Context: an optimization exercise on an open-source flow, tuned for small area and a short achievable clock period. The choices shown serve that exercise and are no tape-out recipe.
RTL that was checked went through simulation tests only; none was proved equivalent to the original.
Some runs may be left out. An edit can pass the tests and still lose a function that they never use.
For runs 2 to 5, only the layout was checked, not whether the RTL still works.
The flow treats the clock pin as an ideal source, which a real chip does not have.
No activity file was given, so power comes from the tool's default toggle rates.

==> flow/design.v <==
module alu( clk, rst, operand_a, operand_b, opcode, result);
    parameter DATA_WIDTH = 8;
    input clk, rst;
    input[DATA_WIDTH-1:0]operand_a,operand_b;
    input [3:0] opcode;
    output reg[DATA_WIDTH-1:0] result;
  always@(posedge clk)
    begin
     if (rst)
        result <= {DATA_WIDTH{1'b0}};
     else
     case(opcode)
        4'b0000:  
           result <= operand_a + operand_b ; 
        4'b0001:  
           result <= operand_a - operand_b;
        default: result <= {DATA_WIDTH{1'b0}}; 
     endcase
    end
endmodule
`timescale 1ns / 1ps
module reg_mem (addr, data_in, wen, clk, data_out);
    parameter DATA_WIDTH = 8;  
    parameter ADDR_BITS = 5;  
    input [ADDR_BITS-1:0] addr;
    input [DATA_WIDTH-1:0] data_in;
    input wen;
    input clk;
    output [DATA_WIDTH-1:0] data_out;
    reg [DATA_WIDTH-1:0] data_out;
    reg [DATA_WIDTH-1:0] mem_array [(2**ADDR_BITS)-1:0];
    always @(posedge clk) begin
        if (wen) begin  
            mem_array [addr] <= data_in;
            data_out <= {DATA_WIDTH{1'b0}};
        end
        else begin  
            data_out <= mem_array[addr];
        end
    end
endmodule
`timescale 1ns / 1ps
module CU (clk,rst, instr, result2, operand1, operand2, offset, opcode, sel1, sel3,w_r, regfile_a,regfile_b,regfile_c,regfile_d);
    parameter DATA_WIDTH = 8;  
    parameter ADDR_BITS = 5;  
    parameter INSTR_WIDTH =20; 
    input clk,rst;
    input [INSTR_WIDTH-1:0]instr;
    input [DATA_WIDTH-1:0] result2;
    output reg [DATA_WIDTH-1:0] operand1;
    output reg [DATA_WIDTH-1:0] operand2;
    output reg [DATA_WIDTH-1:0] offset;
    output reg [3:0] opcode;
    output reg sel1, sel3, w_r;
  output reg [DATA_WIDTH-1:0] regfile_a,regfile_b,regfile_c,regfile_d;
    reg [DATA_WIDTH-1:0] regfile[0:3];
    wire [INSTR_WIDTH-1:0]instruction = instr;
    parameter RESET = 4'b0000;
    parameter DECODE = 4'b0001;
    parameter EXECUTE = 4'b0010;
    parameter MEM_ACCESS = 4'b0100;
    parameter WRITE_BACK = 4'b1000;
    reg [3:0] state;
    always @(posedge clk) begin
        if (rst) begin  
            state <= RESET;
            regfile[0]<= 8'd0;
            regfile[1]<= 8'd1;
            regfile[2]<= 8'd2;
            regfile[3]<= 8'd3;
            operand1 <= {DATA_WIDTH{1'b0}};
            operand2 <= {DATA_WIDTH{1'b0}};
            offset <= {DATA_WIDTH{1'b0}};
            opcode <= 4'b1111;
            sel1 <= 0;
            sel3 <= 0;
            w_r <= 0;
            regfile_a <= {DATA_WIDTH{1'b0}};
            regfile_b <= {DATA_WIDTH{1'b0}};
            regfile_c <= {DATA_WIDTH{1'b0}};
            regfile_d <= {DATA_WIDTH{1'b0}};
        end else
        case (state)
            RESET : begin  
                if (instruction[19:18] == 2'b00)  begin
                    state <= RESET; 
                    end else begin
                    state <= DECODE;  
                    end
                regfile[0]<= 8'd0;
                regfile[1]<= 8'd1;
                regfile[2]<= 8'd2;
                regfile[3]<= 8'd3;
                operand1 <= {DATA_WIDTH{1'b0}};
                operand2 <= {DATA_WIDTH{1'b0}};
                offset <= {DATA_WIDTH{1'b0}};
                opcode <= 4'b1111;
                sel1 <= 0;
                sel3 <= 0;
                w_r <= 0;
            end
            DECODE : begin  
                state <= EXECUTE;  
                if (instruction[19:18] == 2'b1) begin  
                    operand1 <= regfile[instruction[15:14]];  
                    operand2 <= regfile[instruction[13:12]];  
                    offset <= instruction[11:4];
                    opcode <= instruction[3:0];
                   	sel1 <= 1;
                    sel3 <= 0;
                    w_r <= 0;
                end else if (instruction[19:18] == 2'b10) begin  
                    operand1 <= regfile[instruction[15:14]];  
                    operand2 <= regfile[instruction[17:16]];  
                    offset <= instruction[11:4];
                    opcode <= instruction[3:0];
                    sel1 <= 0;  
                    sel3 <= 1;  
                    w_r <= 0;
                end else if (instruction[19:18] == 2'b11) begin  
                  	operand2 <= regfile[instruction[15:14]];  
                    operand1 <= regfile[instruction[17:16]];  
                    offset <= instruction[11:4];
                    opcode <= instruction[3:0];
                    sel1 <= 0;  
                    sel3 <= 1;  
                    w_r <= 1;
                end
            end
            EXECUTE: begin  
                state <= MEM_ACCESS;  
                if (instruction[19:18] == 2'b01) begin  
                    state <= WRITE_BACK;
                    operand1 <= regfile[instruction[15:14]];  
                    operand2 <= regfile[instruction[13:12]];  
                    offset <= instruction[11:4];
                    opcode <= instruction[3:0];
                    sel1 <= 1;
                    sel3 <= 0;
                    w_r <= 0;
                end else if (instruction[19:18] == 2'b10) begin  
                    operand1 <= regfile[instruction[15:14]];  
                    operand2 <= regfile[instruction[17:16]];  
                    offset <= instruction[11:4];
                    opcode <= instruction[3:0];
                    sel1 <= 0;  
                    sel3 <= 1;  
                    w_r <= 0;
                end else if (instruction[19:18] == 2'b11) begin  
                  	operand2 <= regfile[instruction[15:14]];  
                    operand1 <= regfile[instruction[17:16]];  
                    offset <= instruction[11:4];
                    opcode <= instruction[3:0];
                    sel1 <= 0;  
                    sel3 <= 1;  
                    w_r <= 1;
                end   
                 regfile_a <= regfile[0];
                  regfile_b <= regfile[1];
                  regfile_c <= regfile[2];
                  regfile_d <= regfile[3];
            end
            MEM_ACCESS: begin  
                state <= WRITE_BACK;  
                if (instruction[19:18] == 2'b10) begin  
                    operand1 <= regfile[instruction[15:14]];  
                    operand2 <= regfile[instruction[17:16]];  
                    offset <= instruction[11:4];
                    opcode <= instruction[3:0];
                    sel1 <= 0;  
                    sel3 <= 1;  
                    w_r <= 0;
                end else if (instruction[19:18] == 2'b11) begin  
                    state <= DECODE;
                  	operand2 <= regfile[instruction[15:14]];  
                    operand1 <= regfile[instruction[17:16]];  
                    offset <= instruction[11:4];
                    opcode <= instruction[3:0];
                    sel1 <= 0;  
                    sel3 <= 1;  
                    w_r <= 1;
                end
            end
            WRITE_BACK: begin  
                state <= DECODE;  
                if (instruction[19:18] == 2'b01) begin  
                    regfile[instruction[17:16]] <= result2;  
                    operand1 <= regfile[instruction[15:14]];  
                    operand2 <= regfile[instruction[13:12]];  
                    offset <= instruction[11:4];
                    opcode <= instruction[3:0];
                    sel1 <= 1;
                    sel3 <= 0;
                    w_r <= 0;
                end else if (instruction[19:18] == 2'b11) begin  
                  operand2 <= regfile[instruction[15:14]];  
                    operand1 <= regfile[instruction[17:16]];  
                    offset <= instruction[11:4];
                    opcode <= instruction[3:0];
                    sel1 <= 0;  
                    sel3 <= 1;  
                    w_r <= 1; 
                end else if (instruction[19:18] == 2'b10) begin  
                  regfile[instruction[17:16]] <= result2;  
                    operand1 <= regfile[instruction[15:14]];  
                    operand2 <= regfile[instruction[17:16]];  
                    offset <= instruction[11:4];
                    opcode <= instruction[3:0];
                    sel1 <= 0;  
                    sel3 <= 1;  
                    w_r <= 0;
                end
            end
            default:  
            state <= RESET;  
        endcase
    end
endmodule
`timescale 1ns / 1ps
module simple_cpu( clk, rst, instruction, regfile_a,regfile_b,regfile_c,regfile_d);
    parameter DATA_WIDTH = 8;  
    parameter ADDR_BITS = 5;  
    parameter INSTR_WIDTH =20;  
    input [INSTR_WIDTH-1:0] instruction;
    input clk, rst;
    wire [ADDR_BITS-1:0] addr_i;
    wire [DATA_WIDTH-1:0] data_in_i, data_out_i, result2_i ;
    wire wen_i; 
    wire [DATA_WIDTH-1:0]operand_a_i, operand_b_i, result1_i;
    wire [3:0]opcode_i;
    wire [DATA_WIDTH-1:0]offset_i;
    wire sel1_i, sel3_i;
    wire [DATA_WIDTH-1:0] operand_1_i, operand_2_i;
    output [DATA_WIDTH-1:0] regfile_a,regfile_b,regfile_c,regfile_d;
    alu #(DATA_WIDTH) alu1 (clk, rst, operand_a_i, operand_b_i, opcode_i, result1_i);
    reg_mem  #(DATA_WIDTH,ADDR_BITS) data_memory(result1_i[ADDR_BITS-1:0], data_in_i, wen_i, clk, data_out_i);
    CU  #(DATA_WIDTH,ADDR_BITS, INSTR_WIDTH) CU1(clk, rst, instruction, result2_i,
        operand_1_i, operand_2_i, offset_i, opcode_i, sel1_i, sel3_i, wen_i, regfile_a,regfile_b,regfile_c,regfile_d);
    assign operand_a_i = operand_1_i;
    assign operand_b_i = (sel3_i == 0) ? operand_2_i : offset_i;
    assign data_in_i = operand_2_i;
    assign result2_i = (sel1_i == 0) ? data_out_i : result1_i;  
endmodule
==> flow/run.sh <==
#!/bin/bash
# synth_recipe.tcl (not shown) runs the flow's synth.tcl, then flattens the netlist and writes it again
# the make line also repeats each setting of config.mk as NAME=value (left out here)
make -C /OpenROAD-flow-scripts/flow DESIGN_CONFIG=/design/flow/config.mk WORK_HOME=/design/flow/orfs CLKGATE_MAP_FILE= SYNTH_SCRIPT=/design/flow/synth_recipe.tcl finish
==> flow/config.mk <==
export PLATFORM = sky130hd
export DESIGN_NAME = simple_cpu
export DESIGN_NICKNAME = simple_cpu
export VERILOG_FILES = /design/flow/design.v
export SDC_FILE = /design/flow/constraint.sdc
export NUM_CORES = 4
export LEC_CHECK = 0
export CAP_MARGIN = 20
export CORE_MARGIN = 2
export CORE_UTILIZATION = 40
export SLEW_MARGIN = 20
==> flow/constraint.sdc <==
create_clock -name core_clock -period 4.0 [get_ports {clk}]
set_input_delay 0.8000 -clock core_clock [delete_from_list [all_inputs] [get_ports {clk}]]
set_output_delay 0.8000 -clock core_clock [all_outputs]
set_load 0.01 [all_outputs]
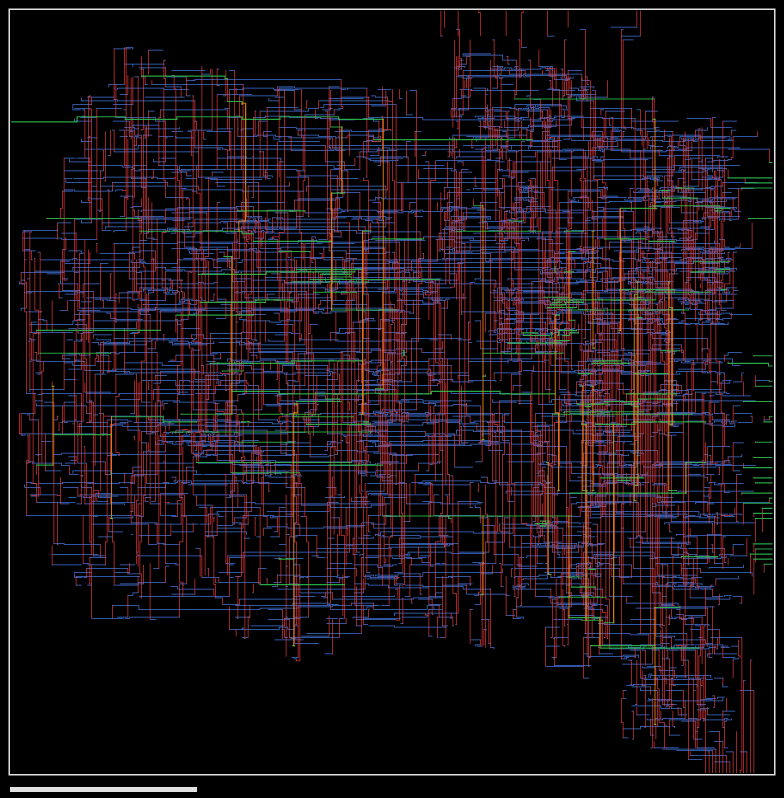
run_1/wires.png
Scale bar: 50 µm.
Green stands for metal 3, wire length 1890 µm. Orange stands for metal 4, wire length 1060 µm. Blue stands for metal 1, wire length 16800 µm. Red stands for metal 2, wire length 19400 µm.
final WL: 39.1 mm
routed vias: 9880
WL/cell: 22.4 µm

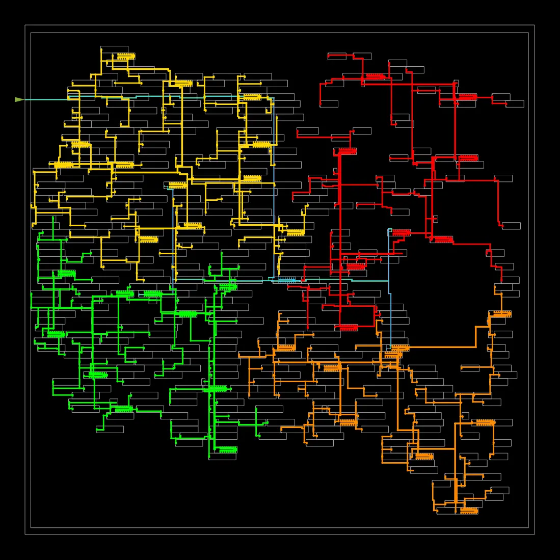
run_1/clock_tree.png
H-tree depth: 2
TritonCTS buffer count: 40
flip-flop and latch count: 371
Num Clock Sinks: 371
Root Driver: clkbuf_16

==> flow_summary.json, run 1 <==
{
  "status": "finished clean",
  "p_comb_uw": 562,
  "synth_warnings": 3,
  "first_iter_violations": 906,
  "cts_resized": 0,
  "synth_compound_area_frac": 0.0939,
  "power_uw": 8380,
  "leakage_uw": 0.00568,
  "p_seq_uw": 4260,
  "grt_pass1_vias": 9760,
  "grt_pass1_wl_mm": 59.4,
  "num-nonclk-inverters": 13,
  "rsz0062_at_grt": "false",
  "die_y_um": 204,
  "end_kind": "flop",
  "cts_setup_buffers": 0,
  "clk_share": 0.0679,
  "setup_viol": 0,
  "power_frac_comb": 0.067,
  "power_frac_seq": 0.508,
  "grt.total_usage": 0.188,
  "ys.flop_type": "edfxtp_1",
  "worstHoldStart": "regfile_b[7]$_SDFFE_PP0N_",
  "syn_area_per_cell_um2": 14.3,
  "finalWorstSetupSlack_ps": 905,
  "crit_buf_inv": 0,
  "grt_max_degree": 57,
  "nets": 1226,
  "internal-power_uw": 6460,
  "worstHoldPathType": "reg2reg",
  "ant_nets": 0,
  "multi_input_gates": 667,
  "reg2reg_from": "CU1.sel3$_SDFFE_PP0P_",
  "clockBufferDepth": 3,
  "yosys.cell_count.top_type": "edfxtp_1",
  "die_w_um": 204,
  "fin_crit_ps": 3090,
  "regArea_um2": 10300,
  "critPathArrivalTime_ps": 3560,
  "layout_common_cells": "edfxtp_1 (288), nand2_1 (116), nor2_1 (89)",
  "drt_first_pass_iters": 5,
  "regToRegEndpoint": "alu1.result[6]$_SDFF_PP0_",
  "cts_hold_buffers": 0,
  "fp.dieArea_um2": 41800,
  "ys_seq_area_frac": 0.642,
  "rows": 73,
  "min_to": "regfile_b[7]$_SDFFE_PP0N_",
  "pg_clk_uw": 3560,
  "antenna_found_initial": 1,
  "hold_viol": 0,
  "synth_seq_cells": 371,
  "power_density_nw_per_um2": 452,
  "start_kind": "flop",
  "synth_common_cells": "edfxtp_1 (288), nand2_1 (116), nor2_1 (89)"
}
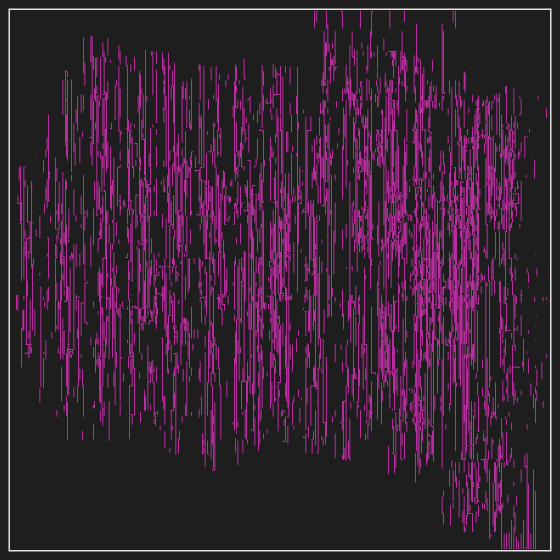
run_1/layer_met2.png
The layer carries 19400 µm of wire. 1064 nets have wire on it. The wires run mostly vertical.

## run 1: how the worst max path moves through the flow
stage               slack (ps)  cells after the start                           end             startpoint
floorplan                 1020                     11     alu1.result[7]$_SDFF_PP0_  CU1.sel3$_SDFFE_PP0P_
global placement           690                      8  CU1.operand2[6]$_SDFFE_PP0P_        instruction[19]
detailed placement         560                      8  CU1.operand2[6]$_SDFFE_PP0P_        instruction[19]
CTS                        920                     10     alu1.result[6]$_SDFF_PP0_  CU1.sel3$_SDFFE_PP0P_
global route               720                     10     alu1.result[6]$_SDFF_PP0_  CU1.sel3$_SDFFE_PP0P_
finish                     910                     10     alu1.result[6]$_SDFF_PP0_  CU1.sel3$_SDFFE_PP0P_
## run 1: metal layers
| layer | track usage | up-vias | part of all wire |
|---|---|---|---|
| met5 | 0 | - | 0 |
| met4 | 0.0600 | 0 | 0.027 |
| met3 | 0.0247 | 68 | 0.048 |
| met2 | 0.319 | 303 | 0.50 |
| met1 | 0.252 | 4971 | 0.43 |
| li1 | - | 4538 | - |
## run 1: through the flow
stage	instance area, µm²	std cells
6_report	18500	1745
3_3_place_gp	17300	1672
2_1_floorplan	16100	1124
3_5_place_dp	17300	1672
5_1_grt	18500	1745
4_1_cts	18500	1745
==> run 2: changes to the inputs <==
==> flow/design.v (replaced) <==
module alu (clk, rst, operand_a, operand_b, en, sub, result);
    input clk, rst;
    input [7:0] operand_a, operand_b;
    input en, sub;
    output reg [7:0] result;
    wire [7:0] sum = operand_a + (operand_b ^ {8{sub}}) + {7'd0, sub};
    always @(posedge clk)
        result <= (en & ~rst) ? sum : 8'd0;
endmodule
module reg_mem (addr, data_in, wen, clk, data_out);
    input [4:0] addr;
    input [7:0] data_in;
    input wen;
    input clk;
    output reg [7:0] data_out;
    reg [7:0] mem_array [0:31];
    always @(posedge clk) begin
        if (wen)
            mem_array[addr] <= data_in;
        data_out <= wen ? 8'd0 : mem_array[addr];
    end
endmodule
module CU (clk, rst, instr, result, data_out, operand1, operand_b, store_data,
           alu_en, alu_sub, w_r, regfile_a, regfile_b, regfile_c, regfile_d);
    input clk, rst;
    input [19:0] instr;
    input [7:0] result, data_out;
    output reg [7:0] operand1, operand_b, store_data;
    output reg alu_en, alu_sub, w_r;
    output reg [7:0] regfile_a, regfile_b, regfile_c, regfile_d;
    localparam RESET = 3'd0, DECODE = 3'd1, EXECUTE = 3'd2, MEM_ACCESS = 3'd3, WRITE_BACK = 3'd4;
    reg [2:0] state;
    reg sel1;
    reg [7:0] regfile [0:3];
    wire [1:0] t = instr[19:18];
    wire is_std = (t == 2'b01);
    wire is_store = (t == 2'b11);
    wire in_reset = (state == RESET);
    wire load = (t != 2'b00) & ~in_reset & ~((state == MEM_ACCESS) & is_std);
    wire [1:0] idx1 = is_store ? instr[17:16] : instr[15:14];
    wire [7:0] result2 = sel1 ? result : data_out;
    wire wb = (state == WRITE_BACK) & (t[1] ^ t[0]);
    always @(posedge clk) begin
        if (load) begin
            operand1 <= regfile[idx1];
            operand_b <= is_std ? regfile[instr[13:12]] : instr[11:4];
            store_data <= regfile[instr[15:14]];
            alu_sub <= instr[0];
        end
        if (rst | in_reset) begin
            alu_en <= 1'b0;
            sel1 <= 1'b0;
            w_r <= 1'b0;
        end else if (load) begin
            alu_en <= (instr[3:1] == 3'b000);
            sel1 <= is_std;
            w_r <= is_store;
        end
        if (rst | in_reset) begin
            regfile[0] <= 8'd0;
            regfile[1] <= 8'd1;
            regfile[2] <= 8'd2;
            regfile[3] <= 8'd3;
        end else if (wb)
            regfile[instr[17:16]] <= result2;
        if (rst) begin
            regfile_a <= 8'd0;
            regfile_b <= 8'd0;
            regfile_c <= 8'd0;
            regfile_d <= 8'd0;
        end else if (state == EXECUTE) begin
            regfile_a <= regfile[0];
            regfile_b <= regfile[1];
            regfile_c <= regfile[2];
            regfile_d <= regfile[3];
        end
        if (rst)
            state <= RESET;
        else case (state)
            RESET:      state <= (t == 2'b00) ? RESET : DECODE;
            DECODE:     state <= EXECUTE;
            EXECUTE:    state <= is_std ? WRITE_BACK : MEM_ACCESS;
            MEM_ACCESS: state <= is_store ? DECODE : WRITE_BACK;
            WRITE_BACK: state <= DECODE;
            default:    state <= RESET;
        endcase
    end
endmodule
`timescale 1ns / 1ps
module simple_cpu (clk, rst, instruction, regfile_a, regfile_b, regfile_c, regfile_d);
    input clk, rst;
    input [19:0] instruction;
    output [7:0] regfile_a, regfile_b, regfile_c, regfile_d;
    wire [7:0] operand1, operand_b, store_data, result, data_out;
    wire alu_en, alu_sub, w_r;
    alu alu1 (clk, rst, operand1, operand_b, alu_en, alu_sub, result);
    reg_mem data_memory (result[4:0], store_data, w_r, clk, data_out);
    CU CU1 (clk, rst, instruction, result, data_out, operand1, operand_b, store_data,
            alu_en, alu_sub, w_r, regfile_a, regfile_b, regfile_c, regfile_d);
endmodule
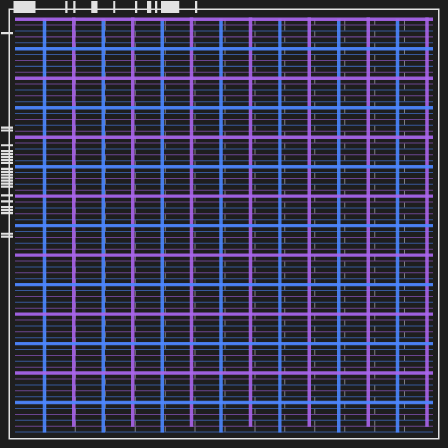
run_2/power_grid.png
Pins as bars on the die edge. Tap cells in gray.
Blue stands for VSS. Purple stands for VDD.
14 straps on met5. 71 met1 rails follow the rows. 468 tap cells. 14 straps on met4.

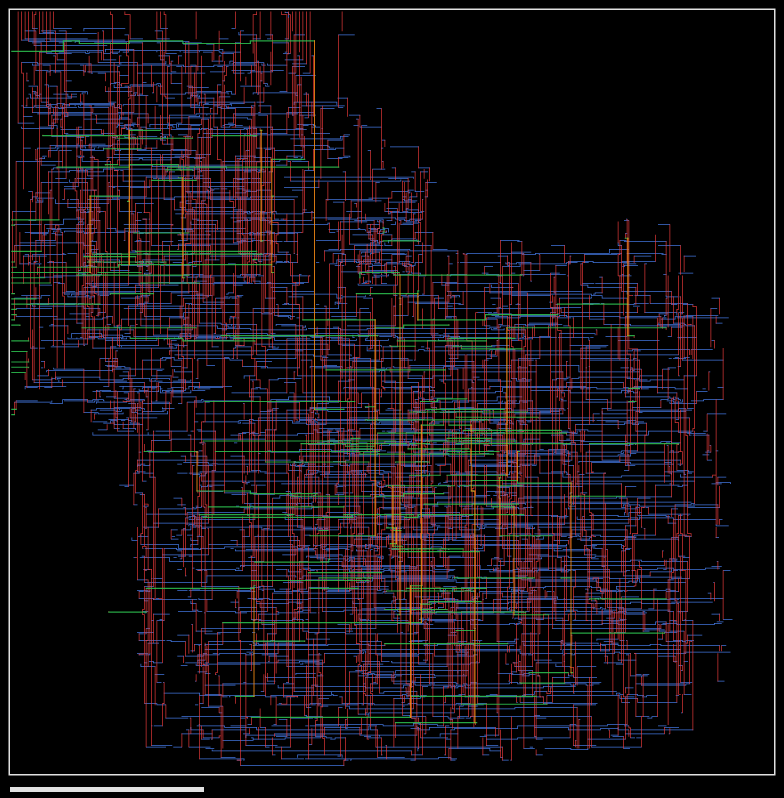
run_2/wires.png
Scale bar: 50 µm.
Green stands for metal 3, wire length 2640 µm. Blue stands for metal 1, wire length 16000 µm. Orange stands for metal 4, wire length 767 µm. Red stands for metal 2, wire length 17300 µm.

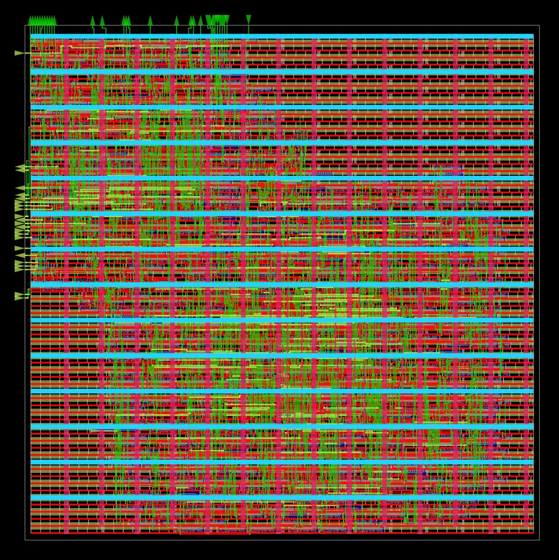
run_2/layout.png
Core Util, Final: 0.470
final instance area: 17200 µm²

==> flow_summary.json, run 2 <==
{
  "grt_pass1_vias": 8378,
  "cts_sinks": 367,
  "ant_nets": 0,
  "crit_buf_inv": 0,
  "min_to": "regfile_c[2]$_SDFFE_PP0N_",
  "hold_viol": 0,
  "regToRegEndpoint": "data_memory.data_out[3]$_SDFF_PP0_",
  "critPathArrivalTime_ps": 3290,
  "grt_max_degree": 70,
  "power_frac_comb": 0.070,
  "vias": 8614,
  "multi_input_gates": 544,
  "cts_buffers": 37,
  "reg2reg_from": "alu1.result[3]$_SDFF_PN0_",
  "status": "finished clean",
  "syn_area_per_cell_um2": 15.3,
  "die_w_um": 197,
  "num-nonclk-inverters": 7,
  "fp.dieArea_um2": 38900,
  "power_density_nw_per_um2": 501,
  "synth_seq_cells": 367,
  "fin_crit_ps": 2890,
  "start_kind": "flop",
  "root_buffer": "clkbuf_16",
  "cts_resized": 0,
  "cts_setup_buffers": 0
}
run 2: kinds of logic after synthesis:
family          Yosys count  synth area share
flops                   367             0.701
mux                     176             0.140
buf+inv                  66            0.0210
xor+xnor                 11           0.00644
compound gates          122            0.0484
simple gates            225            0.0749
fa+ha+maj                10           0.00887
run 2: power groups by stage:
stage / clock network, µW / logic (µW) / registers, µW
after floorplan: 0 / 347 / 4520
after global placement: 0 / 557 / 4570
after detailed placement: 0 / 594 / 4560
after CTS: 3620 / 597 / 4480
after global routing: 3770 / 661 / 4470
final: 3570 / 607 / 4460
run 2: metal layers:
layer  vias to the layer above  GRT usage  wire length, µm
li1                       3889          -                -
met1                      4375      0.270            16000
met2                       291      0.303            17300
met3                        59     0.0369             2640
met4                         0     0.0515              766
met5                         -          0                0
run 2: metrics by stage:
step / util / instance area (µm²) / instances / power [µW] / hold WS [ps]
global route: 0.470 / 17200 / 1527 / 8900 / 470
detailed placement: 0.435 / 16000 / 1458 / 5150 / 446
global placement: 0.434 / 15900 / 1455 / 5130 / 444
floorplan: - / 15000 / 977 / 4860 / 481
CTS: 0.469 / 17200 / 1526 / 8690 / 454
finish: 0.470 / 17200 / 1527 / 8640 / 454
==> run 3: changes to the inputs <==
--- a/flow/config.mk
+++ b/flow/config.mk
@@ -5,7 +5,9 @@
 export SDC_FILE = /design/flow/constraint.sdc
 export NUM_CORES = 4
 export LEC_CHECK = 0
+export ABC_CLOCK_PERIOD_IN_PS = 1800
 export CAP_MARGIN = 20
 export CORE_MARGIN = 2
-export CORE_UTILIZATION = 40
+export CORE_UTILIZATION = 70
+export SETUP_SLACK_MARGIN = 2.2
 export SLEW_MARGIN = 20
==> flow_summary.json, run 3 <==
{
  "status": "finished clean",
  "grt_pass1_vias": 9708,
  "power_density_nw_per_um2": 459,
  "syn_area_um2": 15000,
  "vias": 10700,
  "relSlewSlack": 0.562,
  "syn_area_per_cell_um2": 15.3,
  "root_buffer": "clkbuf_16",
  "crit_fanout": 5,
  "fin_crit_ps": 2140,
  "ys_seq_area_frac": 0.701,
  "cts_tree": "built",
  "worstHoldPathType": "reg2reg",
  "power_uw": 8910,
  "die_w_um": 150,
  "synth_common_cells": "edfxtp_1 (313), mux2i_1 (143), nand2_1 (77)",
  "grt_max_degree": 34,
  "area_growth_syn_to_layout_pct": 30.0,
  "drt-total-wl_mm": 51.3,
  "placed_area_um2": 16000,
  "regToRegEndpoint": "alu1.result[4]$_SDFF_PN0_",
  "crit_buf_inv": 1,
  "synth_area_leaders": "edfxtp_1 (63%), mux2i_1 (9.6%), dfxtp_1 (7.2%)",
  "critical_path_class": "reg2reg",
  "first_iter_violations": 2056,
  "ant_nets": 0,
  "finalCritPeriodShare": 0.536,
  "critPathArrivalTime_ps": 2540,
  "min_to": "regfile_b[4]$_SDFFE_PP0N_",
  "crit_start": "CU1.alu_sub$_DFFE_PP_",
  "start_kind": "flop",
  "reg2reg_from": "CU1.alu_sub$_DFFE_PP_",
  "instances_no_fill": 1426,
  "synth_seq_cells": 367,
  "placedCellCount": 1257,
  "yosys.area.top_type": "edfxtp_1",
  "antenna_cells": 0,
  "synth_warnings": 3,
  "rsz0062_at_grt": "true",
  "fin_setup_tns_ps": 0,
  "holdWs_ps": 461,
  "hold_viol": 0,
  "finalWorstSetupSlack_ps": 1860,
  "grt.total_usage": 0.377,
  "worstHoldStart": "regfile_b[4]$_SDFFE_PP0N_",
  "grt.overflow.total": 0,
  "fin_util": 0.924
}
-- run 3: logic make-up after synthesis --
group,count (synthesis),synth area share
flops,367,0.701
simple gates,225,0.0749
mux,176,0.140
compound gates,122,0.0484
buf+inv,66,0.0210
xor+xnor,11,0.00644
fa+ha+maj,10,0.00887
-- run 3: metal layers --
metal  part of all wire  up-vias  GRT usage
li1                   -     4082          -
met1               0.32     5207      0.525
met2               0.45     1155      0.575
met3               0.15      297      0.111
met4              0.068        2      0.140
met5             0.0011        -          0
-- run 3: layout make-up --
type	instances	area, µm²	share of cell area
multi-input combinational	546	5520	0.284
inverter	7	46.3	0.00238
clock buffer	49	1000	0.0516
timing repair buffer	165	1830	0.0941
sequential	367	10500	0.542
clock inverter	17	166	0.00856
tap	275	344	0.0177
-- run 3: timing repair --
| action | 4_1_cts | 5_1_grt |
|---|---|---|
| gates cloned | 4 | 4 |
| setup buffers | 55 | 32 |
| pin swaps | 26 | 44 |
| setup endpoints to repair | 454 | 304 |
| resized for setup | 252 | 157 |
| hold buffers | 0 | 0 |
-- run 3: power breakdown --
group | leakage, µW | switching [µW] | internal [µW]
Combinational | 0.00231 | 545 | 390
Clock | 0.000570 | 1500 | 1960
Sequential | 0.00335 | 174 | 4340
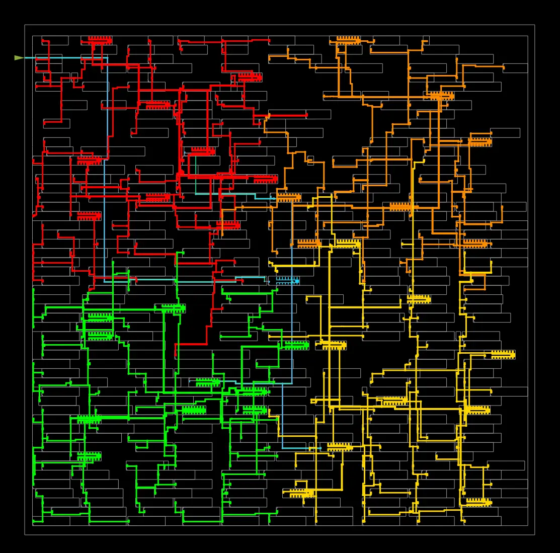
run_3/clock_tree.png
TritonCTS buffer count: 36
Num Clock Sinks: 367

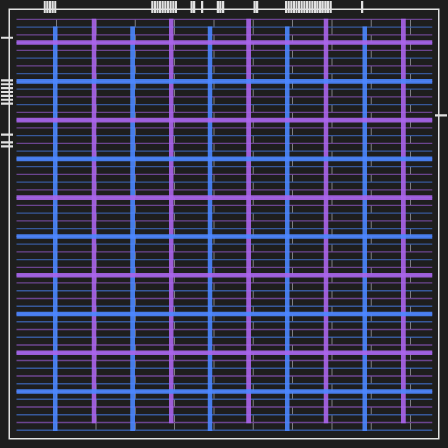
run_3/power_grid.png
Pins as bars on the die edge. Tap cells in gray.
Blue stands for VSS. Purple stands for VDD.
275 tap cells. 54 met1 rails follow the rows. 54 signal pins sit on the boundary. 10 straps on met4.
Die Height: 150 µm
Core ar.: 21000 µm²

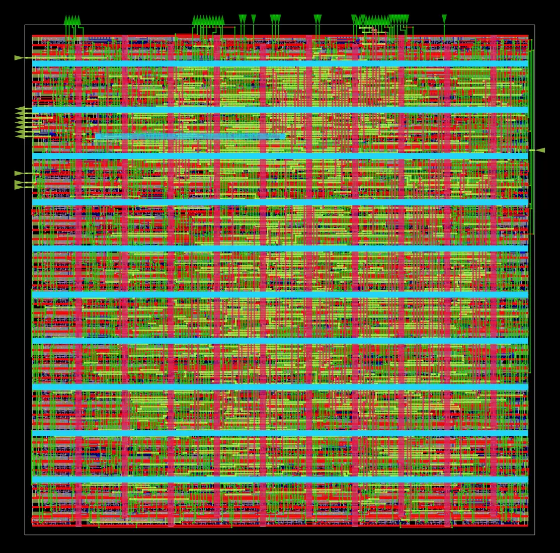
run_3/layout.png
I/O Pins: 54
final instance area: 19400 µm²
Die Area: 22500 µm²

run_3/wires.png
Scale bar: 50 µm.
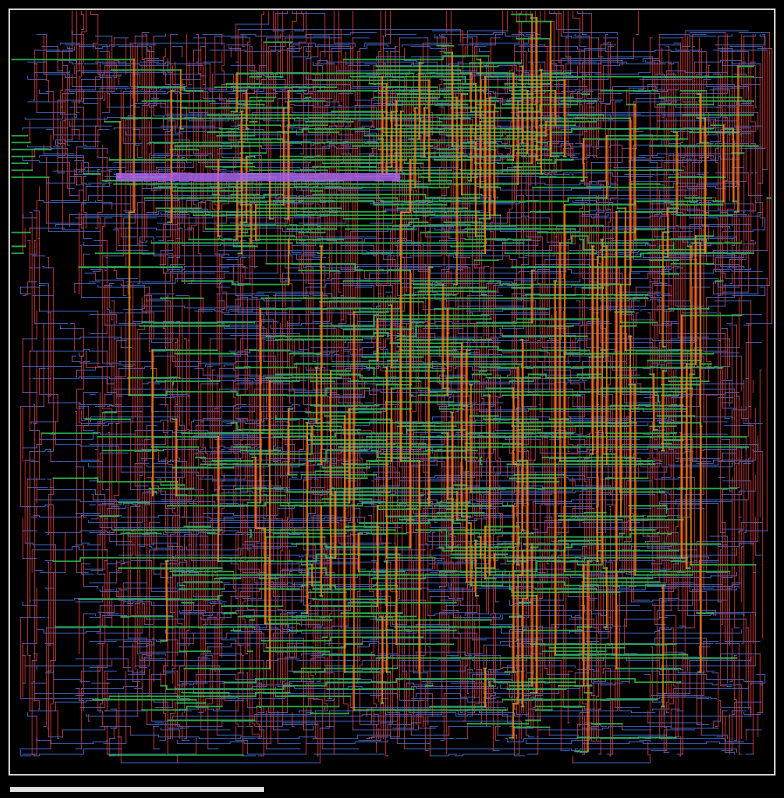

==> run 4: changes to the inputs <==
--- a/flow/design.v
+++ b/flow/design.v
@@ -13,12 +13,22 @@
     input wen;
     input clk;
     output reg [7:0] data_out;
-    reg [7:0] mem_array [0:31];
-    always @(posedge clk) begin
-        if (wen)
-            mem_array[addr] <= data_in;
-        data_out <= wen ? 8'd0 : mem_array[addr];
-    end
+    reg [255:0] mem_bits;
+    wire [31:0] hit;
+    wire [7:0] rd [0:32];
+    assign rd[0] = 8'd0;
+    genvar k;
+    generate
+        for (k = 0; k < 32; k = k + 1) begin : word
+            assign hit[k] = (addr == k);
+            always @(posedge clk)
+                if (wen & hit[k])
+                    mem_bits[8*k +: 8] <= data_in;
+            assign rd[k+1] = rd[k] | ({8{hit[k] & ~wen}} & mem_bits[8*k +: 8]);
+        end
+    endgenerate
+    always @(posedge clk)
+        data_out <= rd[32];
 endmodule
 module CU (clk, rst, instr, result, data_out, operand1, operand_b, store_data,
            alu_en, alu_sub, w_r, regfile_a, regfile_b, regfile_c, regfile_d);
--- a/flow/config.mk
+++ b/flow/config.mk
@@ -5,9 +5,9 @@
 export SDC_FILE = /design/flow/constraint.sdc
 export NUM_CORES = 4
 export LEC_CHECK = 0
-export ABC_CLOCK_PERIOD_IN_PS = 1800
 export CAP_MARGIN = 20
 export CORE_MARGIN = 2
 export CORE_UTILIZATION = 70
-export SETUP_SLACK_MARGIN = 2.2
+export CTS_BUF_LIST = sky130_fd_sc_hd__clkbuf_8
+export CTS_CLUSTER_SIZE = 30
 export SLEW_MARGIN = 20
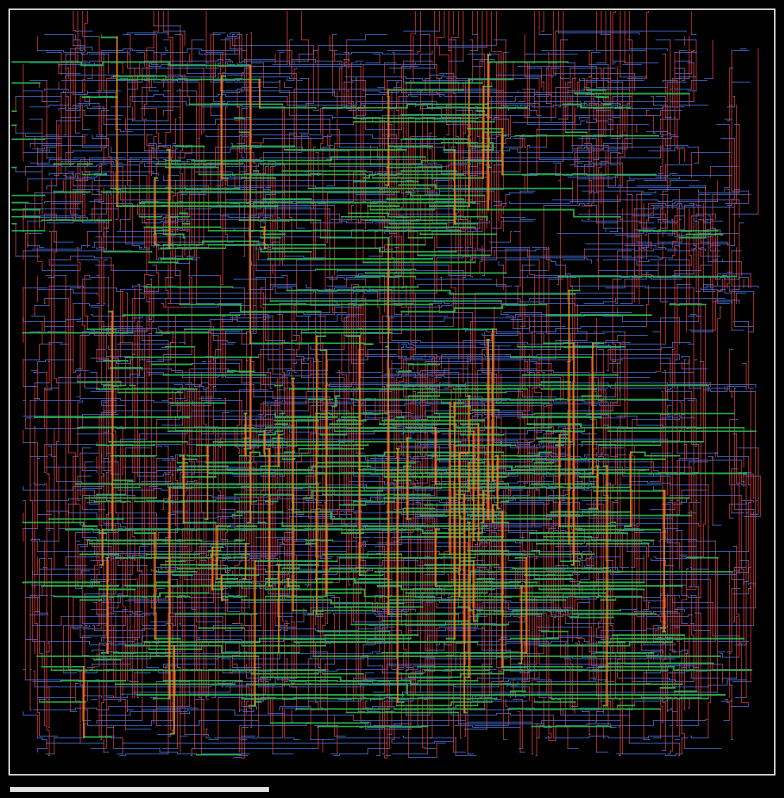
run_4/wires.png
Scale bar: 50 µm.
Green stands for metal 3, wire length 6870 µm. Orange stands for metal 4, wire length 1580 µm. Red stands for metal 2, wire length 18100 µm. Blue stands for metal 1, wire length 14900 µm.

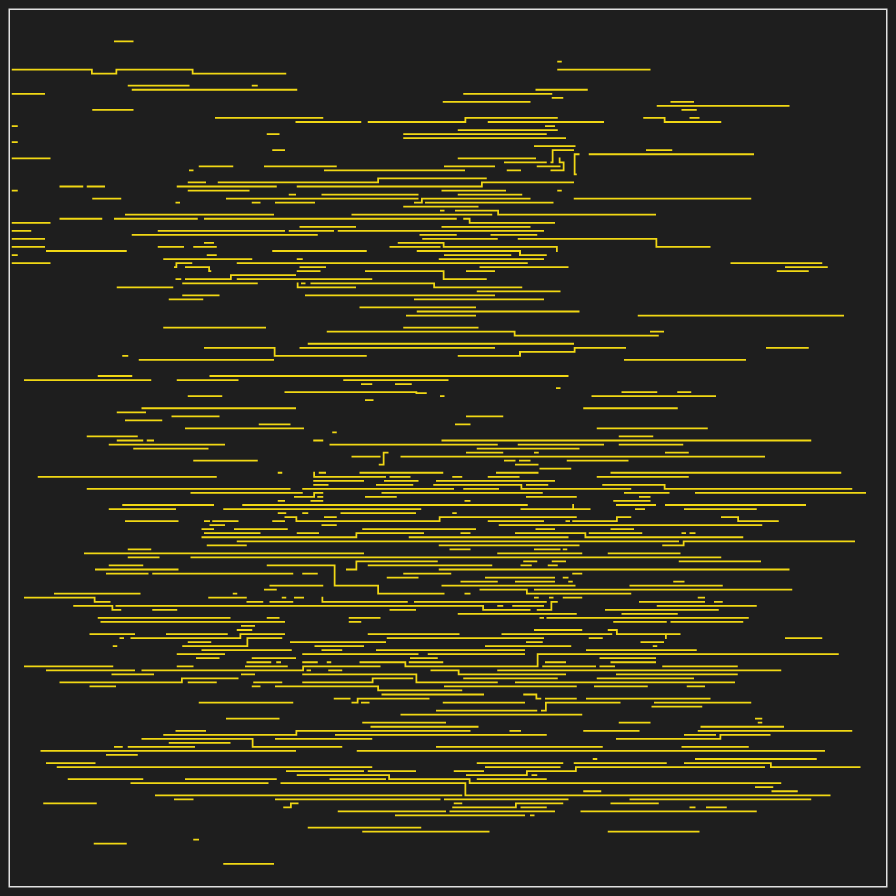
run_4/layer_met3.png
274 nets have wire on it. The layer carries 6870 µm of wire.
M3 GR Usage: 0.144
routed vias: 9583

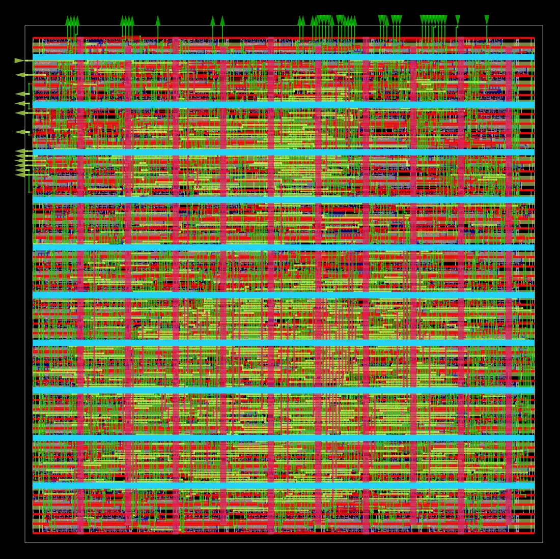
run_4/layout.png
final instance area: 16300 µm²
final WL: 41.5 mm

==> flow_summary.json, run 4 <==
{
  "status": "finished clean",
  "synthAdderAreaFrac": 0.00917,
  "nFlopsAndLatches": 367,
  "wl_met1_mm": 14.9,
  "worstHoldPathType": "reg2reg",
  "regToRegEndpoint": "data_memory.data_out[4]$_DFF_P_",
  "synth_mux_area_frac": 0.0543,
  "worstHoldStart": "regfile_d[1]$_SDFFE_PP0N_",
  "grt.overflow.total": 0,
  "power.largest_group": "sequential cells",
  "power_frac_seq": 0.565,
  "power_density_nw_per_um2": 489,
  "grt_max_degree": 42,
  "hold_viol": 0,
  "power.share.clock": 0.363,
  "buffer_area_frac": 0.0438,
  "pg_clk_uw": 2890,
  "cts_buffers": 54,
  "use_met1": 0.565,
  "largest_class": "sequential cells",
  "synth_compound_area_frac": 0.0868,
  "cts_setup_buffers": 0,
  "critPathArrivalTime_ps": 3430,
  "highest_layer": "met4",
  "syn_area_um2": 14500,
  "core_area_um2": 20200,
  "num-nonclk-inverters": 5,
  "yosys.area.top_type": "edfxtp_1"
}
-- run 4: cell types whose count changed after synthesis, sizes merged, moves of 8 or more --
| cell | before | now |
|---|---|---|
| and2 | 1 | 26 |
| and3 | 0 | 19 |
| nand4 | 1 | 30 |
| mux2i | 144 | 14 |
| a22oi | 0 | 122 |
| nor4 | 16 | 2 |
| buf | 35 | 9 |
| o22ai | 65 | 0 |
| clkbuf | 24 | 54 |
| nand3b | 8 | 0 |
-- run 4: worst max path at each step --
stage	from	to	cells past startpoint
after floorplan	instruction[18]	CU1.alu_sub$_DFFE_PP_	4
after global placement	instruction[18]	CU1.regfile[1][6]$_SDFFCE_PN0P_	6
after detailed placement	instruction[18]	CU1.regfile[1][0]$_SDFFCE_PN1P_	6
after CTS	instruction[18]	CU1.regfile[1][3]$_SDFFCE_PN0P_	6
after global routing	alu1.result[2]$_SDFF_PN0_	data_memory.data_out[2]$_DFF_P_	5
final	alu1.result[2]$_SDFF_PN0_	data_memory.data_out[4]$_DFF_P_	5
-- run 4: worst register-to-register path, cell delays in order (launching register included) --
cell and delay [ps]:
dfxtp_1 630, nor4b_1 780, and2_0 780, a22oi_1 300, nand4_1 200, or4_1 160
==> run 5: changes to the inputs <==
--- a/flow/config.mk
+++ b/flow/config.mk
@@ -8,6 +8,5 @@
 export CAP_MARGIN = 20
 export CORE_MARGIN = 2
 export CORE_UTILIZATION = 70
-export CTS_BUF_LIST = sky130_fd_sc_hd__clkbuf_8
-export CTS_CLUSTER_SIZE = 30
+export SETUP_SLACK_MARGIN = 2.1
 export SLEW_MARGIN = 20
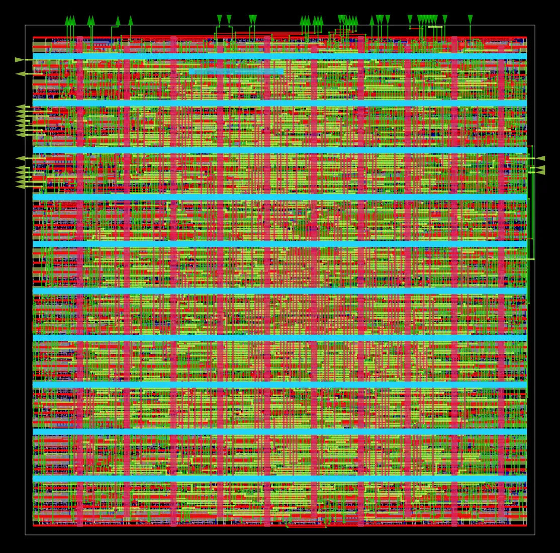
run_5/layout.png
Final Non-Filler Cells: 1398
final instance area: 18600 µm²
Die Height: 148 µm

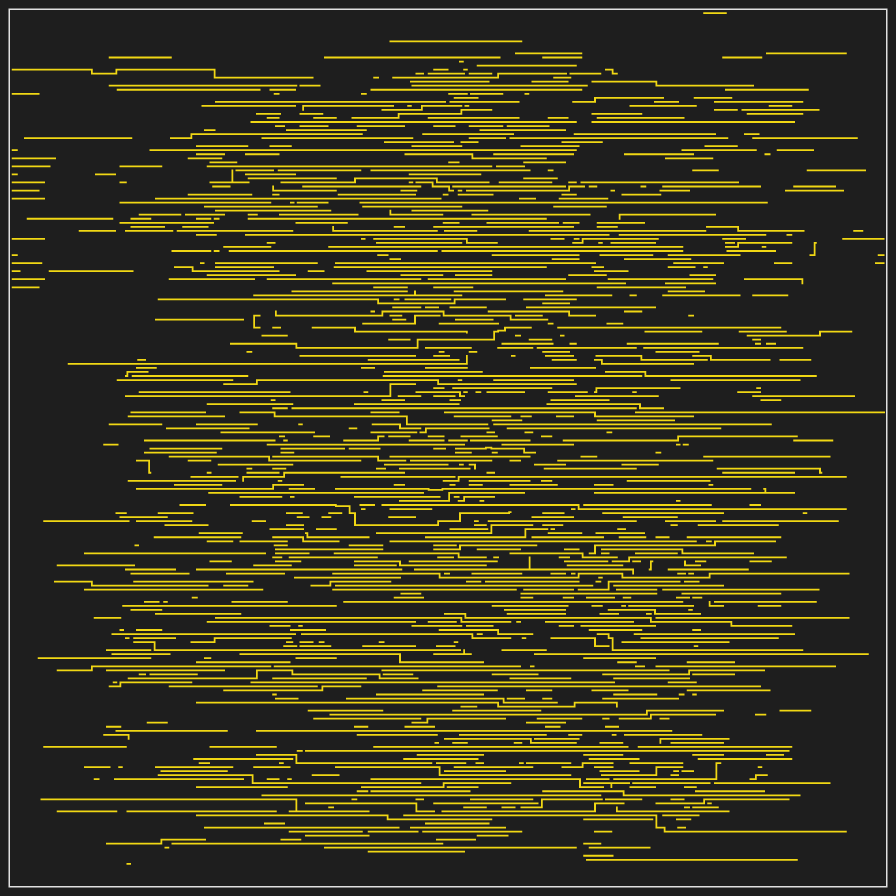
run_5/layer_met3.png
The layer carries 10700 µm of wire. The wires run mostly horizontal. The layer holds 20% of the routed length. 436 nets have wire on it.

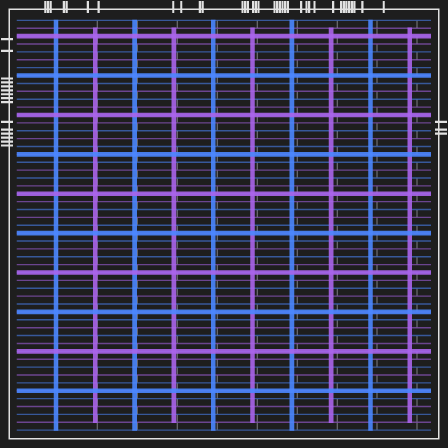
run_5/power_grid.png
Pins as bars on the die edge. Tap cells in gray.
Purple stands for VDD. Blue stands for VSS.
10 straps on met4. 53 met1 rails follow the rows. 54 signal pins sit on the boundary. The core has 52 rows. 270 tap cells.
Core ar.: 20200 µm²
Die Wd: 148 µm
peak supply drop: 518 µV

==> flow_summary.json, run 5 <==
{
  "status": "finished clean",
  "regToRegEndpoint": "data_memory.data_out[5]$_DFF_P_",
  "power_frac_comb": 0.097,
  "yosys.area.top_type": "edfxtp_1",
  "power.largest_group": "sequential cells",
  "antenna_found_initial": 2,
  "synthAdderAreaFrac": 0.00917,
  "yosys.cell_count.top_type": "edfxtp_1",
  "worstHoldPathType": "reg2reg",
  "drt-total-wl_mm": 54.8,
  "first_iter_violations": 2131,
  "critPathArrivalTime_ps": 2760,
  "power_frac_seq": 0.519,
  "synth_compound_area_frac": 0.0868,
  "busiest_layer": "met2",
  "pg_clk_uw": 3350,
  "synth_nets": 995,
  "hold_viol": 0,
  "power.share.clock": 0.384,
  "grt.overflow.total": 0,
  "use_met1": 0.617,
  "end_kind": "flop",
  "layout_commonest_cell": "edfxtp_1",
  "cp-endpoint": "data_memory.data_out[5]$_DFF_P_",
  "power_density_nw_per_um2": 469,
  "crit_start": "alu1.result[3]$_SDFF_PN0_",
  "syn_area_um2": 14500,
  "synth_mux_area_frac": 0.0543,
  "highest_layer": "met5",
  "wl_met1_mm": 16.5,
  "use_met3": 0.171,
  "vias": 11300,
  "grt_max_degree": 42,
  "cts_buffers": 35,
  "fin_crit_ps": 2390,
  "worstHoldStart": "regfile_d[0]$_SDFFE_PP0N_"
}
run 5: repair_timing:
action / 4_1_cts / 5_1_grt
endpoints found under the setup margin: 434 / 334
buffers inserted: 67 / 37
gates cloned: 1 / 0
hold buffers: 0 / 0
gates resized for setup: 342 / 93
pin swaps: 79 / 51
run 5: final cells by class:
class	count	area [µm²]
multi-input cells	529	4860
repair buffers	165	1750
well taps	270	338
diodes	2	5.00
clock inverters	15	128
flip-flops and latches	367	10500
clock buffers	45	955
fillers	569	1650
inverters	5	33.8
run 5: worst max-delay path: cells and delay by family (launching register included):
family,cells,cell delay [ps]
and+or+nand+nor,4,1310
buffers and inverters,3,410
DFF,1,360
AOI/OAI and AO/OA,1,150
run 5: through the flow:
step,power (µW),setup slack [ps],std cells
global placement,5080,695,1225
floorplan,4870,1770,963
detailed placement,5120,645,1225
global route,8790,1630,1396
finish,8730,1610,1398
CTS,8340,1830,1353
run 5: kinds of logic after synthesis:
| group | after synthesis |
|---|---|
| adder cells (fa/ha/maj) | 10 |
| AO/OA/AOI/OAI | 176 |
| multiplexers | 47 |
| XOR/XNOR | 11 |
| buffers and inverters | 68 |
| AND/OR/NAND/NOR | 284 |
| flip-flops | 367 |
==> run 6: a larger rewrite; changed files in full <==
removed: flow/run.sh
==> flow/design.v <==
module alu (clk, operand_a, operand_b, cin, en, result);
    input clk;
    input [7:0] operand_a, operand_b;
    input cin, en;
    output reg [7:0] result;
    wire [8:0] sum = {operand_a, 1'b1} + {operand_b, cin};
    always @(posedge clk)
        result <= en ? sum[8:1] : 8'd0;
endmodule
module reg_mem (addr, data_in, wen, mask, clk, data_out);
    input [4:0] addr;
    input [7:0] data_in;
    input wen, mask;
    input clk;
    output [7:0] data_out;
    reg [255:0] mem_bits;
    reg [3:0] rlo;
    reg [7:0] rhi;
    wire [7:0] rd [0:32];
    assign rd[0] = 8'd0;
    always @(posedge clk) begin
        rlo <= 4'b0001 << addr[1:0];
        rhi <= (wen | mask) ? 8'd0 : (8'b00000001 << addr[4:2]);
    end
    genvar k;
    generate
        for (k = 0; k < 32; k = k + 1) begin : word
            always @(posedge clk)
                if (wen & (addr == k))
                    mem_bits[8*k +: 8] <= data_in;
            assign rd[k+1] = rd[k] | ({8{rlo[k % 4] & rhi[k / 4]}} & mem_bits[8*k +: 8]);
        end
    endgenerate
    assign data_out = rd[32];
endmodule
module CU (clk, rst, instr, result, data_out, mem_mask, operand1, operand_b, store_data,
           alu_cin, alu_en, w_r, regfile_a, regfile_b, regfile_c, regfile_d);
    input clk, rst;
    input [19:0] instr;
    input [7:0] result, data_out;
    output mem_mask;
    output reg [7:0] operand1, operand_b, store_data;
    output reg alu_cin, alu_en, w_r;
    output reg [7:0] regfile_a, regfile_b, regfile_c, regfile_d;
    reg s_reset, s_decode, s_execute, s_mem, s_wb;
    reg sel1;
    reg [7:0] regfile [0:3];
    wire [1:0] t = instr[19:18];
    wire is_std = ~t[1] & t[0];
    wire is_load = t[1] & ~t[0];
    wire is_store = t[1] & t[0];
    wire ld_any = ~s_reset;
    wire ld_std = ~s_reset & ~s_mem;
    wire load = t[1] ? ld_any : (t[0] & ld_std);
    wire [7:0] x1 = regfile[instr[17:16]];
    wire [7:0] x2 = regfile[instr[15:14]];
    wire [7:0] x3 = regfile[instr[13:12]];
    wire s_reset_nx = rst | (s_reset & (t == 2'b00));
    wire sel1_nx = s_reset ? 1'b0 : (load ? is_std : sel1);
    assign mem_mask = sel1_nx | s_reset_nx;
    wire [7:0] result2 = data_out | (result & {8{sel1 & ~s_reset}});
    wire wb = s_wb & (is_std | is_load);
    always @(posedge clk) begin
        if (load) begin
            operand1 <= is_store ? x1 : x2;
            operand_b <= (is_std ? x3 : instr[11:4]) ^ {8{instr[0]}};
            store_data <= x2;
            alu_cin <= instr[0];
        end
        sel1 <= sel1_nx;
        if (s_reset)
            alu_en <= 1'b0;
        else if (load)
            alu_en <= (instr[3:1] == 3'b000);
        if (rst | s_reset)
            w_r <= 1'b0;
        else if (load)
            w_r <= is_store;
        if (s_reset | (wb & (instr[17:16] == 2'd0))) regfile[0] <= result2;
        if (s_reset | (wb & (instr[17:16] == 2'd1))) regfile[1] <= result2 | {7'd0, s_reset};
        if (s_reset | (wb & (instr[17:16] == 2'd2))) regfile[2] <= result2 | {6'd0, s_reset, 1'b0};
        if (s_reset | (wb & (instr[17:16] == 2'd3))) regfile[3] <= result2 | {6'd0, s_reset, s_reset};
        if (rst) begin
            regfile_a <= 8'd0;
            regfile_b <= 8'd0;
            regfile_c <= 8'd0;
            regfile_d <= 8'd0;
        end else if (s_execute) begin
            regfile_a <= regfile[0];
            regfile_b <= regfile[1];
            regfile_c <= regfile[2];
            regfile_d <= regfile[3];
        end
        s_reset <= s_reset_nx;
        s_decode <= ~rst & ((s_reset & (t != 2'b00)) | (s_mem & is_store) | s_wb);
        s_execute <= ~rst & s_decode;
        s_mem <= ~rst & s_execute & ~is_std;
        s_wb <= ~rst & ((s_execute & is_std) | (s_mem & ~is_store));
    end
endmodule
`timescale 1ns / 1ps
module simple_cpu (clk, rst, instruction, regfile_a, regfile_b, regfile_c, regfile_d);
    input clk, rst;
    input [19:0] instruction;
    output [7:0] regfile_a, regfile_b, regfile_c, regfile_d;
    wire [7:0] operand1, operand_b, store_data, result, data_out;
    wire alu_cin, alu_en, w_r, mem_mask;
    alu alu1 (clk, operand1, operand_b, alu_cin, alu_en, result);
    reg_mem data_memory (result[4:0], store_data, w_r, mem_mask, clk, data_out);
    CU CU1 (clk, rst, instruction, result, data_out, mem_mask, operand1, operand_b, store_data,
            alu_cin, alu_en, w_r, regfile_a, regfile_b, regfile_c, regfile_d);
endmodule
==> flow/flow/run.sh <==
#!/bin/bash
# The standard ORFS layout (standard.sh) with:
# - port buffers of buf_2 instead of the resizer's default delay cell;
# - CTS without dummy loads, built from clkbuf_8 in sink clusters of 16;
# - timing repair allowed to change a cell's footprint when sizing;
# - no full/half-adder cell extraction in synthesis (ABC maps the adder).
# Each tool's log stays under orfs/logs; make's own output goes to flow.log.
set -euo pipefail
export BUFFER_PORTS_ARGS="-buffer_cell sky130_fd_sc_hd__buf_2"
export CTS_ARGS="-sink_clustering_enable -repair_clock_nets -dont_use_dummy_load -buf_list sky130_fd_sc_hd__clkbuf_8 -sink_clustering_size 16 -sink_clustering_max_diameter 40"
bash standard.sh MATCH_CELL_FOOTPRINT=0 ADDER_MAP_FILE= finish > flow.log 2>&1
==> flow/standard.sh <==
#!/bin/bash
# synth_recipe.tcl (not shown) runs the flow's synth.tcl, then flattens the netlist and writes it again
# the make line also repeats each setting of config.mk as NAME=value (left out here)
make -C /OpenROAD-flow-scripts/flow DESIGN_CONFIG=/design/flow/config.mk WORK_HOME=/design/flow/orfs CLKGATE_MAP_FILE= SYNTH_SCRIPT=/design/flow/synth_recipe.tcl "${@:-finish}"
==> flow/config.mk <==
export PLATFORM = sky130hd
export DESIGN_NAME = simple_cpu
export DESIGN_NICKNAME = simple_cpu
export VERILOG_FILES = /design/flow/design.v
export SDC_FILE = /design/flow/constraint.sdc
export NUM_CORES = 4
export LEC_CHECK = 0
export ABC_AREA = 1
export CAP_MARGIN = 20
export CORE_MARGIN = 2
export CORE_UTILIZATION = 70
export SETUP_SLACK_MARGIN = 2.2
export SLEW_MARGIN = 20
export TNS_END_PERCENT = 10
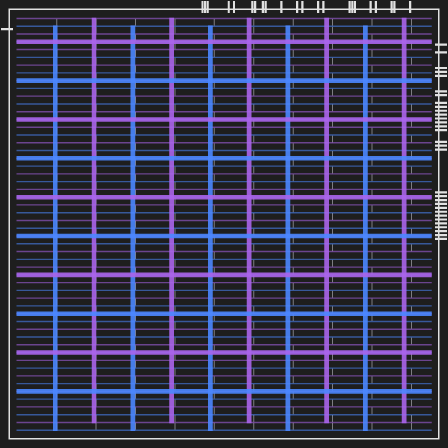
run_6/power_grid.png
Pins as bars on the die edge. Tap cells in gray.
Blue stands for VSS. Purple stands for VDD.
The core has 53 rows. 54 signal pins sit on the boundary. 10 straps on met4.
Die Height: 150 µm
Die Wd: 150 µm

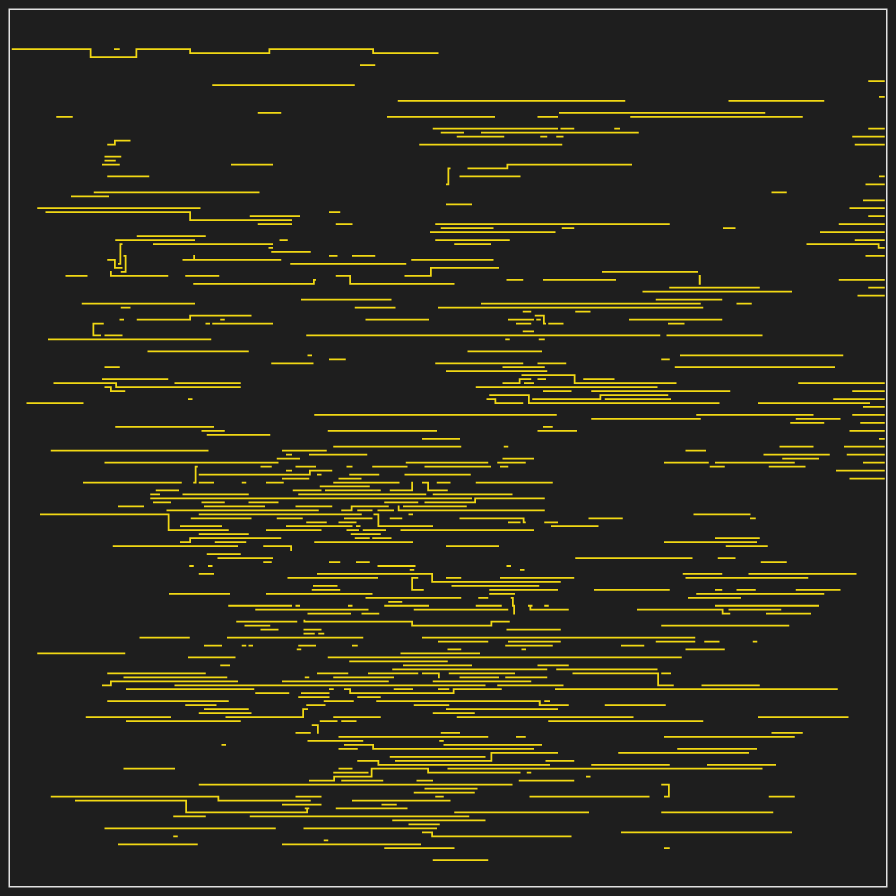
run_6/layer_met3.png
The layer carries 5200 µm of wire. The wires run mostly horizontal. The longest straight run is 60.3 µm. 306 nets have wire on it. The layer holds 13% of the routed length.

==> flow_summary.json, run 6 <==
{
  "grt_max_degree": 44,
  "power_uw": 7220,
  "yosys.area.top_type": "edfxtp_1",
  "synthAdderAreaFrac": 0,
  "placedCellCount": 1696,
  "critical_path.top_delay_family": "simple AND/OR/NAND/NOR gates",
  "synth_mux_area_frac": 0,
  "synth_nets": 1402,
  "worstHoldPathType": "reg2reg",
  "power_frac_comb": 0.092,
  "layout_commonest_cell": "nand2_1",
  "cts_setup_buffers": 0,
  "worstHoldStart": "CU1.s_decode$_DFF_P_",
  "core_area_um2": 21000,
  "crit_buf_inv": 1,
  "finalWorstSetupSlack_ps": 1940,
  "power.largest_group": "sequential cells",
  "cts_resized": 49,
  "vias": 11000,
  "power_frac_seq": 0.636,
  "crit_start": "alu1.result[1]$_SDFF_PN0_",
  "wl_met1_mm": 15.5,
  "end_kind": "flop",
  "instances_no_fill": 1749,
  "fin_crit_ps": 2060,
  "hold_viol": 0,
  "critPathArrivalTime_ps": 2230,
  "detailedPlace.worstSlack_ps": 1610,
  "stdcell_area_um2": 16600,
  "status": "finished clean",
  "use_met1": 0.518,
  "antenna_found_initial": 1,
  "yosys.cell_count.top_type": "nand2_1",
  "cts_buffers": 36,
  "drt-total-wl_mm": 40.7,
  "power_density_nw_per_um2": 436,
  "pg_clk_uw": 1960,
  "use_met3": 0.0796,
  "syn_area_um2": 14900,
  "first_iter_violations": 1500
}
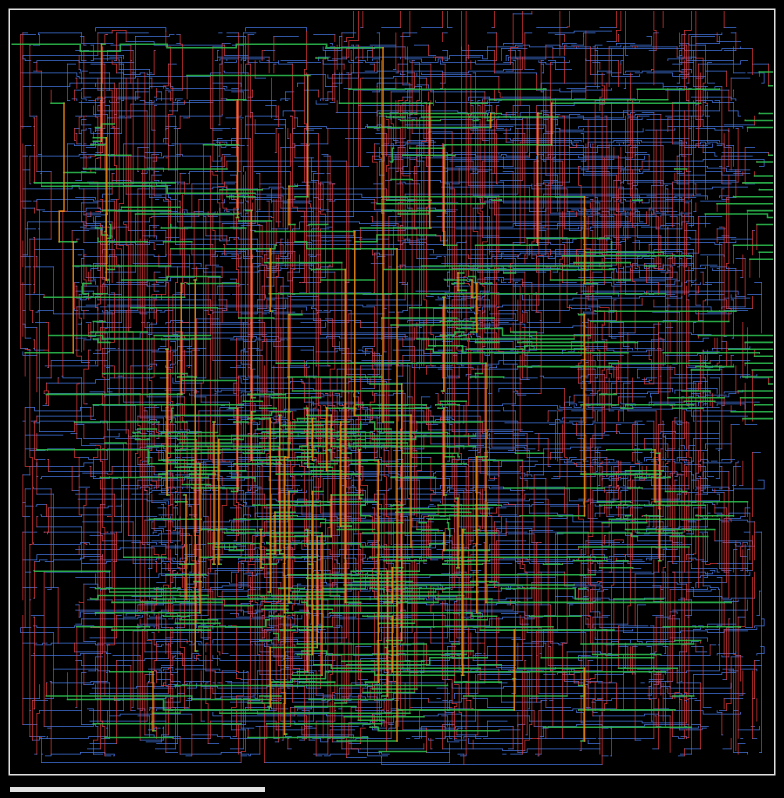
run_6/wires.png
Scale bar: 50 µm.
Blue stands for metal 1, wire length 15500 µm. Red stands for metal 2, wire length 18300 µm. Green stands for metal 3, wire length 5200 µm. Orange stands for metal 4, wire length 1650 µm.

==> run 6: cell types whose count changed in the layout (fill, tap and decap cells not counted), sizes merged, moves of 18 or more <==
| cell | before | now |
|---|---|---|
| a22oi | 122 | 0 |
| nand3 | 11 | 51 |
| clkdlybuf4s15 | 18 | 0 |
| clkbuf | 57 | 36 |
| mux4 | 24 | 0 |
| o21ai | 2 | 71 |
| nor2 | 73 | 152 |
| and2 | 26 | 0 |
| and3 | 19 | 0 |
| nand2 | 76 | 485 |
| inv | 7 | 107 |
| buf | 119 | 76 |
==> run 6: final cells by class <==
| cell class | instances | area, µm² |
|---|---|---|
| multi-input combinational | 876 | 4190 |
| timing repair buffer | 76 | 484 |
| tap | 275 | 344 |
| sequential | 373 | 10600 |
| antenna | 1 | 2.50 |
| fill | 1295 | 4380 |
| clock buffer | 36 | 495 |
| inverter | 112 | 442 |
==> run 6: final timing paths <==
kind / slack, ps / cells after the start / endpoint
worst max-delay path: 1940 / 4 / data_memory.mem_bits[176]$_DFFE_PP_
worst min-delay path: 430 / 2 / CU1.s_execute$_DFF_P_
worst max register to register: 1940 / 4 / data_memory.mem_bits[176]$_DFFE_PP_
worst min register to register: 430 / 2 / CU1.s_execute$_DFF_P_
==> run 7: changes to the inputs <==
==> flow/design.v (replaced) <==
module alu (clk, operand_a, operand_b, cin, en, result, next);
    input clk;
    input [7:0] operand_a, operand_b;
    input cin, en;
    output reg [7:0] result;
    output [7:0] next;
    wire [8:0] sum = {operand_a, 1'b1} + {operand_b, cin};
    assign next = en ? sum[8:1] : 8'd0;
    always @(posedge clk)
        result <= next;
endmodule
module reg_mem (addr_next, data_in, wen, clk, data_out);
    input [4:0] addr_next;
    input [7:0] data_in;
    input wen;
    input clk;
    output reg [7:0] data_out;
    reg [255:0] mem_bits;
    reg [3:0] rlo;
    reg [7:0] rhi;
    wire [7:0] rd [0:32];
    assign rd[0] = 8'd0;
    always @(posedge clk) begin
        rlo <= 4'b0001 << addr_next[1:0];
        rhi <= 8'b00000001 << addr_next[4:2];
    end
    genvar k;
    generate
        for (k = 0; k < 32; k = k + 1) begin : word
            wire hit = rlo[k % 4] & rhi[k / 4];
            always @(posedge clk)
                if (wen & hit)
                    mem_bits[8*k +: 8] <= data_in;
            assign rd[k+1] = rd[k] | ({8{hit}} & mem_bits[8*k +: 8]);
        end
    endgenerate
    always @(posedge clk)
        data_out <= wen ? 8'd0 : rd[32];
endmodule
module CU (clk, rst, instr, result, data_out, operand1, operand_b, store_data,
           alu_cin, alu_en, w_r, regfile_a, regfile_b, regfile_c, regfile_d);
    input clk, rst;
    input [19:0] instr;
    input [7:0] result, data_out;
    output reg [7:0] operand1, operand_b, store_data;
    output reg alu_cin, alu_en, w_r;
    output reg [7:0] regfile_a, regfile_b, regfile_c, regfile_d;
    reg s_reset, s_decode, s_execute, s_mem, s_wb;
    reg sel1;
    reg [7:0] regfile [0:3];
    wire [1:0] t = instr[19:18];
    wire is_std = ~t[1] & t[0];
    wire is_load = t[1] & ~t[0];
    wire is_store = t[1] & t[0];
    wire ld_any = ~s_reset;
    wire ld_std = ~s_reset & ~s_mem;
    wire load = t[1] ? ld_any : (t[0] & ld_std);
    wire [7:0] x1 = regfile[instr[17:16]];
    wire [7:0] x2 = regfile[instr[15:14]];
    wire [7:0] x3 = regfile[instr[13:12]];
    wire s_reset_nx = rst | (s_reset & (t == 2'b00));
    wire sel1_nx = s_reset ? 1'b0 : (load ? is_std : sel1);
    wire [7:0] result2 = sel1 ? result : data_out;
    wire wb = s_wb & (is_std | is_load);
    always @(posedge clk) begin
        if (load) begin
            operand1 <= is_store ? x1 : x2;
            operand_b <= (is_std ? x3 : instr[11:4]) ^ {8{instr[0]}};
            store_data <= x2;
            alu_cin <= instr[0];
        end
        sel1 <= sel1_nx;
        if (s_reset)
            alu_en <= 1'b0;
        else if (load)
            alu_en <= (instr[3:1] == 3'b000);
        if (rst | s_reset)
            w_r <= 1'b0;
        else if (load)
            w_r <= is_store;
        if (s_reset) begin
            regfile[0] <= 8'd0;
            regfile[1] <= 8'd1;
            regfile[2] <= 8'd2;
            regfile[3] <= 8'd3;
        end else if (wb)
            regfile[instr[17:16]] <= result2;
        if (rst) begin
            regfile_a <= 8'd0;
            regfile_b <= 8'd0;
            regfile_c <= 8'd0;
            regfile_d <= 8'd0;
        end else if (s_execute) begin
            regfile_a <= regfile[0];
            regfile_b <= regfile[1];
            regfile_c <= regfile[2];
            regfile_d <= regfile[3];
        end
        s_reset <= s_reset_nx;
        s_decode <= ~rst & ((s_reset & (t != 2'b00)) | (s_mem & is_store) | s_wb);
        s_execute <= ~rst & s_decode;
        s_mem <= ~rst & s_execute & ~is_std;
        s_wb <= ~rst & ((s_execute & is_std) | (s_mem & ~is_store));
    end
endmodule
`timescale 1ns / 1ps
module simple_cpu (clk, rst, instruction, regfile_a, regfile_b, regfile_c, regfile_d);
    input clk, rst;
    input [19:0] instruction;
    output [7:0] regfile_a, regfile_b, regfile_c, regfile_d;
    wire [7:0] operand1, operand_b, store_data, result, result_next, data_out;
    wire alu_cin, alu_en, w_r;
    alu alu1 (clk, operand1, operand_b, alu_cin, alu_en, result, result_next);
    reg_mem data_memory (result_next[4:0], store_data, w_r, clk, data_out);
    CU CU1 (clk, rst, instruction, result, data_out, operand1, operand_b, store_data,
            alu_cin, alu_en, w_r, regfile_a, regfile_b, regfile_c, regfile_d);
endmodule
--- a/flow/flow/run.sh
+++ b/flow/flow/run.sh
@@ -8,4 +8,5 @@
 set -euo pipefail
 export BUFFER_PORTS_ARGS="-buffer_cell sky130_fd_sc_hd__buf_2"
 export CTS_ARGS="-sink_clustering_enable -repair_clock_nets -dont_use_dummy_load -buf_list sky130_fd_sc_hd__clkbuf_8 -sink_clustering_size 16 -sink_clustering_max_diameter 40"
+export POST_CTS_TCL="$PWD/flow/post_cts.tcl"
 bash standard.sh MATCH_CELL_FOOTPRINT=0 ADDER_MAP_FILE= finish > flow.log 2>&1
==> flow/flow/post_cts.tcl (new file) <==
# extra setup repair after CTS: more passes, all endpoints
estimate_parasitics -placement
repair_timing -setup -setup_margin 2.3 -repair_tns 100 -max_passes 10000 -verbose
detailed_placement
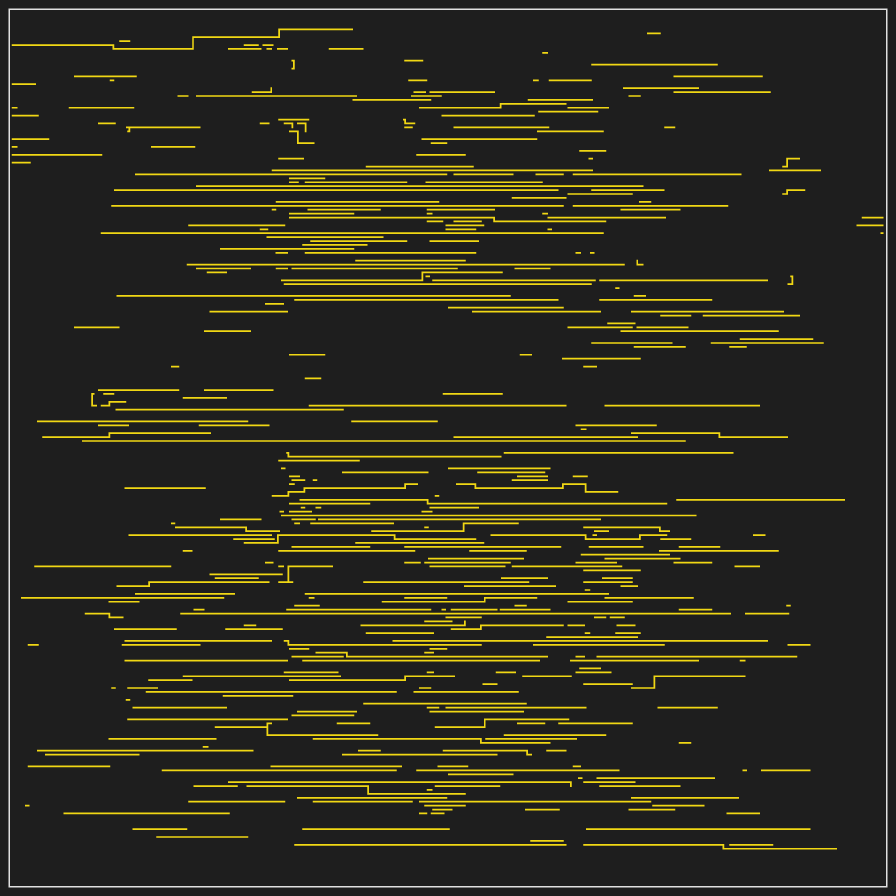
run_7/layer_met3.png
The layer holds 14% of the routed length. The layer carries 5700 µm of wire. The wires run mostly horizontal. 223 nets have wire on it. The longest straight run is 104 µm.
M3 GR Usage: 0.0995
final WL: 41.1 mm
routed vias: 11100

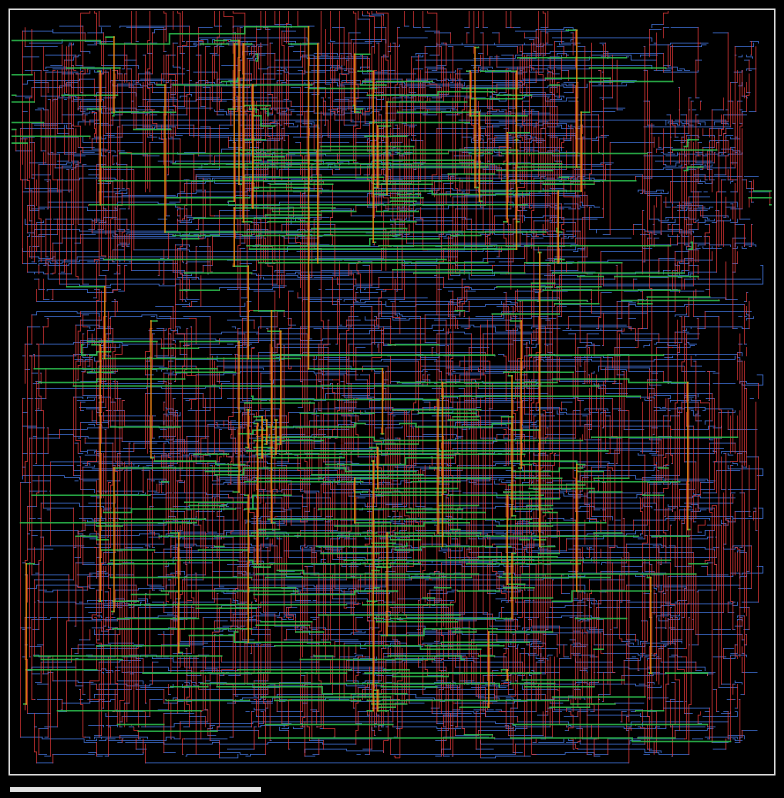
run_7/wires.png
Scale bar: 50 µm.
Red stands for metal 2, wire length 18300 µm. Orange stands for metal 4, wire length 1320 µm. Green stands for metal 3, wire length 5700 µm. Blue stands for metal 1, wire length 15800 µm.
WL/cell: 22.8 µm
Total Routing Usage GR: 0.358

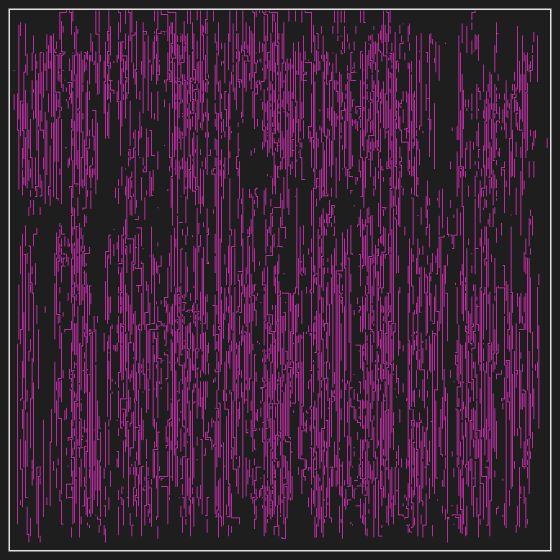
run_7/layer_met2.png
The layer carries 18300 µm of wire. The longest straight run is 59.2 µm.
met2 GRT Util: 0.530

==> flow_summary.json, run 7 <==
{
  "core_area_um2": 21600,
  "rr_worst_depth": 8,
  "regToRegEndpoint": "data_memory.data_out[6]$_SDFF_PP0_",
  "grt.overflow.total": 0,
  "synthAdderAreaFrac": 0,
  "crit_buf_inv": 2,
  "power.share.clock": 0.289,
  "fillCellCount": 1394,
  "worstHoldPathType": "reg2reg",
  "antenna_cells": 0,
  "min_to": "CU1.s_execute$_DFF_P_",
  "end_kind": "flop",
  "antenna_found_initial": 1,
  "worstHoldStart": "CU1.s_decode$_DFF_P_",
  "hold_viol": 0,
  "status": "finished clean",
  "layout_commonest_cell": "nand2_1",
  "whs_path_depth": 2,
  "synth_common_cells": "nand2_1 (468), edfxtp_1 (313), nor2_1 (194)",
  "critPathArrivalTime_ps": 2290,
  "pg_clk_uw": 2140,
  "yosys.cell_count.top_type": "nand2_1",
  "r2r_slack_ps": 2150,
  "power_uw": 7400,
  "syn_area_per_cell_um2": 10.6,
  "syn_area_um2": 15300,
  "fin_crit_ps": 1850,
  "power_frac_seq": 0.614,
  "critical_path.top_delay_family": "simple AND/OR/NAND/NOR gates",
  "cp-endpoint": "data_memory.data_out[6]$_SDFF_PP0_",
  "power.largest_group": "sequential cells"
}
[run 7: cell count changes after synthesis, moves of 9 or more]
| cell | before | now |
|---|---|---|
| nand2_1 | 482 | 468 |
| nor2_1 | 147 | 194 |
| nand3_1 | 51 | 23 |
| o211ai_1 | 12 | 0 |
| a21oi_1 | 47 | 82 |
| o21ai_0 | 62 | 71 |
[run 7: stage by stage]
stage,cells,instance area [µm²],util,hold slack [ps],setup slack [ps]
after floorplan,1446,15300,-,388,1950
after global placement,1756,15900,0.734,393,1450
after detailed placement,1756,15900,0.734,395,1380
after global routing,1804,17000,0.785,410,2050
final,1804,17000,0.785,405,2150
[run 7: cell type report]
type | instances | area [µm²] | area share
sequential | 381 | 10800 | 0.636
inverter | 108 | 420 | 0.0248
multi-input combinational | 924 | 4240 | 0.250
clock buffer | 42 | 578 | 0.0340
tap | 280 | 350 | 0.0206
timing repair buffer | 68 | 578 | 0.0340
timing repair inverter | 1 | 5.00 | 0.000295
[run 7: routing by layer]
layer,track usage,up-vias,part of all wire
li1,-,4978,-
met1,0.528,5220,0.38
met2,0.530,747,0.45
met3,0.0995,125,0.14
met4,0.112,0,0.032
met5,0,-,0
==> run 8: changes to the inputs <==
--- a/flow/flow/run.sh
+++ b/flow/flow/run.sh
@@ -8,5 +8,4 @@
 set -euo pipefail
 export BUFFER_PORTS_ARGS="-buffer_cell sky130_fd_sc_hd__buf_2"
 export CTS_ARGS="-sink_clustering_enable -repair_clock_nets -dont_use_dummy_load -buf_list sky130_fd_sc_hd__clkbuf_8 -sink_clustering_size 16 -sink_clustering_max_diameter 40"
-export POST_CTS_TCL="$PWD/flow/post_cts.tcl"
 bash standard.sh MATCH_CELL_FOOTPRINT=0 ADDER_MAP_FILE= finish > flow.log 2>&1
--- a/flow/config.mk
+++ b/flow/config.mk
@@ -5,7 +5,7 @@
 export SDC_FILE = /design/flow/constraint.sdc
 export NUM_CORES = 4
 export LEC_CHECK = 0
-export ABC_AREA = 1
+export ABC_AREA = 0
 export CAP_MARGIN = 20
 export CORE_MARGIN = 2
 export CORE_UTILIZATION = 70
removed: flow/flow/post_cts.tcl
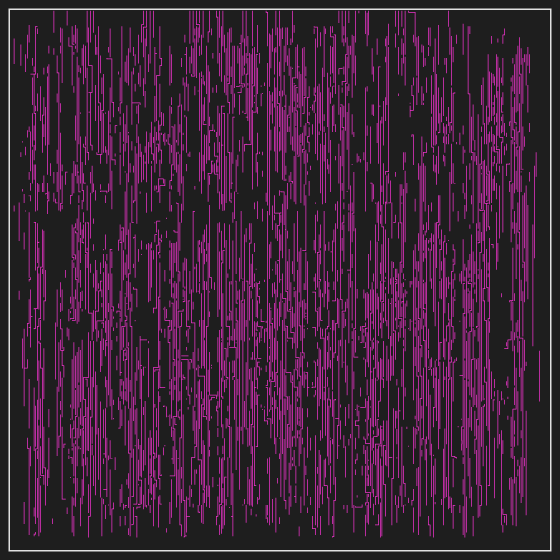
run_8/layer_met2.png
The layer carries 16500 µm of wire. 914 nets have wire on it.
final WL: 36.1 mm
met2 GRT Util: 0.470
routed vias: 9025

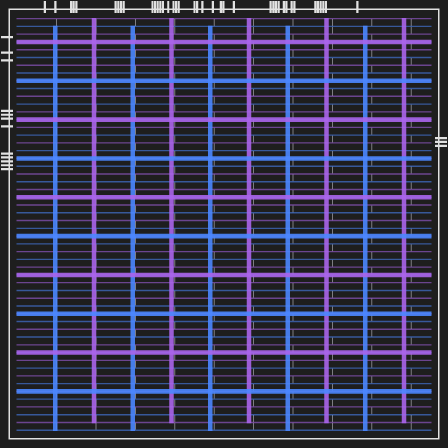
run_8/power_grid.png
Pins as bars on the die edge. Tap cells in gray.
Blue stands for VSS. Purple stands for VDD.
10 straps on met5. 275 tap cells. 54 met1 rails follow the rows. 10 straps on met4.

==> flow_summary.json, run 8 <==
{
  "status": "finished clean",
  "wl_met2_mm": 16.5,
  "synthAdderAreaFrac": 0.00143,
  "placed_area_um2": 15500,
  "placedCellCount": 1238,
  "antenna_cells": 0,
  "end_kind": "flop",
  "r2r_slack_ps": 2030,
  "min_to": "CU1.s_execute$_DFF_P_",
  "instances_no_fill": 1286,
  "cp-endpoint": "data_memory.rhi[4]$_SDFF_PN0_",
  "hold_viol": 0,
  "layout_commonest_cell": "edfxtp_1",
  "critical_path_class": "reg2reg",
  "internal-power_uw": 5390,
  "rr_worst_depth": 6,
  "wl_met1_mm": 13.9,
  "gp_congestion": 0.953,
  "stdcell_area_um2": 16200,
  "synth_warnings": 3,
  "crit_buf_inv": 0,
  "portBuffers": 53,
  "worstHoldPathType": "reg2reg",
  "cts_buffers": 37,
  "synth_seq_cells": 381,
  "yosys.area.top_type": "edfxtp_1",
  "fin_util": 0.775,
  "power.share.clock": 0.286,
  "synth-edff-count": 313,
  "finalWorstSetupSlack_ps": 2030,
  "grt_pass1_vias": 8569,
  "fin_crit_ps": 1970,
  "yosysTopAreaCellShare": 0.631,
  "core_area_um2": 21000,
  "detailedPlace.worstSlack_ps": 1340,
  "syn_area_per_cell_um2": 15.5,
  "met3WireLength_mm": 4.58,
  "grt.overflow.total": 0,
  "whs_path_depth": 1,
  "ys_seq_area_frac": 0.722,
  "largest_register": "data_memory.mem_bits",
  "synthCells": 959,
  "power_frac_seq": 0.652,
  "regToRegEndpoint": "data_memory.rhi[4]$_SDFF_PN0_",
  "nets": 1035,
  "worstHoldStart": "CU1.s_decode$_DFF_P_",
  "cap_viol_max_count": 0,
  "grt.total_usage": 0.323,
  "avgRoutedWirePerCell_um": 28.1,
  "antenna_found_initial": 0,
  "holdWs_ps": 466,
  "yosys.cell_count.top_type": "edfxtp_1",
  "critical_path.top_delay_family": "simple AND/OR/NAND/NOR gates",
  "syn_area_um2": 14900,
  "power_uw": 6890,
  "critPathArrivalTime_ps": 2360
}
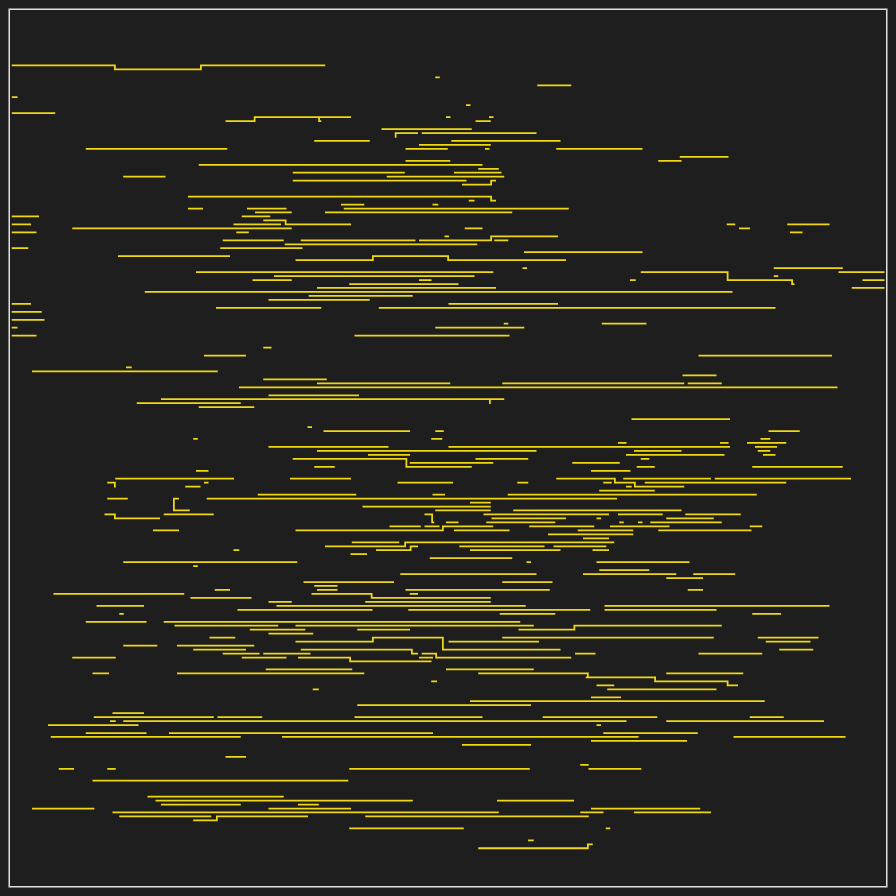
run_8/layer_met3.png
173 nets have wire on it. The layer carries 4580 µm of wire. The wires run mostly horizontal. The layer holds 13% of the routed length. The longest straight run is 102 µm.

==> run 8: repair_timing <==
| item | in CTS | in global routing |
|---|---|---|
| resized for setup | 17 | 24 |
| pin swaps | 0 | 3 |
| setup endpoints to repair | 321 | 275 |
| gates cloned | 0 | 1 |
| setup buffers | 3 | 1 |
==> run 8: cell type report <==
cell class              count  area (µm²)
repair inverters            1        7.51
fillers                  1227        4720
repair buffers             82         581
inverters                   6        26.3
flip-flops and latches    381       10800
well taps                 275         344
multi-input cells         504        3980
clock buffers              37         509
==> run 8: cell families (layout without fill, tap and decap cells) <==
group           after synthesis  after routing
flops                       381            381
simple gates                205            205
compound gates              194            194
xor+xnor                     22             22
buf+inv                      74            126
mux                          81             81
fa+ha+maj                     2              2
==> run 8: routing by layer <==
metal	vias up	track usage
li1	3848	-
met1	4475	0.483
met2	611	0.470
met3	91	0.0912
met4	0	0.105
met5	-	0
==> run 8: power by group through the flow <==
stage | Clock, µW | Sequential, µW | Combinational [µW]
final | 1970 | 4490 | 429
after global routing | 2120 | 4500 | 459
after CTS | 1990 | 4520 | 379
after detailed placement | 0 | 4610 | 372
after global placement | 0 | 4600 | 361
after floorplan | 0 | 4520 | 291
==> run 9: changes to the inputs <==
--- a/flow/design.v
+++ b/flow/design.v
@@ -1,16 +1,40 @@
-module alu (clk, operand_a, operand_b, cin, en, result, next);
+module alu (clk, operand_a, operand_b, cin, en, result, lo_next, hi_next);
     input clk;
     input [7:0] operand_a, operand_b;
     input cin, en;
     output reg [7:0] result;
-    output [7:0] next;
-    wire [8:0] sum = {operand_a, 1'b1} + {operand_b, cin};
-    assign next = en ? sum[8:1] : 8'd0;
+    output [3:0] lo_next;
+    output [7:0] hi_next;
+    wire [7:0] p = operand_a ^ operand_b;
+    wire [7:0] g = operand_a & operand_b;
+    wire G10 = g[1] | (p[1] & g[0]), P10 = p[1] & p[0];
+    wire G32 = g[3] | (p[3] & g[2]), P32 = p[3] & p[2];
+    wire G54 = g[5] | (p[5] & g[4]), P54 = p[5] & p[4];
+    wire G64 = g[6] | (p[6] & G54),  P64 = p[6] & P54;
+    wire G52 = G54 | (P54 & G32),    P52 = P54 & P32;
+    wire G62 = G64 | (P64 & G32),    P62 = P64 & P32;
+    wire [7:0] c;
+    assign c[0] = cin;
+    assign c[1] = g[0] | (p[0] & cin);
+    assign c[2] = G10 | (P10 & cin);
+    assign c[3] = g[2] | (p[2] & c[2]);
+    assign c[4] = G32 | (P32 & c[2]);
+    assign c[5] = g[4] | (p[4] & c[4]);
+    assign c[6] = G52 | (P52 & c[2]);
+    assign c[7] = G62 | (P62 & c[2]);
+    wire [7:0] sum = p ^ c;
     always @(posedge clk)
-        result <= next;
+        result <= en ? sum : 8'd0;
+    wire [1:0] s_lo = sum[1:0];
+    assign lo_next = en ? (4'b0001 << s_lo) : 4'b0001;
+    wire [2:0] s0 = operand_a[4:2] + operand_b[4:2];
+    wire [7:0] d0 = 8'b00000001 << s0;
+    wire [7:0] d1 = {d0[6:0], d0[7]};
+    assign hi_next = en ? (c[2] ? d1 : d0) : 8'b00000001;
 endmodule
-module reg_mem (addr_next, data_in, wen, clk, data_out);
-    input [4:0] addr_next;
+module reg_mem (lo_next, hi_next, data_in, wen, clk, data_out);
+    input [3:0] lo_next;
+    input [7:0] hi_next;
     input [7:0] data_in;
     input wen;
     input clk;
@@ -21,8 +45,8 @@
     wire [7:0] rd [0:32];
     assign rd[0] = 8'd0;
     always @(posedge clk) begin
-        rlo <= 4'b0001 << addr_next[1:0];
-        rhi <= 8'b00000001 << addr_next[4:2];
+        rlo <= lo_next;
+        rhi <= hi_next;
     end
     genvar k;
     generate
@@ -108,10 +132,12 @@
     input clk, rst;
     input [19:0] instruction;
     output [7:0] regfile_a, regfile_b, regfile_c, regfile_d;
-    wire [7:0] operand1, operand_b, store_data, result, result_next, data_out;
+    wire [7:0] operand1, operand_b, store_data, result, data_out;
+    wire [3:0] lo_next;
+    wire [7:0] hi_next;
     wire alu_cin, alu_en, w_r;
-    alu alu1 (clk, operand1, operand_b, alu_cin, alu_en, result, result_next);
-    reg_mem data_memory (result_next[4:0], store_data, w_r, clk, data_out);
+    alu alu1 (clk, operand1, operand_b, alu_cin, alu_en, result, lo_next, hi_next);
+    reg_mem data_memory (lo_next, hi_next, store_data, w_r, clk, data_out);
     CU CU1 (clk, rst, instruction, result, data_out, operand1, operand_b, store_data,
             alu_cin, alu_en, w_r, regfile_a, regfile_b, regfile_c, regfile_d);
 endmodule
--- a/flow/config.mk
+++ b/flow/config.mk
@@ -9,6 +9,6 @@
 export CAP_MARGIN = 20
 export CORE_MARGIN = 2
 export CORE_UTILIZATION = 70
-export SETUP_SLACK_MARGIN = 2.2
+export SETUP_SLACK_MARGIN = 2.4
 export SLEW_MARGIN = 20
 export TNS_END_PERCENT = 10
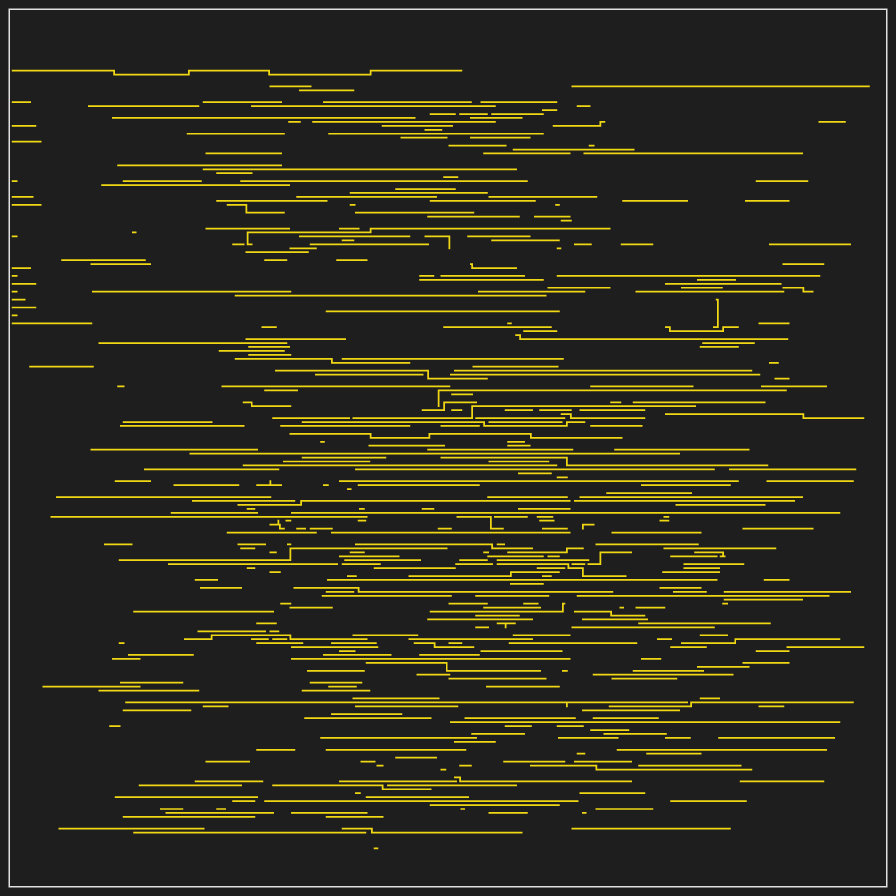
run_9/layer_met3.png
The longest straight run is 96.6 µm. The layer carries 6130 µm of wire. 226 nets have wire on it. The layer holds 15% of the routed length.

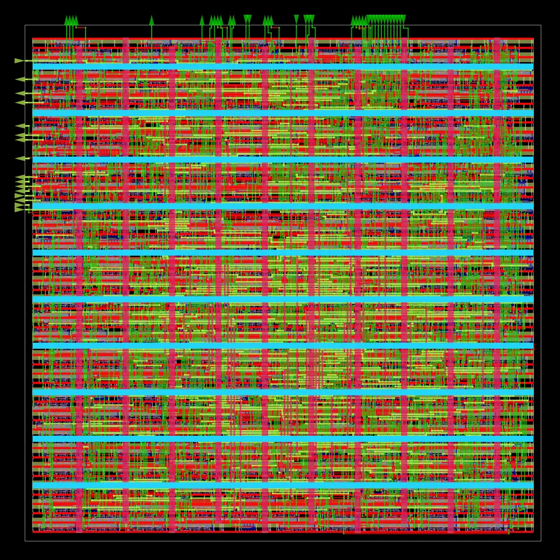
run_9/layout.png
Die Area: 22800 µm²
Final Non-Filler Cells: 1357
final instance area: 17000 µm²
final WL: 40.1 mm

==> flow_summary.json, run 9 <==
{
  "regToRegEndpoint": "data_memory.rhi[0]$_SDFF_PN1_",
  "cts_resized": 67,
  "power.largest_group": "sequential cells",
  "holdWs_ps": 446,
  "whs_path_depth": 1,
  "status": "finished clean",
  "synth-edff-count": 313,
  "worstHoldStart": "CU1.s_decode$_DFF_P_",
  "layout_commonest_cell": "edfxtp_1",
  "antenna_cells": 0,
  "p_seq_uw": 4470,
  "vias": 9743,
  "power.share.clock": 0.295,
  "core_area_um2": 21100,
  "power_uw": 7120,
  "yosys.cell_count.top_type": "edfxtp_1",
  "placed_area_um2": 15500,
  "synth_seq_cells": 381,
  "antenna_found_initial": 0,
  "placedCellCount": 1258,
  "largest_register": "data_memory.mem_bits",
  "hold_viol": 0,
  "finalWorstSetupSlack_ps": 2140,
  "min_to": "CU1.s_execute$_DFF_P_",
  "synthCells": 988,
  "internal-power_uw": 5500,
  "yosysTopAreaCellShare": 0.623,
  "cts_setup_buffers": 19,
  "critical_path.top_delay_family": "compound AO/OA/AOI/OAI gates",
  "cts_buffers": 40,
  "cp-endpoint": "data_memory.rhi[0]$_SDFF_PN1_",
  "crit_buf_inv": 0,
  "p_comb_uw": 542,
  "critPathArrivalTime_ps": 2250,
  "ys_seq_area_frac": 0.713,
  "via_per_inst": 7.18,
  "avgRoutedWirePerCell_um": 29.5,
  "cap_viol_max_count": 0,
  "gp_congestion": 0.945,
  "power_frac_seq": 0.629,
  "synth_warnings": 3,
  "pg_clk_uw": 2100,
  "grt_pass1_vias": 8852,
  "grt.total_usage": 0.339,
  "synthAdderAreaFrac": 0.000746,
  "yosys.area.top_type": "edfxtp_1",
  "rr_worst_depth": 4,
  "worstHoldPathType": "reg2reg",
  "nets": 1106,
  "r2r_slack_ps": 2140,
  "fin_util": 0.808,
  "maxClockFrequency_ghz": 0.538,
  "fin_crit_ps": 1860
}
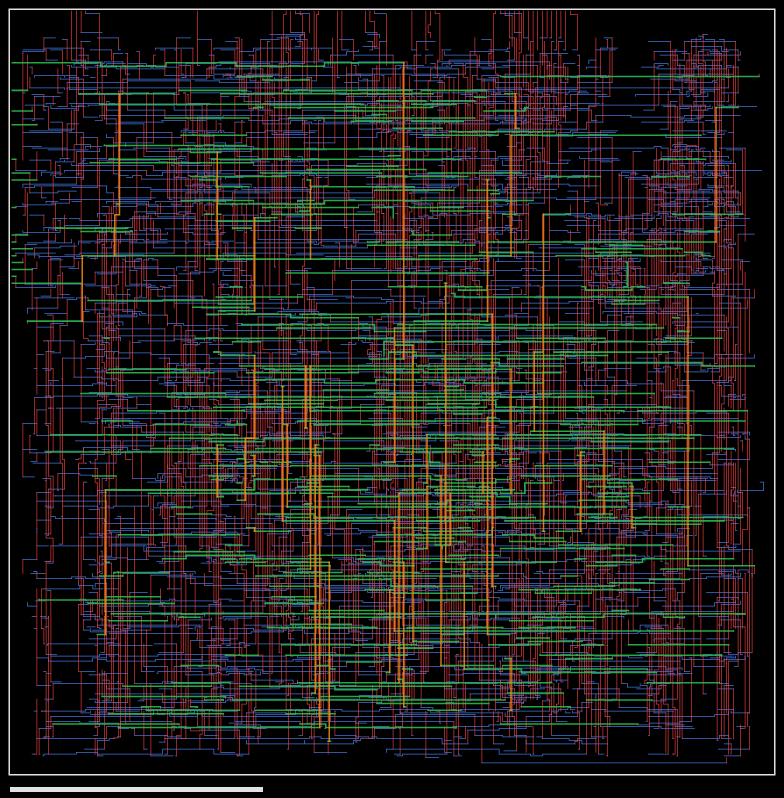
run_9/wires.png
Scale bar: 50 µm.
Red stands for metal 2, wire length 17900 µm. Orange stands for metal 4, wire length 1200 µm. Green stands for metal 3, wire length 6130 µm. Blue stands for metal 1, wire length 14800 µm.

[run 9: changes by cell type after synthesis, moves of 4 or more]
| cell | before | now |
|---|---|---|
| nand2_1 | 30 | 46 |
| nor2_1 | 81 | 69 |
| a22o_1 | 43 | 51 |
| a22oi_1 | 82 | 76 |
| nor2_2 | 1 | 7 |
| o21ai_0 | 3 | 9 |
| xnor2_1 | 19 | 13 |
| xor2_1 | 2 | 8 |
| nor3_1 | 2 | 7 |
| mux2i_1 | 48 | 52 |
[run 9: layout make-up]
type                            count  area (µm²)
Sequential cell                   381       10800
Multi-Input combinational cell    529        4160
Fill cell                        1108        4060
Timing Repair Buffer              125        1120
Clock buffer                       40         551
Tap cell                          275         344
Inverter                            6        26.3
Timing Repair inverter              1        7.51
[run 9: layer usage]
| layer | part of all wire | global-route usage | wire length, µm | vias up |
|---|---|---|---|---|
| li1 | - | - | - | 4058 |
| met1 | 0.37 | 0.524 | 14800 | 4784 |
| met2 | 0.45 | 0.488 | 17900 | 801 |
| met3 | 0.15 | 0.0792 | 6130 | 100 |
| met4 | 0.030 | 0.108 | 1200 | 0 |
| met5 | 0 | 0 | 0 | - |
==> run 10: changes to the inputs <==
--- a/flow/config.mk
+++ b/flow/config.mk
@@ -9,6 +9,6 @@
 export CAP_MARGIN = 20
 export CORE_MARGIN = 2
 export CORE_UTILIZATION = 70
-export SETUP_SLACK_MARGIN = 2.4
+export SETUP_SLACK_MARGIN = 2.6
 export SLEW_MARGIN = 20
 export TNS_END_PERCENT = 10
==> flow_summary.json, run 10 <==
{
  "vias": 9904,
  "layout_commonest_cell": "edfxtp_1",
  "yosys.cell_count.top_type": "edfxtp_1",
  "rr_worst_depth": 5,
  "crit_buf_inv": 2,
  "fin_crit_ps": 1850,
  "whs_path_depth": 1,
  "r2r_slack_ps": 2150,
  "grt.total_usage": 0.365,
  "met3WireLength_mm": 6.45,
  "cp-endpoint": "data_memory.data_out[1]$_SDFF_PP0_",
  "critPathArrivalTime_ps": 2230,
  "nets": 1130,
  "regToRegEndpoint": "data_memory.data_out[1]$_SDFF_PP0_",
  "largest_register": "data_memory.mem_bits",
  "regArea_um2": 10800,
  "gp_congestion": 0.930,
  "multi_input_area_um2": 4240,
  "fillCellCount": 1012,
  "status": "finished clean",
  "power_uw": 7150,
  "avgRoutedWirePerCell_um": 30.2,
  "synthCells": 988,
  "synth-edff-count": 313,
  "fp.dieArea_um2": 22800,
  "worstHoldPathType": "reg2reg",
  "yosys.area.top_type": "edfxtp_1",
  "core_area_um2": 21100,
  "maxClockFrequency_ghz": 0.542,
  "highest_layer": "met5",
  "cap_viol_max_count": 0,
  "placedCellCount": 1258,
  "antenna_found_initial": 1,
  "drt-total-wl_mm": 41.7,
  "finalWorstSetupSlack_ps": 2150,
  "cp.required_ps": 4390,
  "via_per_inst": 7.17,
  "placed_area_um2": 15500,
  "min_to": "CU1.s_execute$_DFF_P_",
  "worstHoldStart": "CU1.s_decode$_DFF_P_",
  "synth_warnings": 3,
  "wl_met2_mm": 18.7,
  "hold_viol": 0,
  "wl_met1_mm": 15.3
}
-- run 10: cell counts after synthesis --
No cell type changed its count.
-- run 10: cell type report --
class                   count  area share
well taps                 275      0.0196
diodes                      1    0.000142
inverters                   6     0.00149
clock buffers              39      0.0305
repair inverters            1    0.000427
multi-input cells         529       0.241
repair buffers            150      0.0897
flip-flops and latches    381       0.617
-- run 10: layer usage --
metal  track usage  up-vias
met2         0.530      870
met3         0.107      132
met5             0        -
li1              -     4108
met4         0.119        2
met1         0.542     4792
-- run 10: power breakdown --
group          switching, µW  internal (µW)  total, µW  leakage, µW
logic                    327            270        597      0.00236
registers                106           4370       4470      0.00344
clock network           1200            870       2070     0.000280
-- run 10: what timing repair did --
action                                  CTS  global route
endpoints found under the setup margin  706           426
pin swaps                                20            17
gates resized for setup                 115            74
buffers inserted                         47            25
cloned                                    5             0
-- run 10: cells by family (layout without fill, tap and decap cells) --
kind of cell,after synthesis,after routing,synth area share
compound gates,200,200,0.104
xor+xnor,21,21,0.0122
fa+ha+maj,1,1,0.000746
buf+inv,78,196,0.0211
flops,381,381,0.713
mux,84,84,0.0763
other cells,0,1,0
simple gates,223,223,0.0728
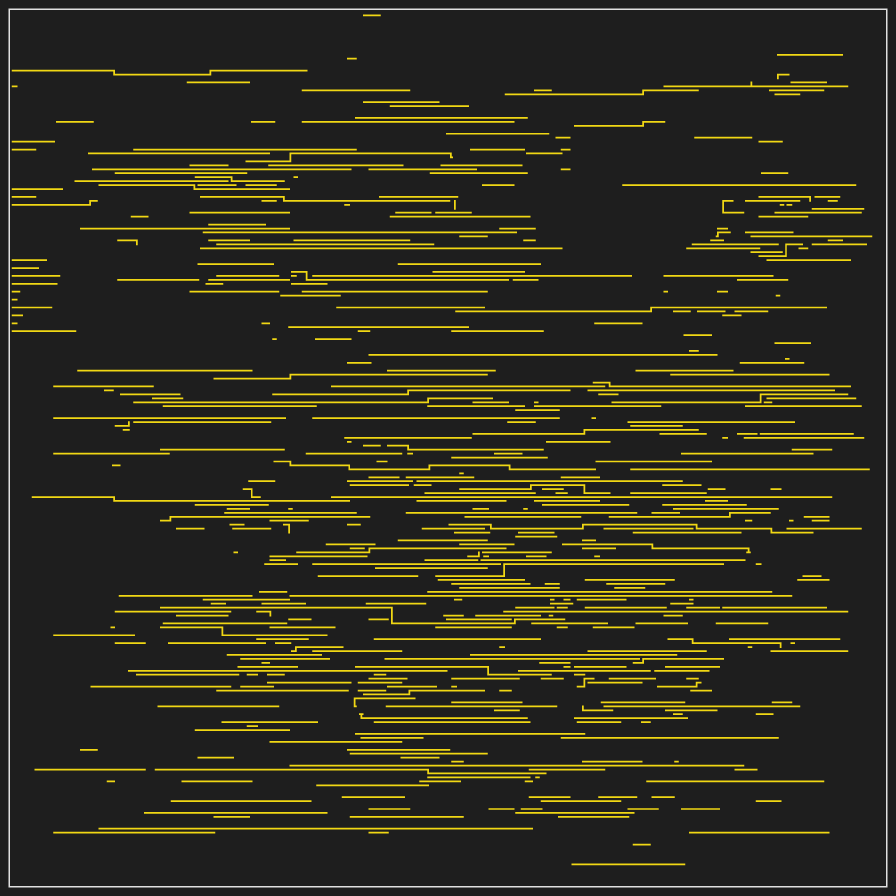
run_10/layer_met3.png
The wires run mostly horizontal. 244 nets have wire on it. The layer holds 15% of the routed length.

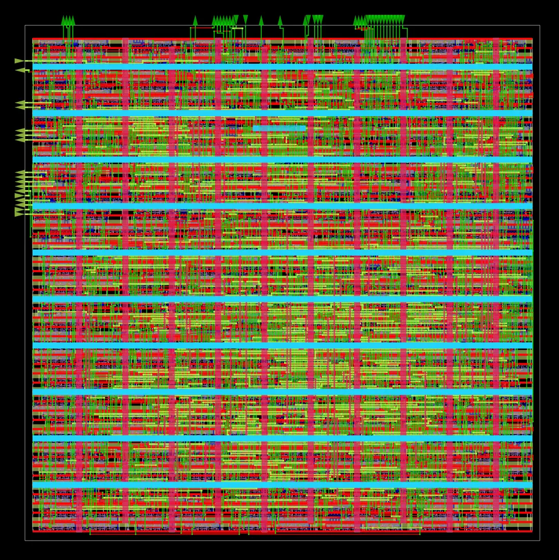
run_10/layout.png
Core Util, Final: 0.834
final instance area: 17600 µm²
Die Height: 151 µm
Final Non-Filler Cells: 1382
num rows: 53

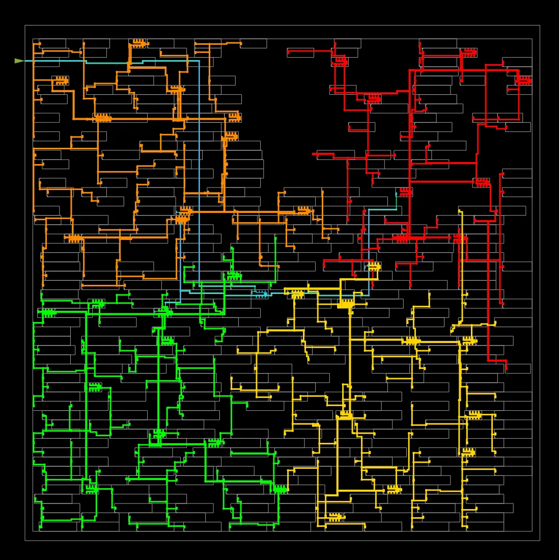
run_10/clock_tree.png
Num Clock Sinks: 381
TritonCTS buffer count: 39
Root Driver: clkbuf_8
flip-flop and latch count: 381

==> run 11: changes to the inputs <==
--- a/flow/config.mk
+++ b/flow/config.mk
@@ -9,6 +9,6 @@
 export CAP_MARGIN = 20
 export CORE_MARGIN = 2
 export CORE_UTILIZATION = 70
-export SETUP_SLACK_MARGIN = 2.6
+export SETUP_SLACK_MARGIN = 2.5
 export SLEW_MARGIN = 20
 export TNS_END_PERCENT = 10
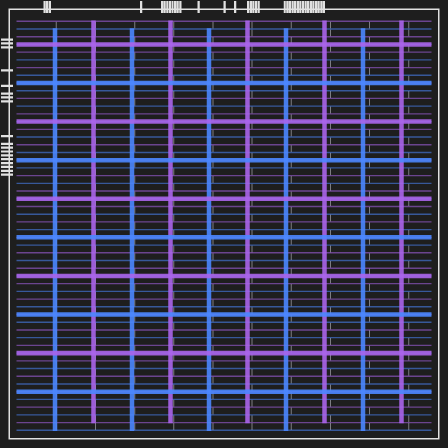
run_11/power_grid.png
Pins as bars on the die edge. Tap cells in gray.
Blue stands for VSS. Purple stands for VDD.
10 straps on met5. 54 met1 rails follow the rows. The core has 53 rows.
Core ar.: 21100 µm²
Die Wd: 151 µm
peak supply drop: 320 µV

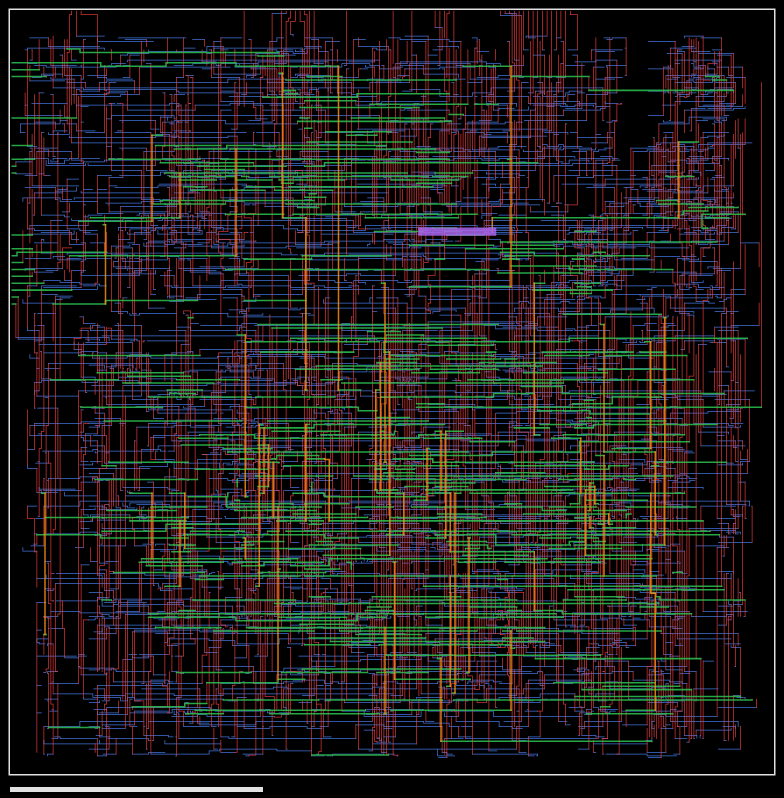
run_11/wires.png
Scale bar: 50 µm.
Orange stands for metal 4, wire length 1080 µm. Purple stands for metal 5, wire length 13.8 µm. Red stands for metal 2, wire length 18200 µm. Green stands for metal 3, wire length 6200 µm. Blue stands for metal 1, wire length 14400 µm.

==> flow_summary.json, run 11 <==
{
  "p_comb_uw": 542,
  "drt-total-wl_mm": 39.9,
  "cts_resized": 84,
  "power.largest_group": "sequential cells",
  "critPathArrivalTime_ps": 990,
  "maxClockFrequency_ghz": 0.557,
  "worstPathCellList": "buf_6",
  "grt_pass1_wl_mm": 55.6,
  "synth_compound_area_frac": 0.104,
  "via_per_inst": 7.16,
  "p_sw_uw": 1580,
  "multi_input_area_um2": 4190,
  "synth_mux_area_frac": 0.0763,
  "regArea_um2": 10800,
  "yosys.cell_count.top_type": "edfxtp_1",
  "antenna_found_initial": 1,
  "vias": 9681,
  "synth_warnings": 3,
  "layout_commonest_cell": "edfxtp_1",
  "power_frac_seq": 0.635,
  "pg_clk_uw": 2040,
  "synth_area_leaders": "edfxtp_1 (62%), dfxtp_1 (9.0%), a22oi_1 (3.8%)",
  "nets": 1101,
  "placed_area_um2": 15500,
  "cts_sinks": 381,
  "p_seq_uw": 4480,
  "fp.dieArea_um2": 22800,
  "synth_xor_area_frac": 0.0122,
  "fillCellCount": 1072,
  "fin_crit_ps": 1790,
  "gp_congestion": 0.919,
  "ant_nets": 0,
  "largest_register": "data_memory.mem_bits",
  "worstHoldPathType": "in2reg",
  "cts_buffers": 39,
  "cap_viol_max_count": 0,
  "crit_buf_inv": 1,
  "critical_path_class": "reg2out",
  "antenna_cells": 0,
  "synthCells": 988,
  "avgRoutedWirePerCell_um": 29.5,
  "synthSimpleGateAreaFrac": 0.0728,
  "stdcell_area_um2": 17300,
  "cp.required_ps": 3200,
  "grt.total_usage": 0.347,
  "rsz0062_at_grt": "true",
  "hold_viol": 0,
  "rows": 53,
  "power_frac_comb": 0.077,
  "setup_viol": 0,
  "root_buffer": "clkbuf_8",
  "ys.flop_type": "edfxtp_1",
  "status": "finished clean",
  "synthAdderAreaFrac": 0.000746,
  "synth-edff-count": 313,
  "worstHoldStart": "instruction[19]"
}
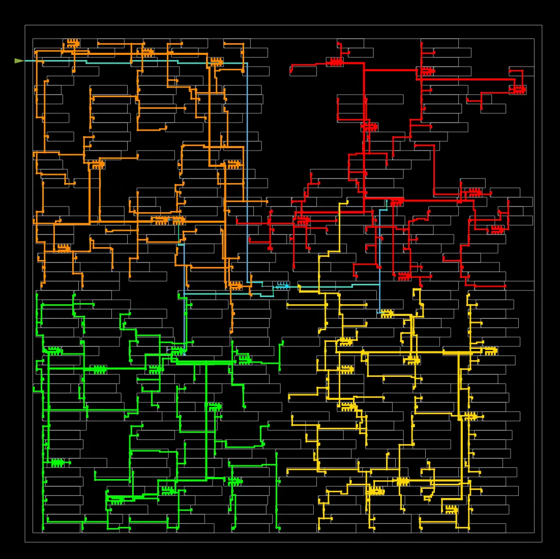
run_11/clock_tree.png

run 11: cell type report:
class / instances / area share
Tap cell: 275 / 0.0199
Clock buffer: 39 / 0.0311
Inverter: 6 / 0.00152
Timing Repair inverter: 1 / 0.000435
Multi-Input combinational cell: 529 / 0.243
Sequential cell: 381 / 0.628
Timing Repair Buffer: 121 / 0.0762
run 11: stage by stage:
stage / instances / setup WS [ps] / utilization
after floorplan: 988 / 1500 / -
after global placement: 1258 / 1130 / 0.737
after detailed placement: 1258 / 1050 / 0.737
after CTS: 1328 / 2180 / 0.792
after global routing: 1352 / 2150 / 0.818
final: 1352 / 2210 / 0.818
run 11: path summary, 6_finish.rpt:
| path | slack [ps] | to | cells after the start |
|---|---|---|---|
| setup / recovery | 2210 | regfile_d[3] | 1 |
| hold / removal | 450 | CU1.sel1$_SDFFE_PP0P_ | 2 |
| setup reg to reg | 2210 | data_memory.data_out[1]$_SDFF_PP0_ | 4 |
| hold reg to reg | 450 | CU1.s_execute$_DFF_P_ | 1 |
run 11: routing by layer:
metal  up-vias  GRT usage  wire [µm]
li1       4049          -          -
met1      4695      0.503      14400
met2       815      0.507      18200
met3       120      0.118       6200
met4         2      0.109       1080
met5         -          0         13
==> run 12: changes to the inputs <==
--- a/flow/config.mk
+++ b/flow/config.mk
@@ -8,7 +8,7 @@
 export ABC_AREA = 0
 export CAP_MARGIN = 20
 export CORE_MARGIN = 2
-export CORE_UTILIZATION = 70
+export CORE_UTILIZATION = 75
 export SETUP_SLACK_MARGIN = 2.5
 export SLEW_MARGIN = 20
 export TNS_END_PERCENT = 10
==> flow_summary.json, run 12 <==
{
  "ys.flop_type": "edfxtp_1",
  "ant_nets": 0,
  "synthSimpleGateAreaFrac": 0.0728,
  "use_met3": 0.153,
  "buffer_area_frac": 0.0941,
  "multi_input_area_um2": 4280,
  "fp.dieArea_um2": 21300,
  "num-nonclk-inverters": 7,
  "p_comb_uw": 620,
  "largest_class": "sequential cells",
  "antenna_cells": 0,
  "met3WireLength_mm": 8.70,
  "multi_input_gates": 529,
  "yosys.cell_count.top_type": "edfxtp_1",
  "synth_compound_area_frac": 0.104,
  "min_to": "CU1.sel1$_SDFFE_PP0P_",
  "rr_worst_depth": 5,
  "synth_warnings": 3,
  "sh_seq_area": 0.615,
  "irDropWorstVdd_uv": 379,
  "antenna_found_initial": 0,
  "hold_viol": 0,
  "power.largest_group": "sequential cells",
  "instances_no_fill": 1375,
  "grt_use_met2": 0.582,
  "multi_input_area_share": 0.242,
  "worstHoldPathType": "in2reg",
  "cts_buffers": 36,
  "pg_clk_uw": 2050,
  "wl_met1_mm": 14.6,
  "synth-edff-count": 313,
  "clk_share": 0.0281,
  "taps": 265,
  "busiest_layer": "met2",
  "synthAdderAreaFrac": 0.000746,
  "synthCells": 988,
  "p_sw_uw": 1720,
  "synth_mux_area_frac": 0.0763,
  "nFlopsAndLatches": 381,
  "avgRoutedWirePerCell_um": 34.4,
  "power_frac_comb": 0.087,
  "critical_path_class": "reg2reg",
  "grt.total_usage": 0.391,
  "grt_pass1_wl_mm": 60.4,
  "nets": 1134,
  "status": "finished clean",
  "largest_register": "data_memory.mem_bits",
  "cap_viol_max_count": 0,
  "highest_layer": "met4",
  "power_frac_seq": 0.627,
  "crit_buf_inv": 1,
  "regArea_um2": 10800,
  "use_met1": 0.526,
  "setup_viol": 0,
  "critPathArrivalTime_ps": 2340,
  "synth_xor_area_frac": 0.0122
}
run 12: cell types whose count changed in the layout (fill, tap and decap cells not counted), moves of 4 or more:
cell | previous run | this run
a22oi_1 | 74 | 67
clkbuf_16 | 5 | 9
nand3_2 | 0 | 4
a22oi_2 | 2 | 9
nand3_1 | 22 | 18
buf_4 | 36 | 64
run 12: worst max-delay path by stage:
| stage | startpoint | cells past startpoint | end |
|---|---|---|---|
| 5_1_grt | CU1.operand1[2]$_DFFE_PP_ | 5 | alu1.result[4]$_SDFF_PN0_ |
| 3_3_place_gp | instruction[18] | 6 | CU1.regfile[0][5]$_SDFFCE_PN0P_ |
| 6_report | CU1.operand1[2]$_DFFE_PP_ | 5 | alu1.result[4]$_SDFF_PN0_ |
| 2_1_floorplan | instruction[18] | 9 | CU1.regfile[0][0]$_SDFFCE_PN0P_ |
| 3_5_place_dp | instruction[18] | 6 | CU1.regfile[0][3]$_SDFFCE_PN0P_ |
| 4_1_cts | regfile_d[2]$_SDFFE_PP0P_ | 1 | regfile_d[2] |
run 12: what timing repair did:
item	4_1_cts	5_1_grt
gates resized for setup	112	69
gates cloned	8	3
setup endpoints to repair	548	437
pin swaps	28	24
buffers inserted	41	31
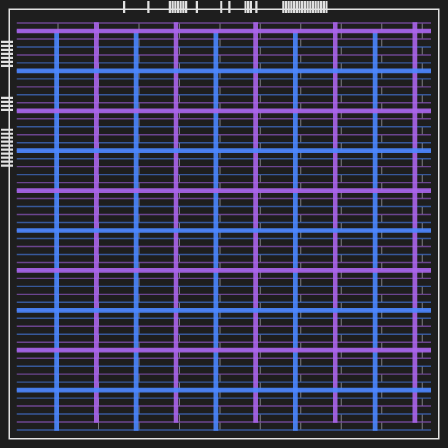
run_12/power_grid.png
Pins as bars on the die edge. Tap cells in gray.
Purple stands for VDD. Blue stands for VSS.
10 straps on met5. 52 met1 rails follow the rows. 10 straps on met4.
Die Height: 146 µm
Core ar.: 19600 µm²
Die Wd: 146 µm

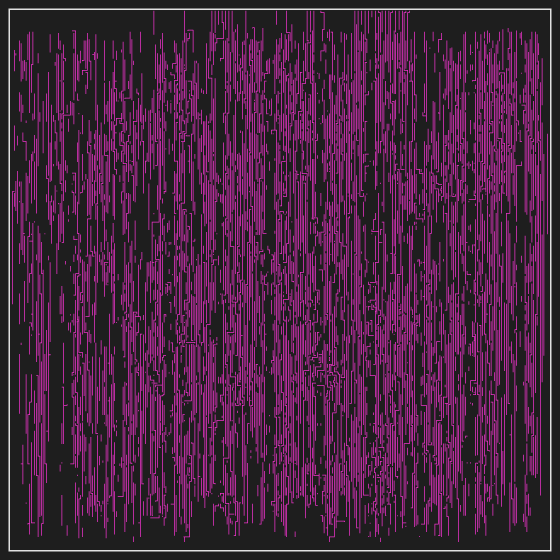
run_12/layer_met2.png
1048 nets have wire on it. The layer carries 21.0 mm of wire. The layer holds 44% of the routed length. The longest straight run is 86.7 µm.
routed vias: 10700
final WL: 47.4 mm

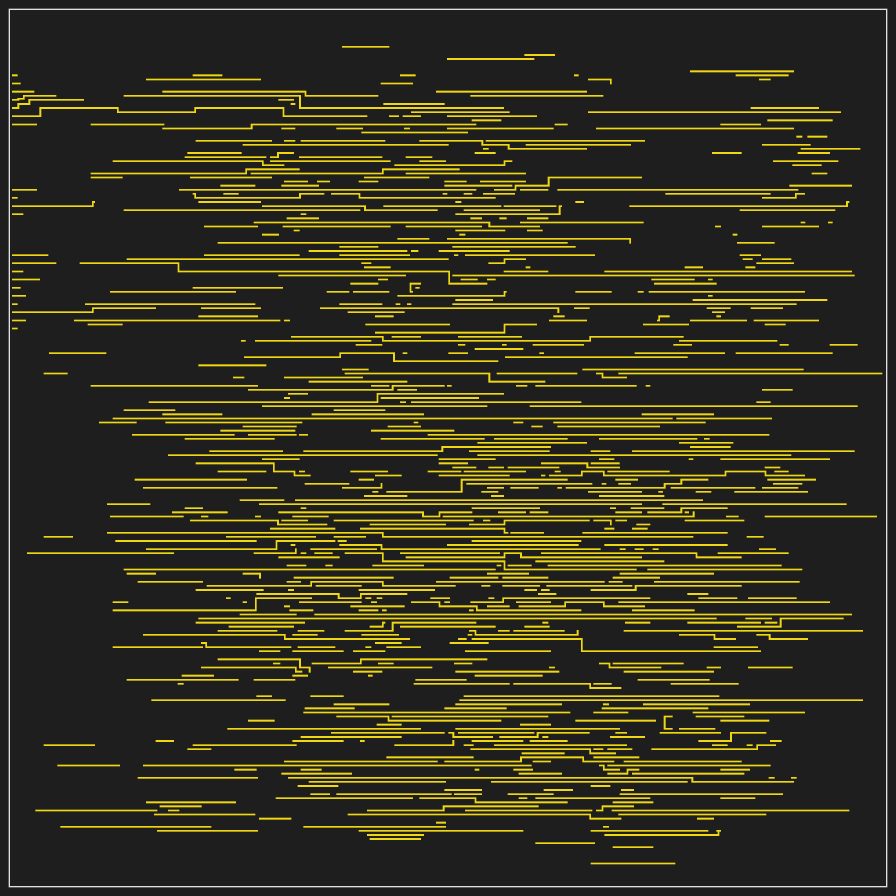
run_12/layer_met3.png
The wires run mostly horizontal. The layer carries 8700 µm of wire.


==> layout pictures side by side <==
The metal 2 layer.
panel A
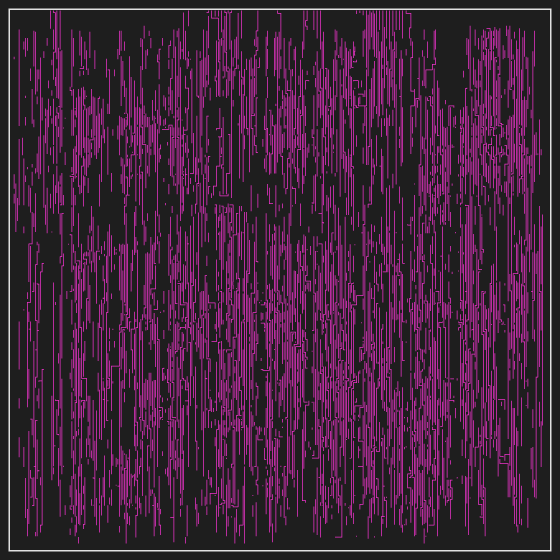
panel B
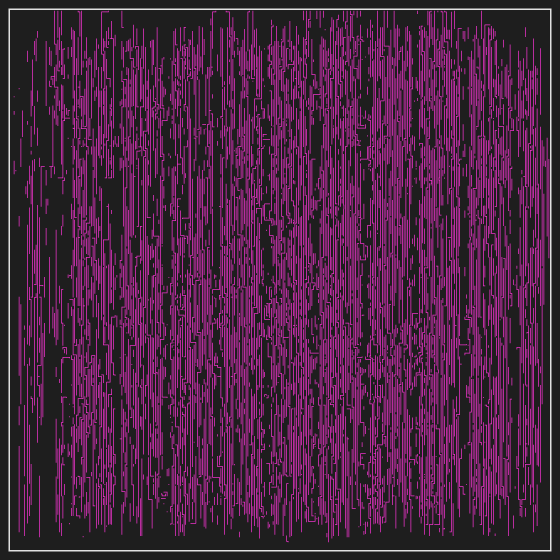
panel C
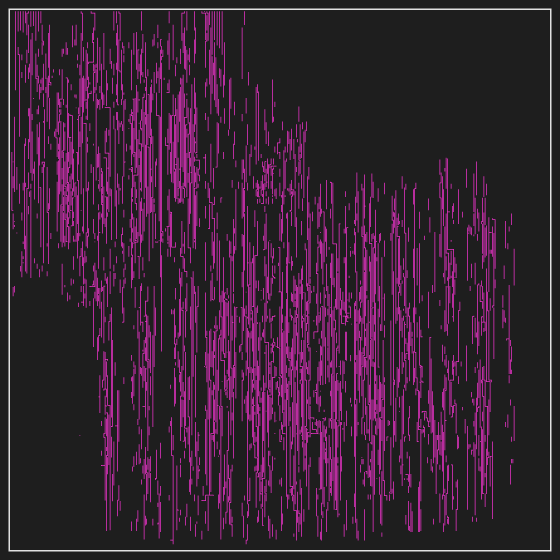
panel D
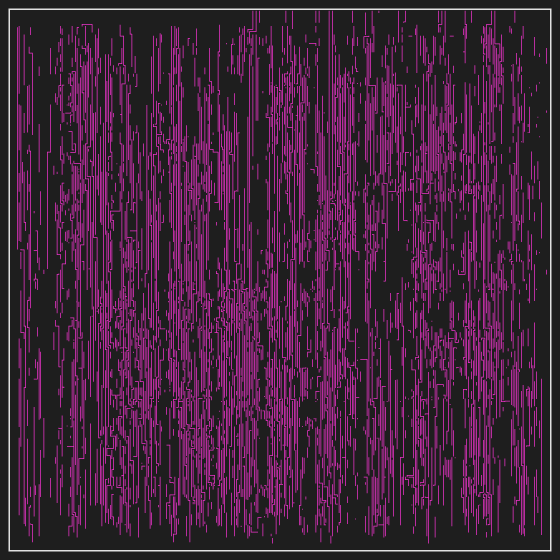
panel E
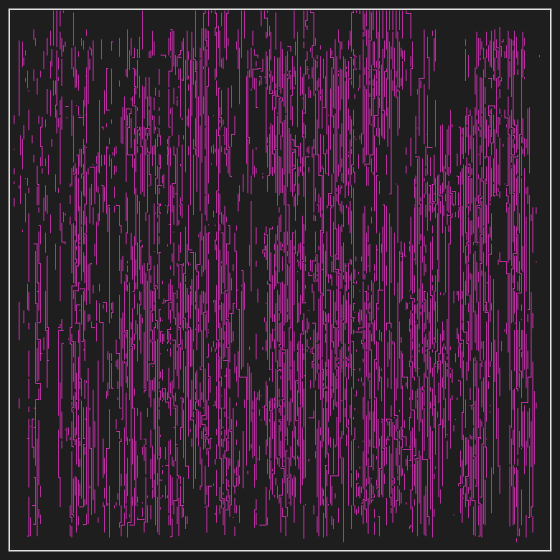
panel F
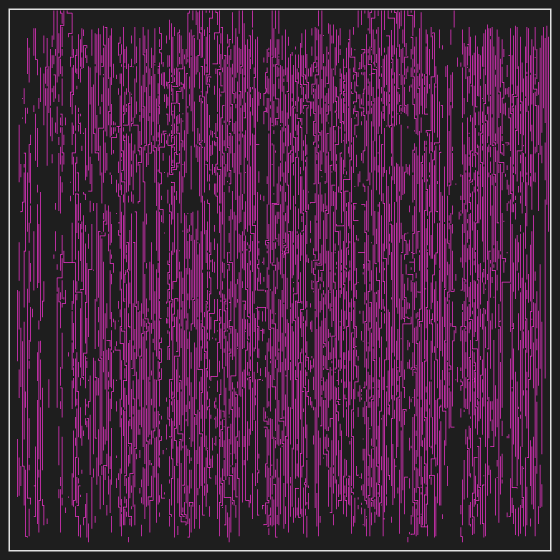
run 2 -> panel C
run 5 -> panel B
run 3 -> panel F
run 6 -> panel D
run 9 -> panel E
run 10 -> panel A

Key to panel F:
The longest straight run is 58.1 µm. The layer carries 23.3 mm of wire. The layer holds 45% of the routed length.


==> gallery <==
Met3 routing.
picture 1
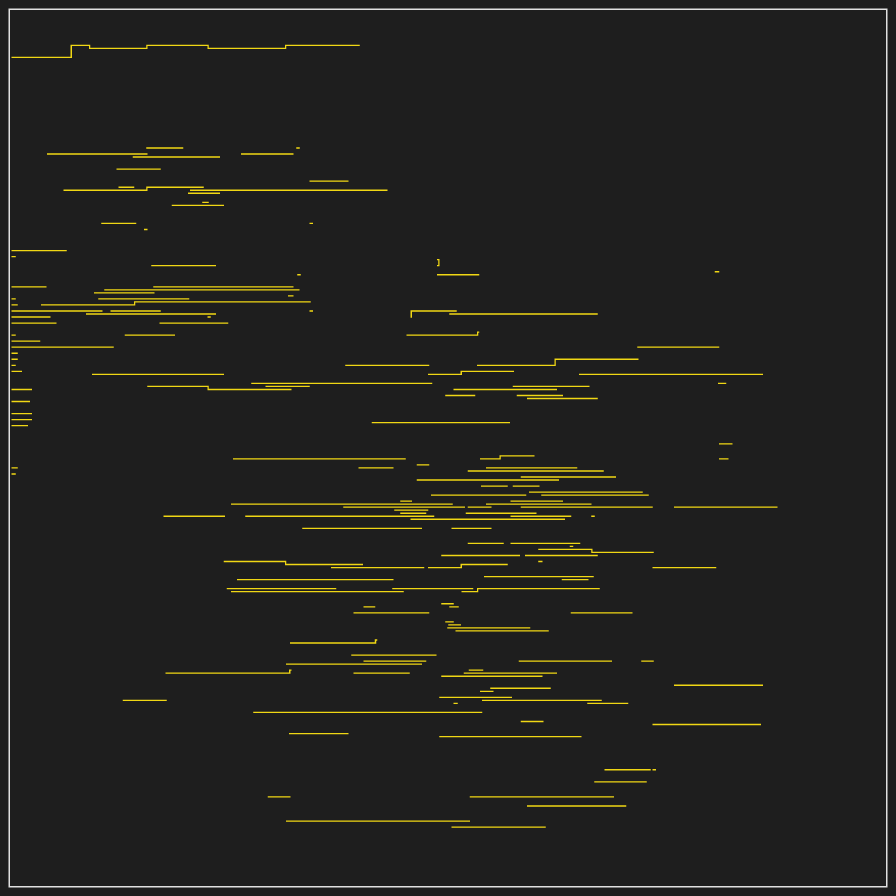
picture 2
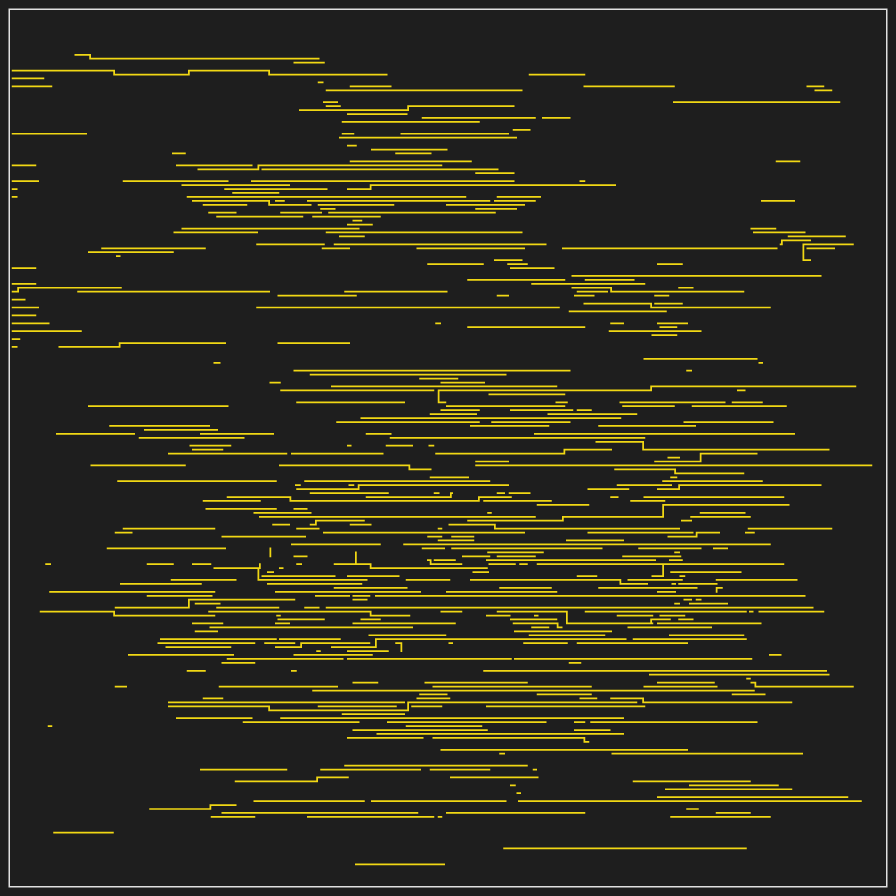
picture 3
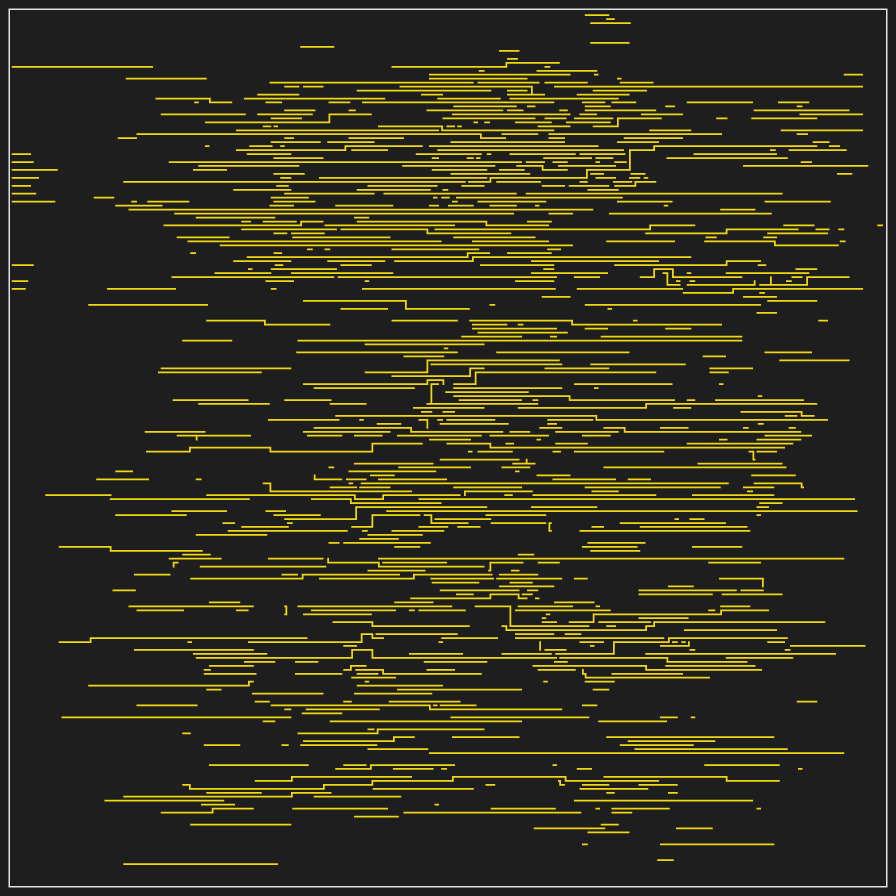
picture 4
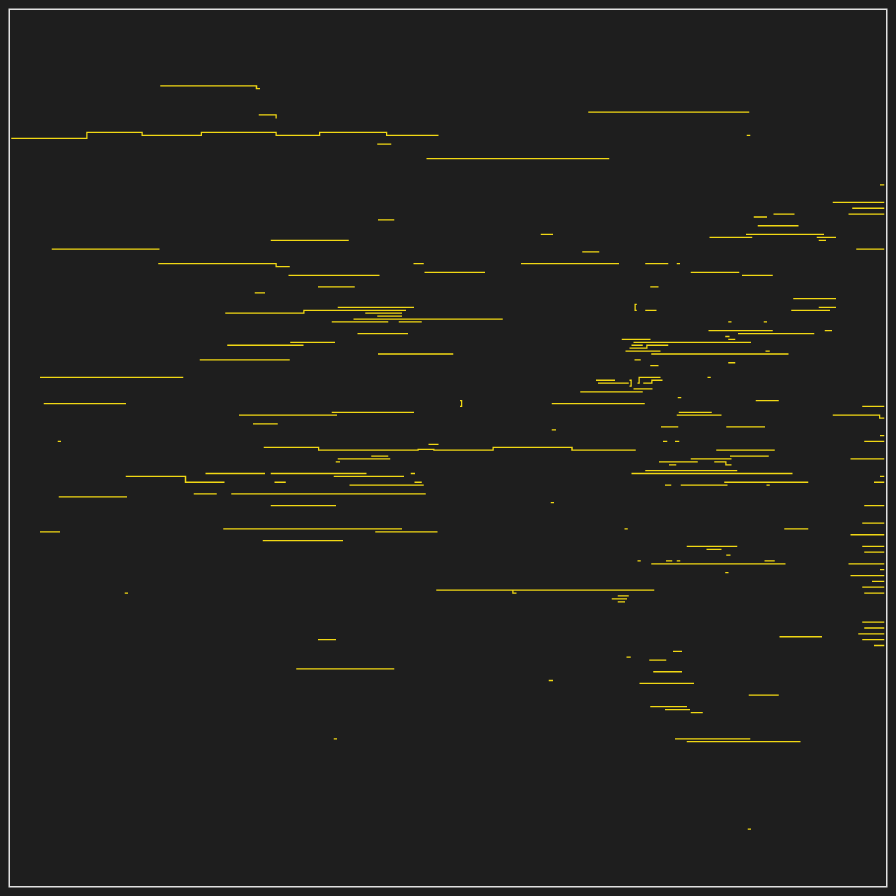
- picture 1 = run 2
- picture 4 = run 1
- picture 3 = run 3
- picture 2 = run 11

Key to picture 1:
The layer holds 7.2% of the routed length. The longest straight run is 51.3 µm. The wires run mostly horizontal.

==> what the ideal ports hide <==
The results above use ideal ports. As a check the final layouts listed here were re-extracted and re-timed, cells and wires unchanged. Step 1, drivers: a clkbuf_16 drives clk and a buf_2 each remaining input, both assumed. Step 2 also shifts input and output timing later by t, the mid clock arrival at the registers, as if the neighbouring blocks saw the same clock. Slacks: ideal ports / drivers / drivers and shift; pairs: ideal ports / drivers.
run	t (ns)	slack for setup (ns)
run 1	0.597	0.905 / 0.905 / 0.523
run 2	0.571	1.115 / 1.115 / 0.798
run 3	0.574	1.858 / 1.858 / 1.570
run 4	0.632	1.096 / 1.096 / 0.550
run 5	0.578	1.612 / 1.612 / 1.336
run 6	0.582	1.939 / 1.939 / 1.532
run 7	0.599	2.148 / 2.122 / 1.667
run 8	0.571	2.031 / 2.031 / 1.551
run 9	0.603	2.141 / 2.117 / 1.656
run 10	0.565	2.155 / 2.155 / 1.699
run 11	0.568	2.206 / 2.163 / 1.715
run 12	0.593	2.076 / 2.076 / 1.682
After both steps setup and hold are still met in every run listed.
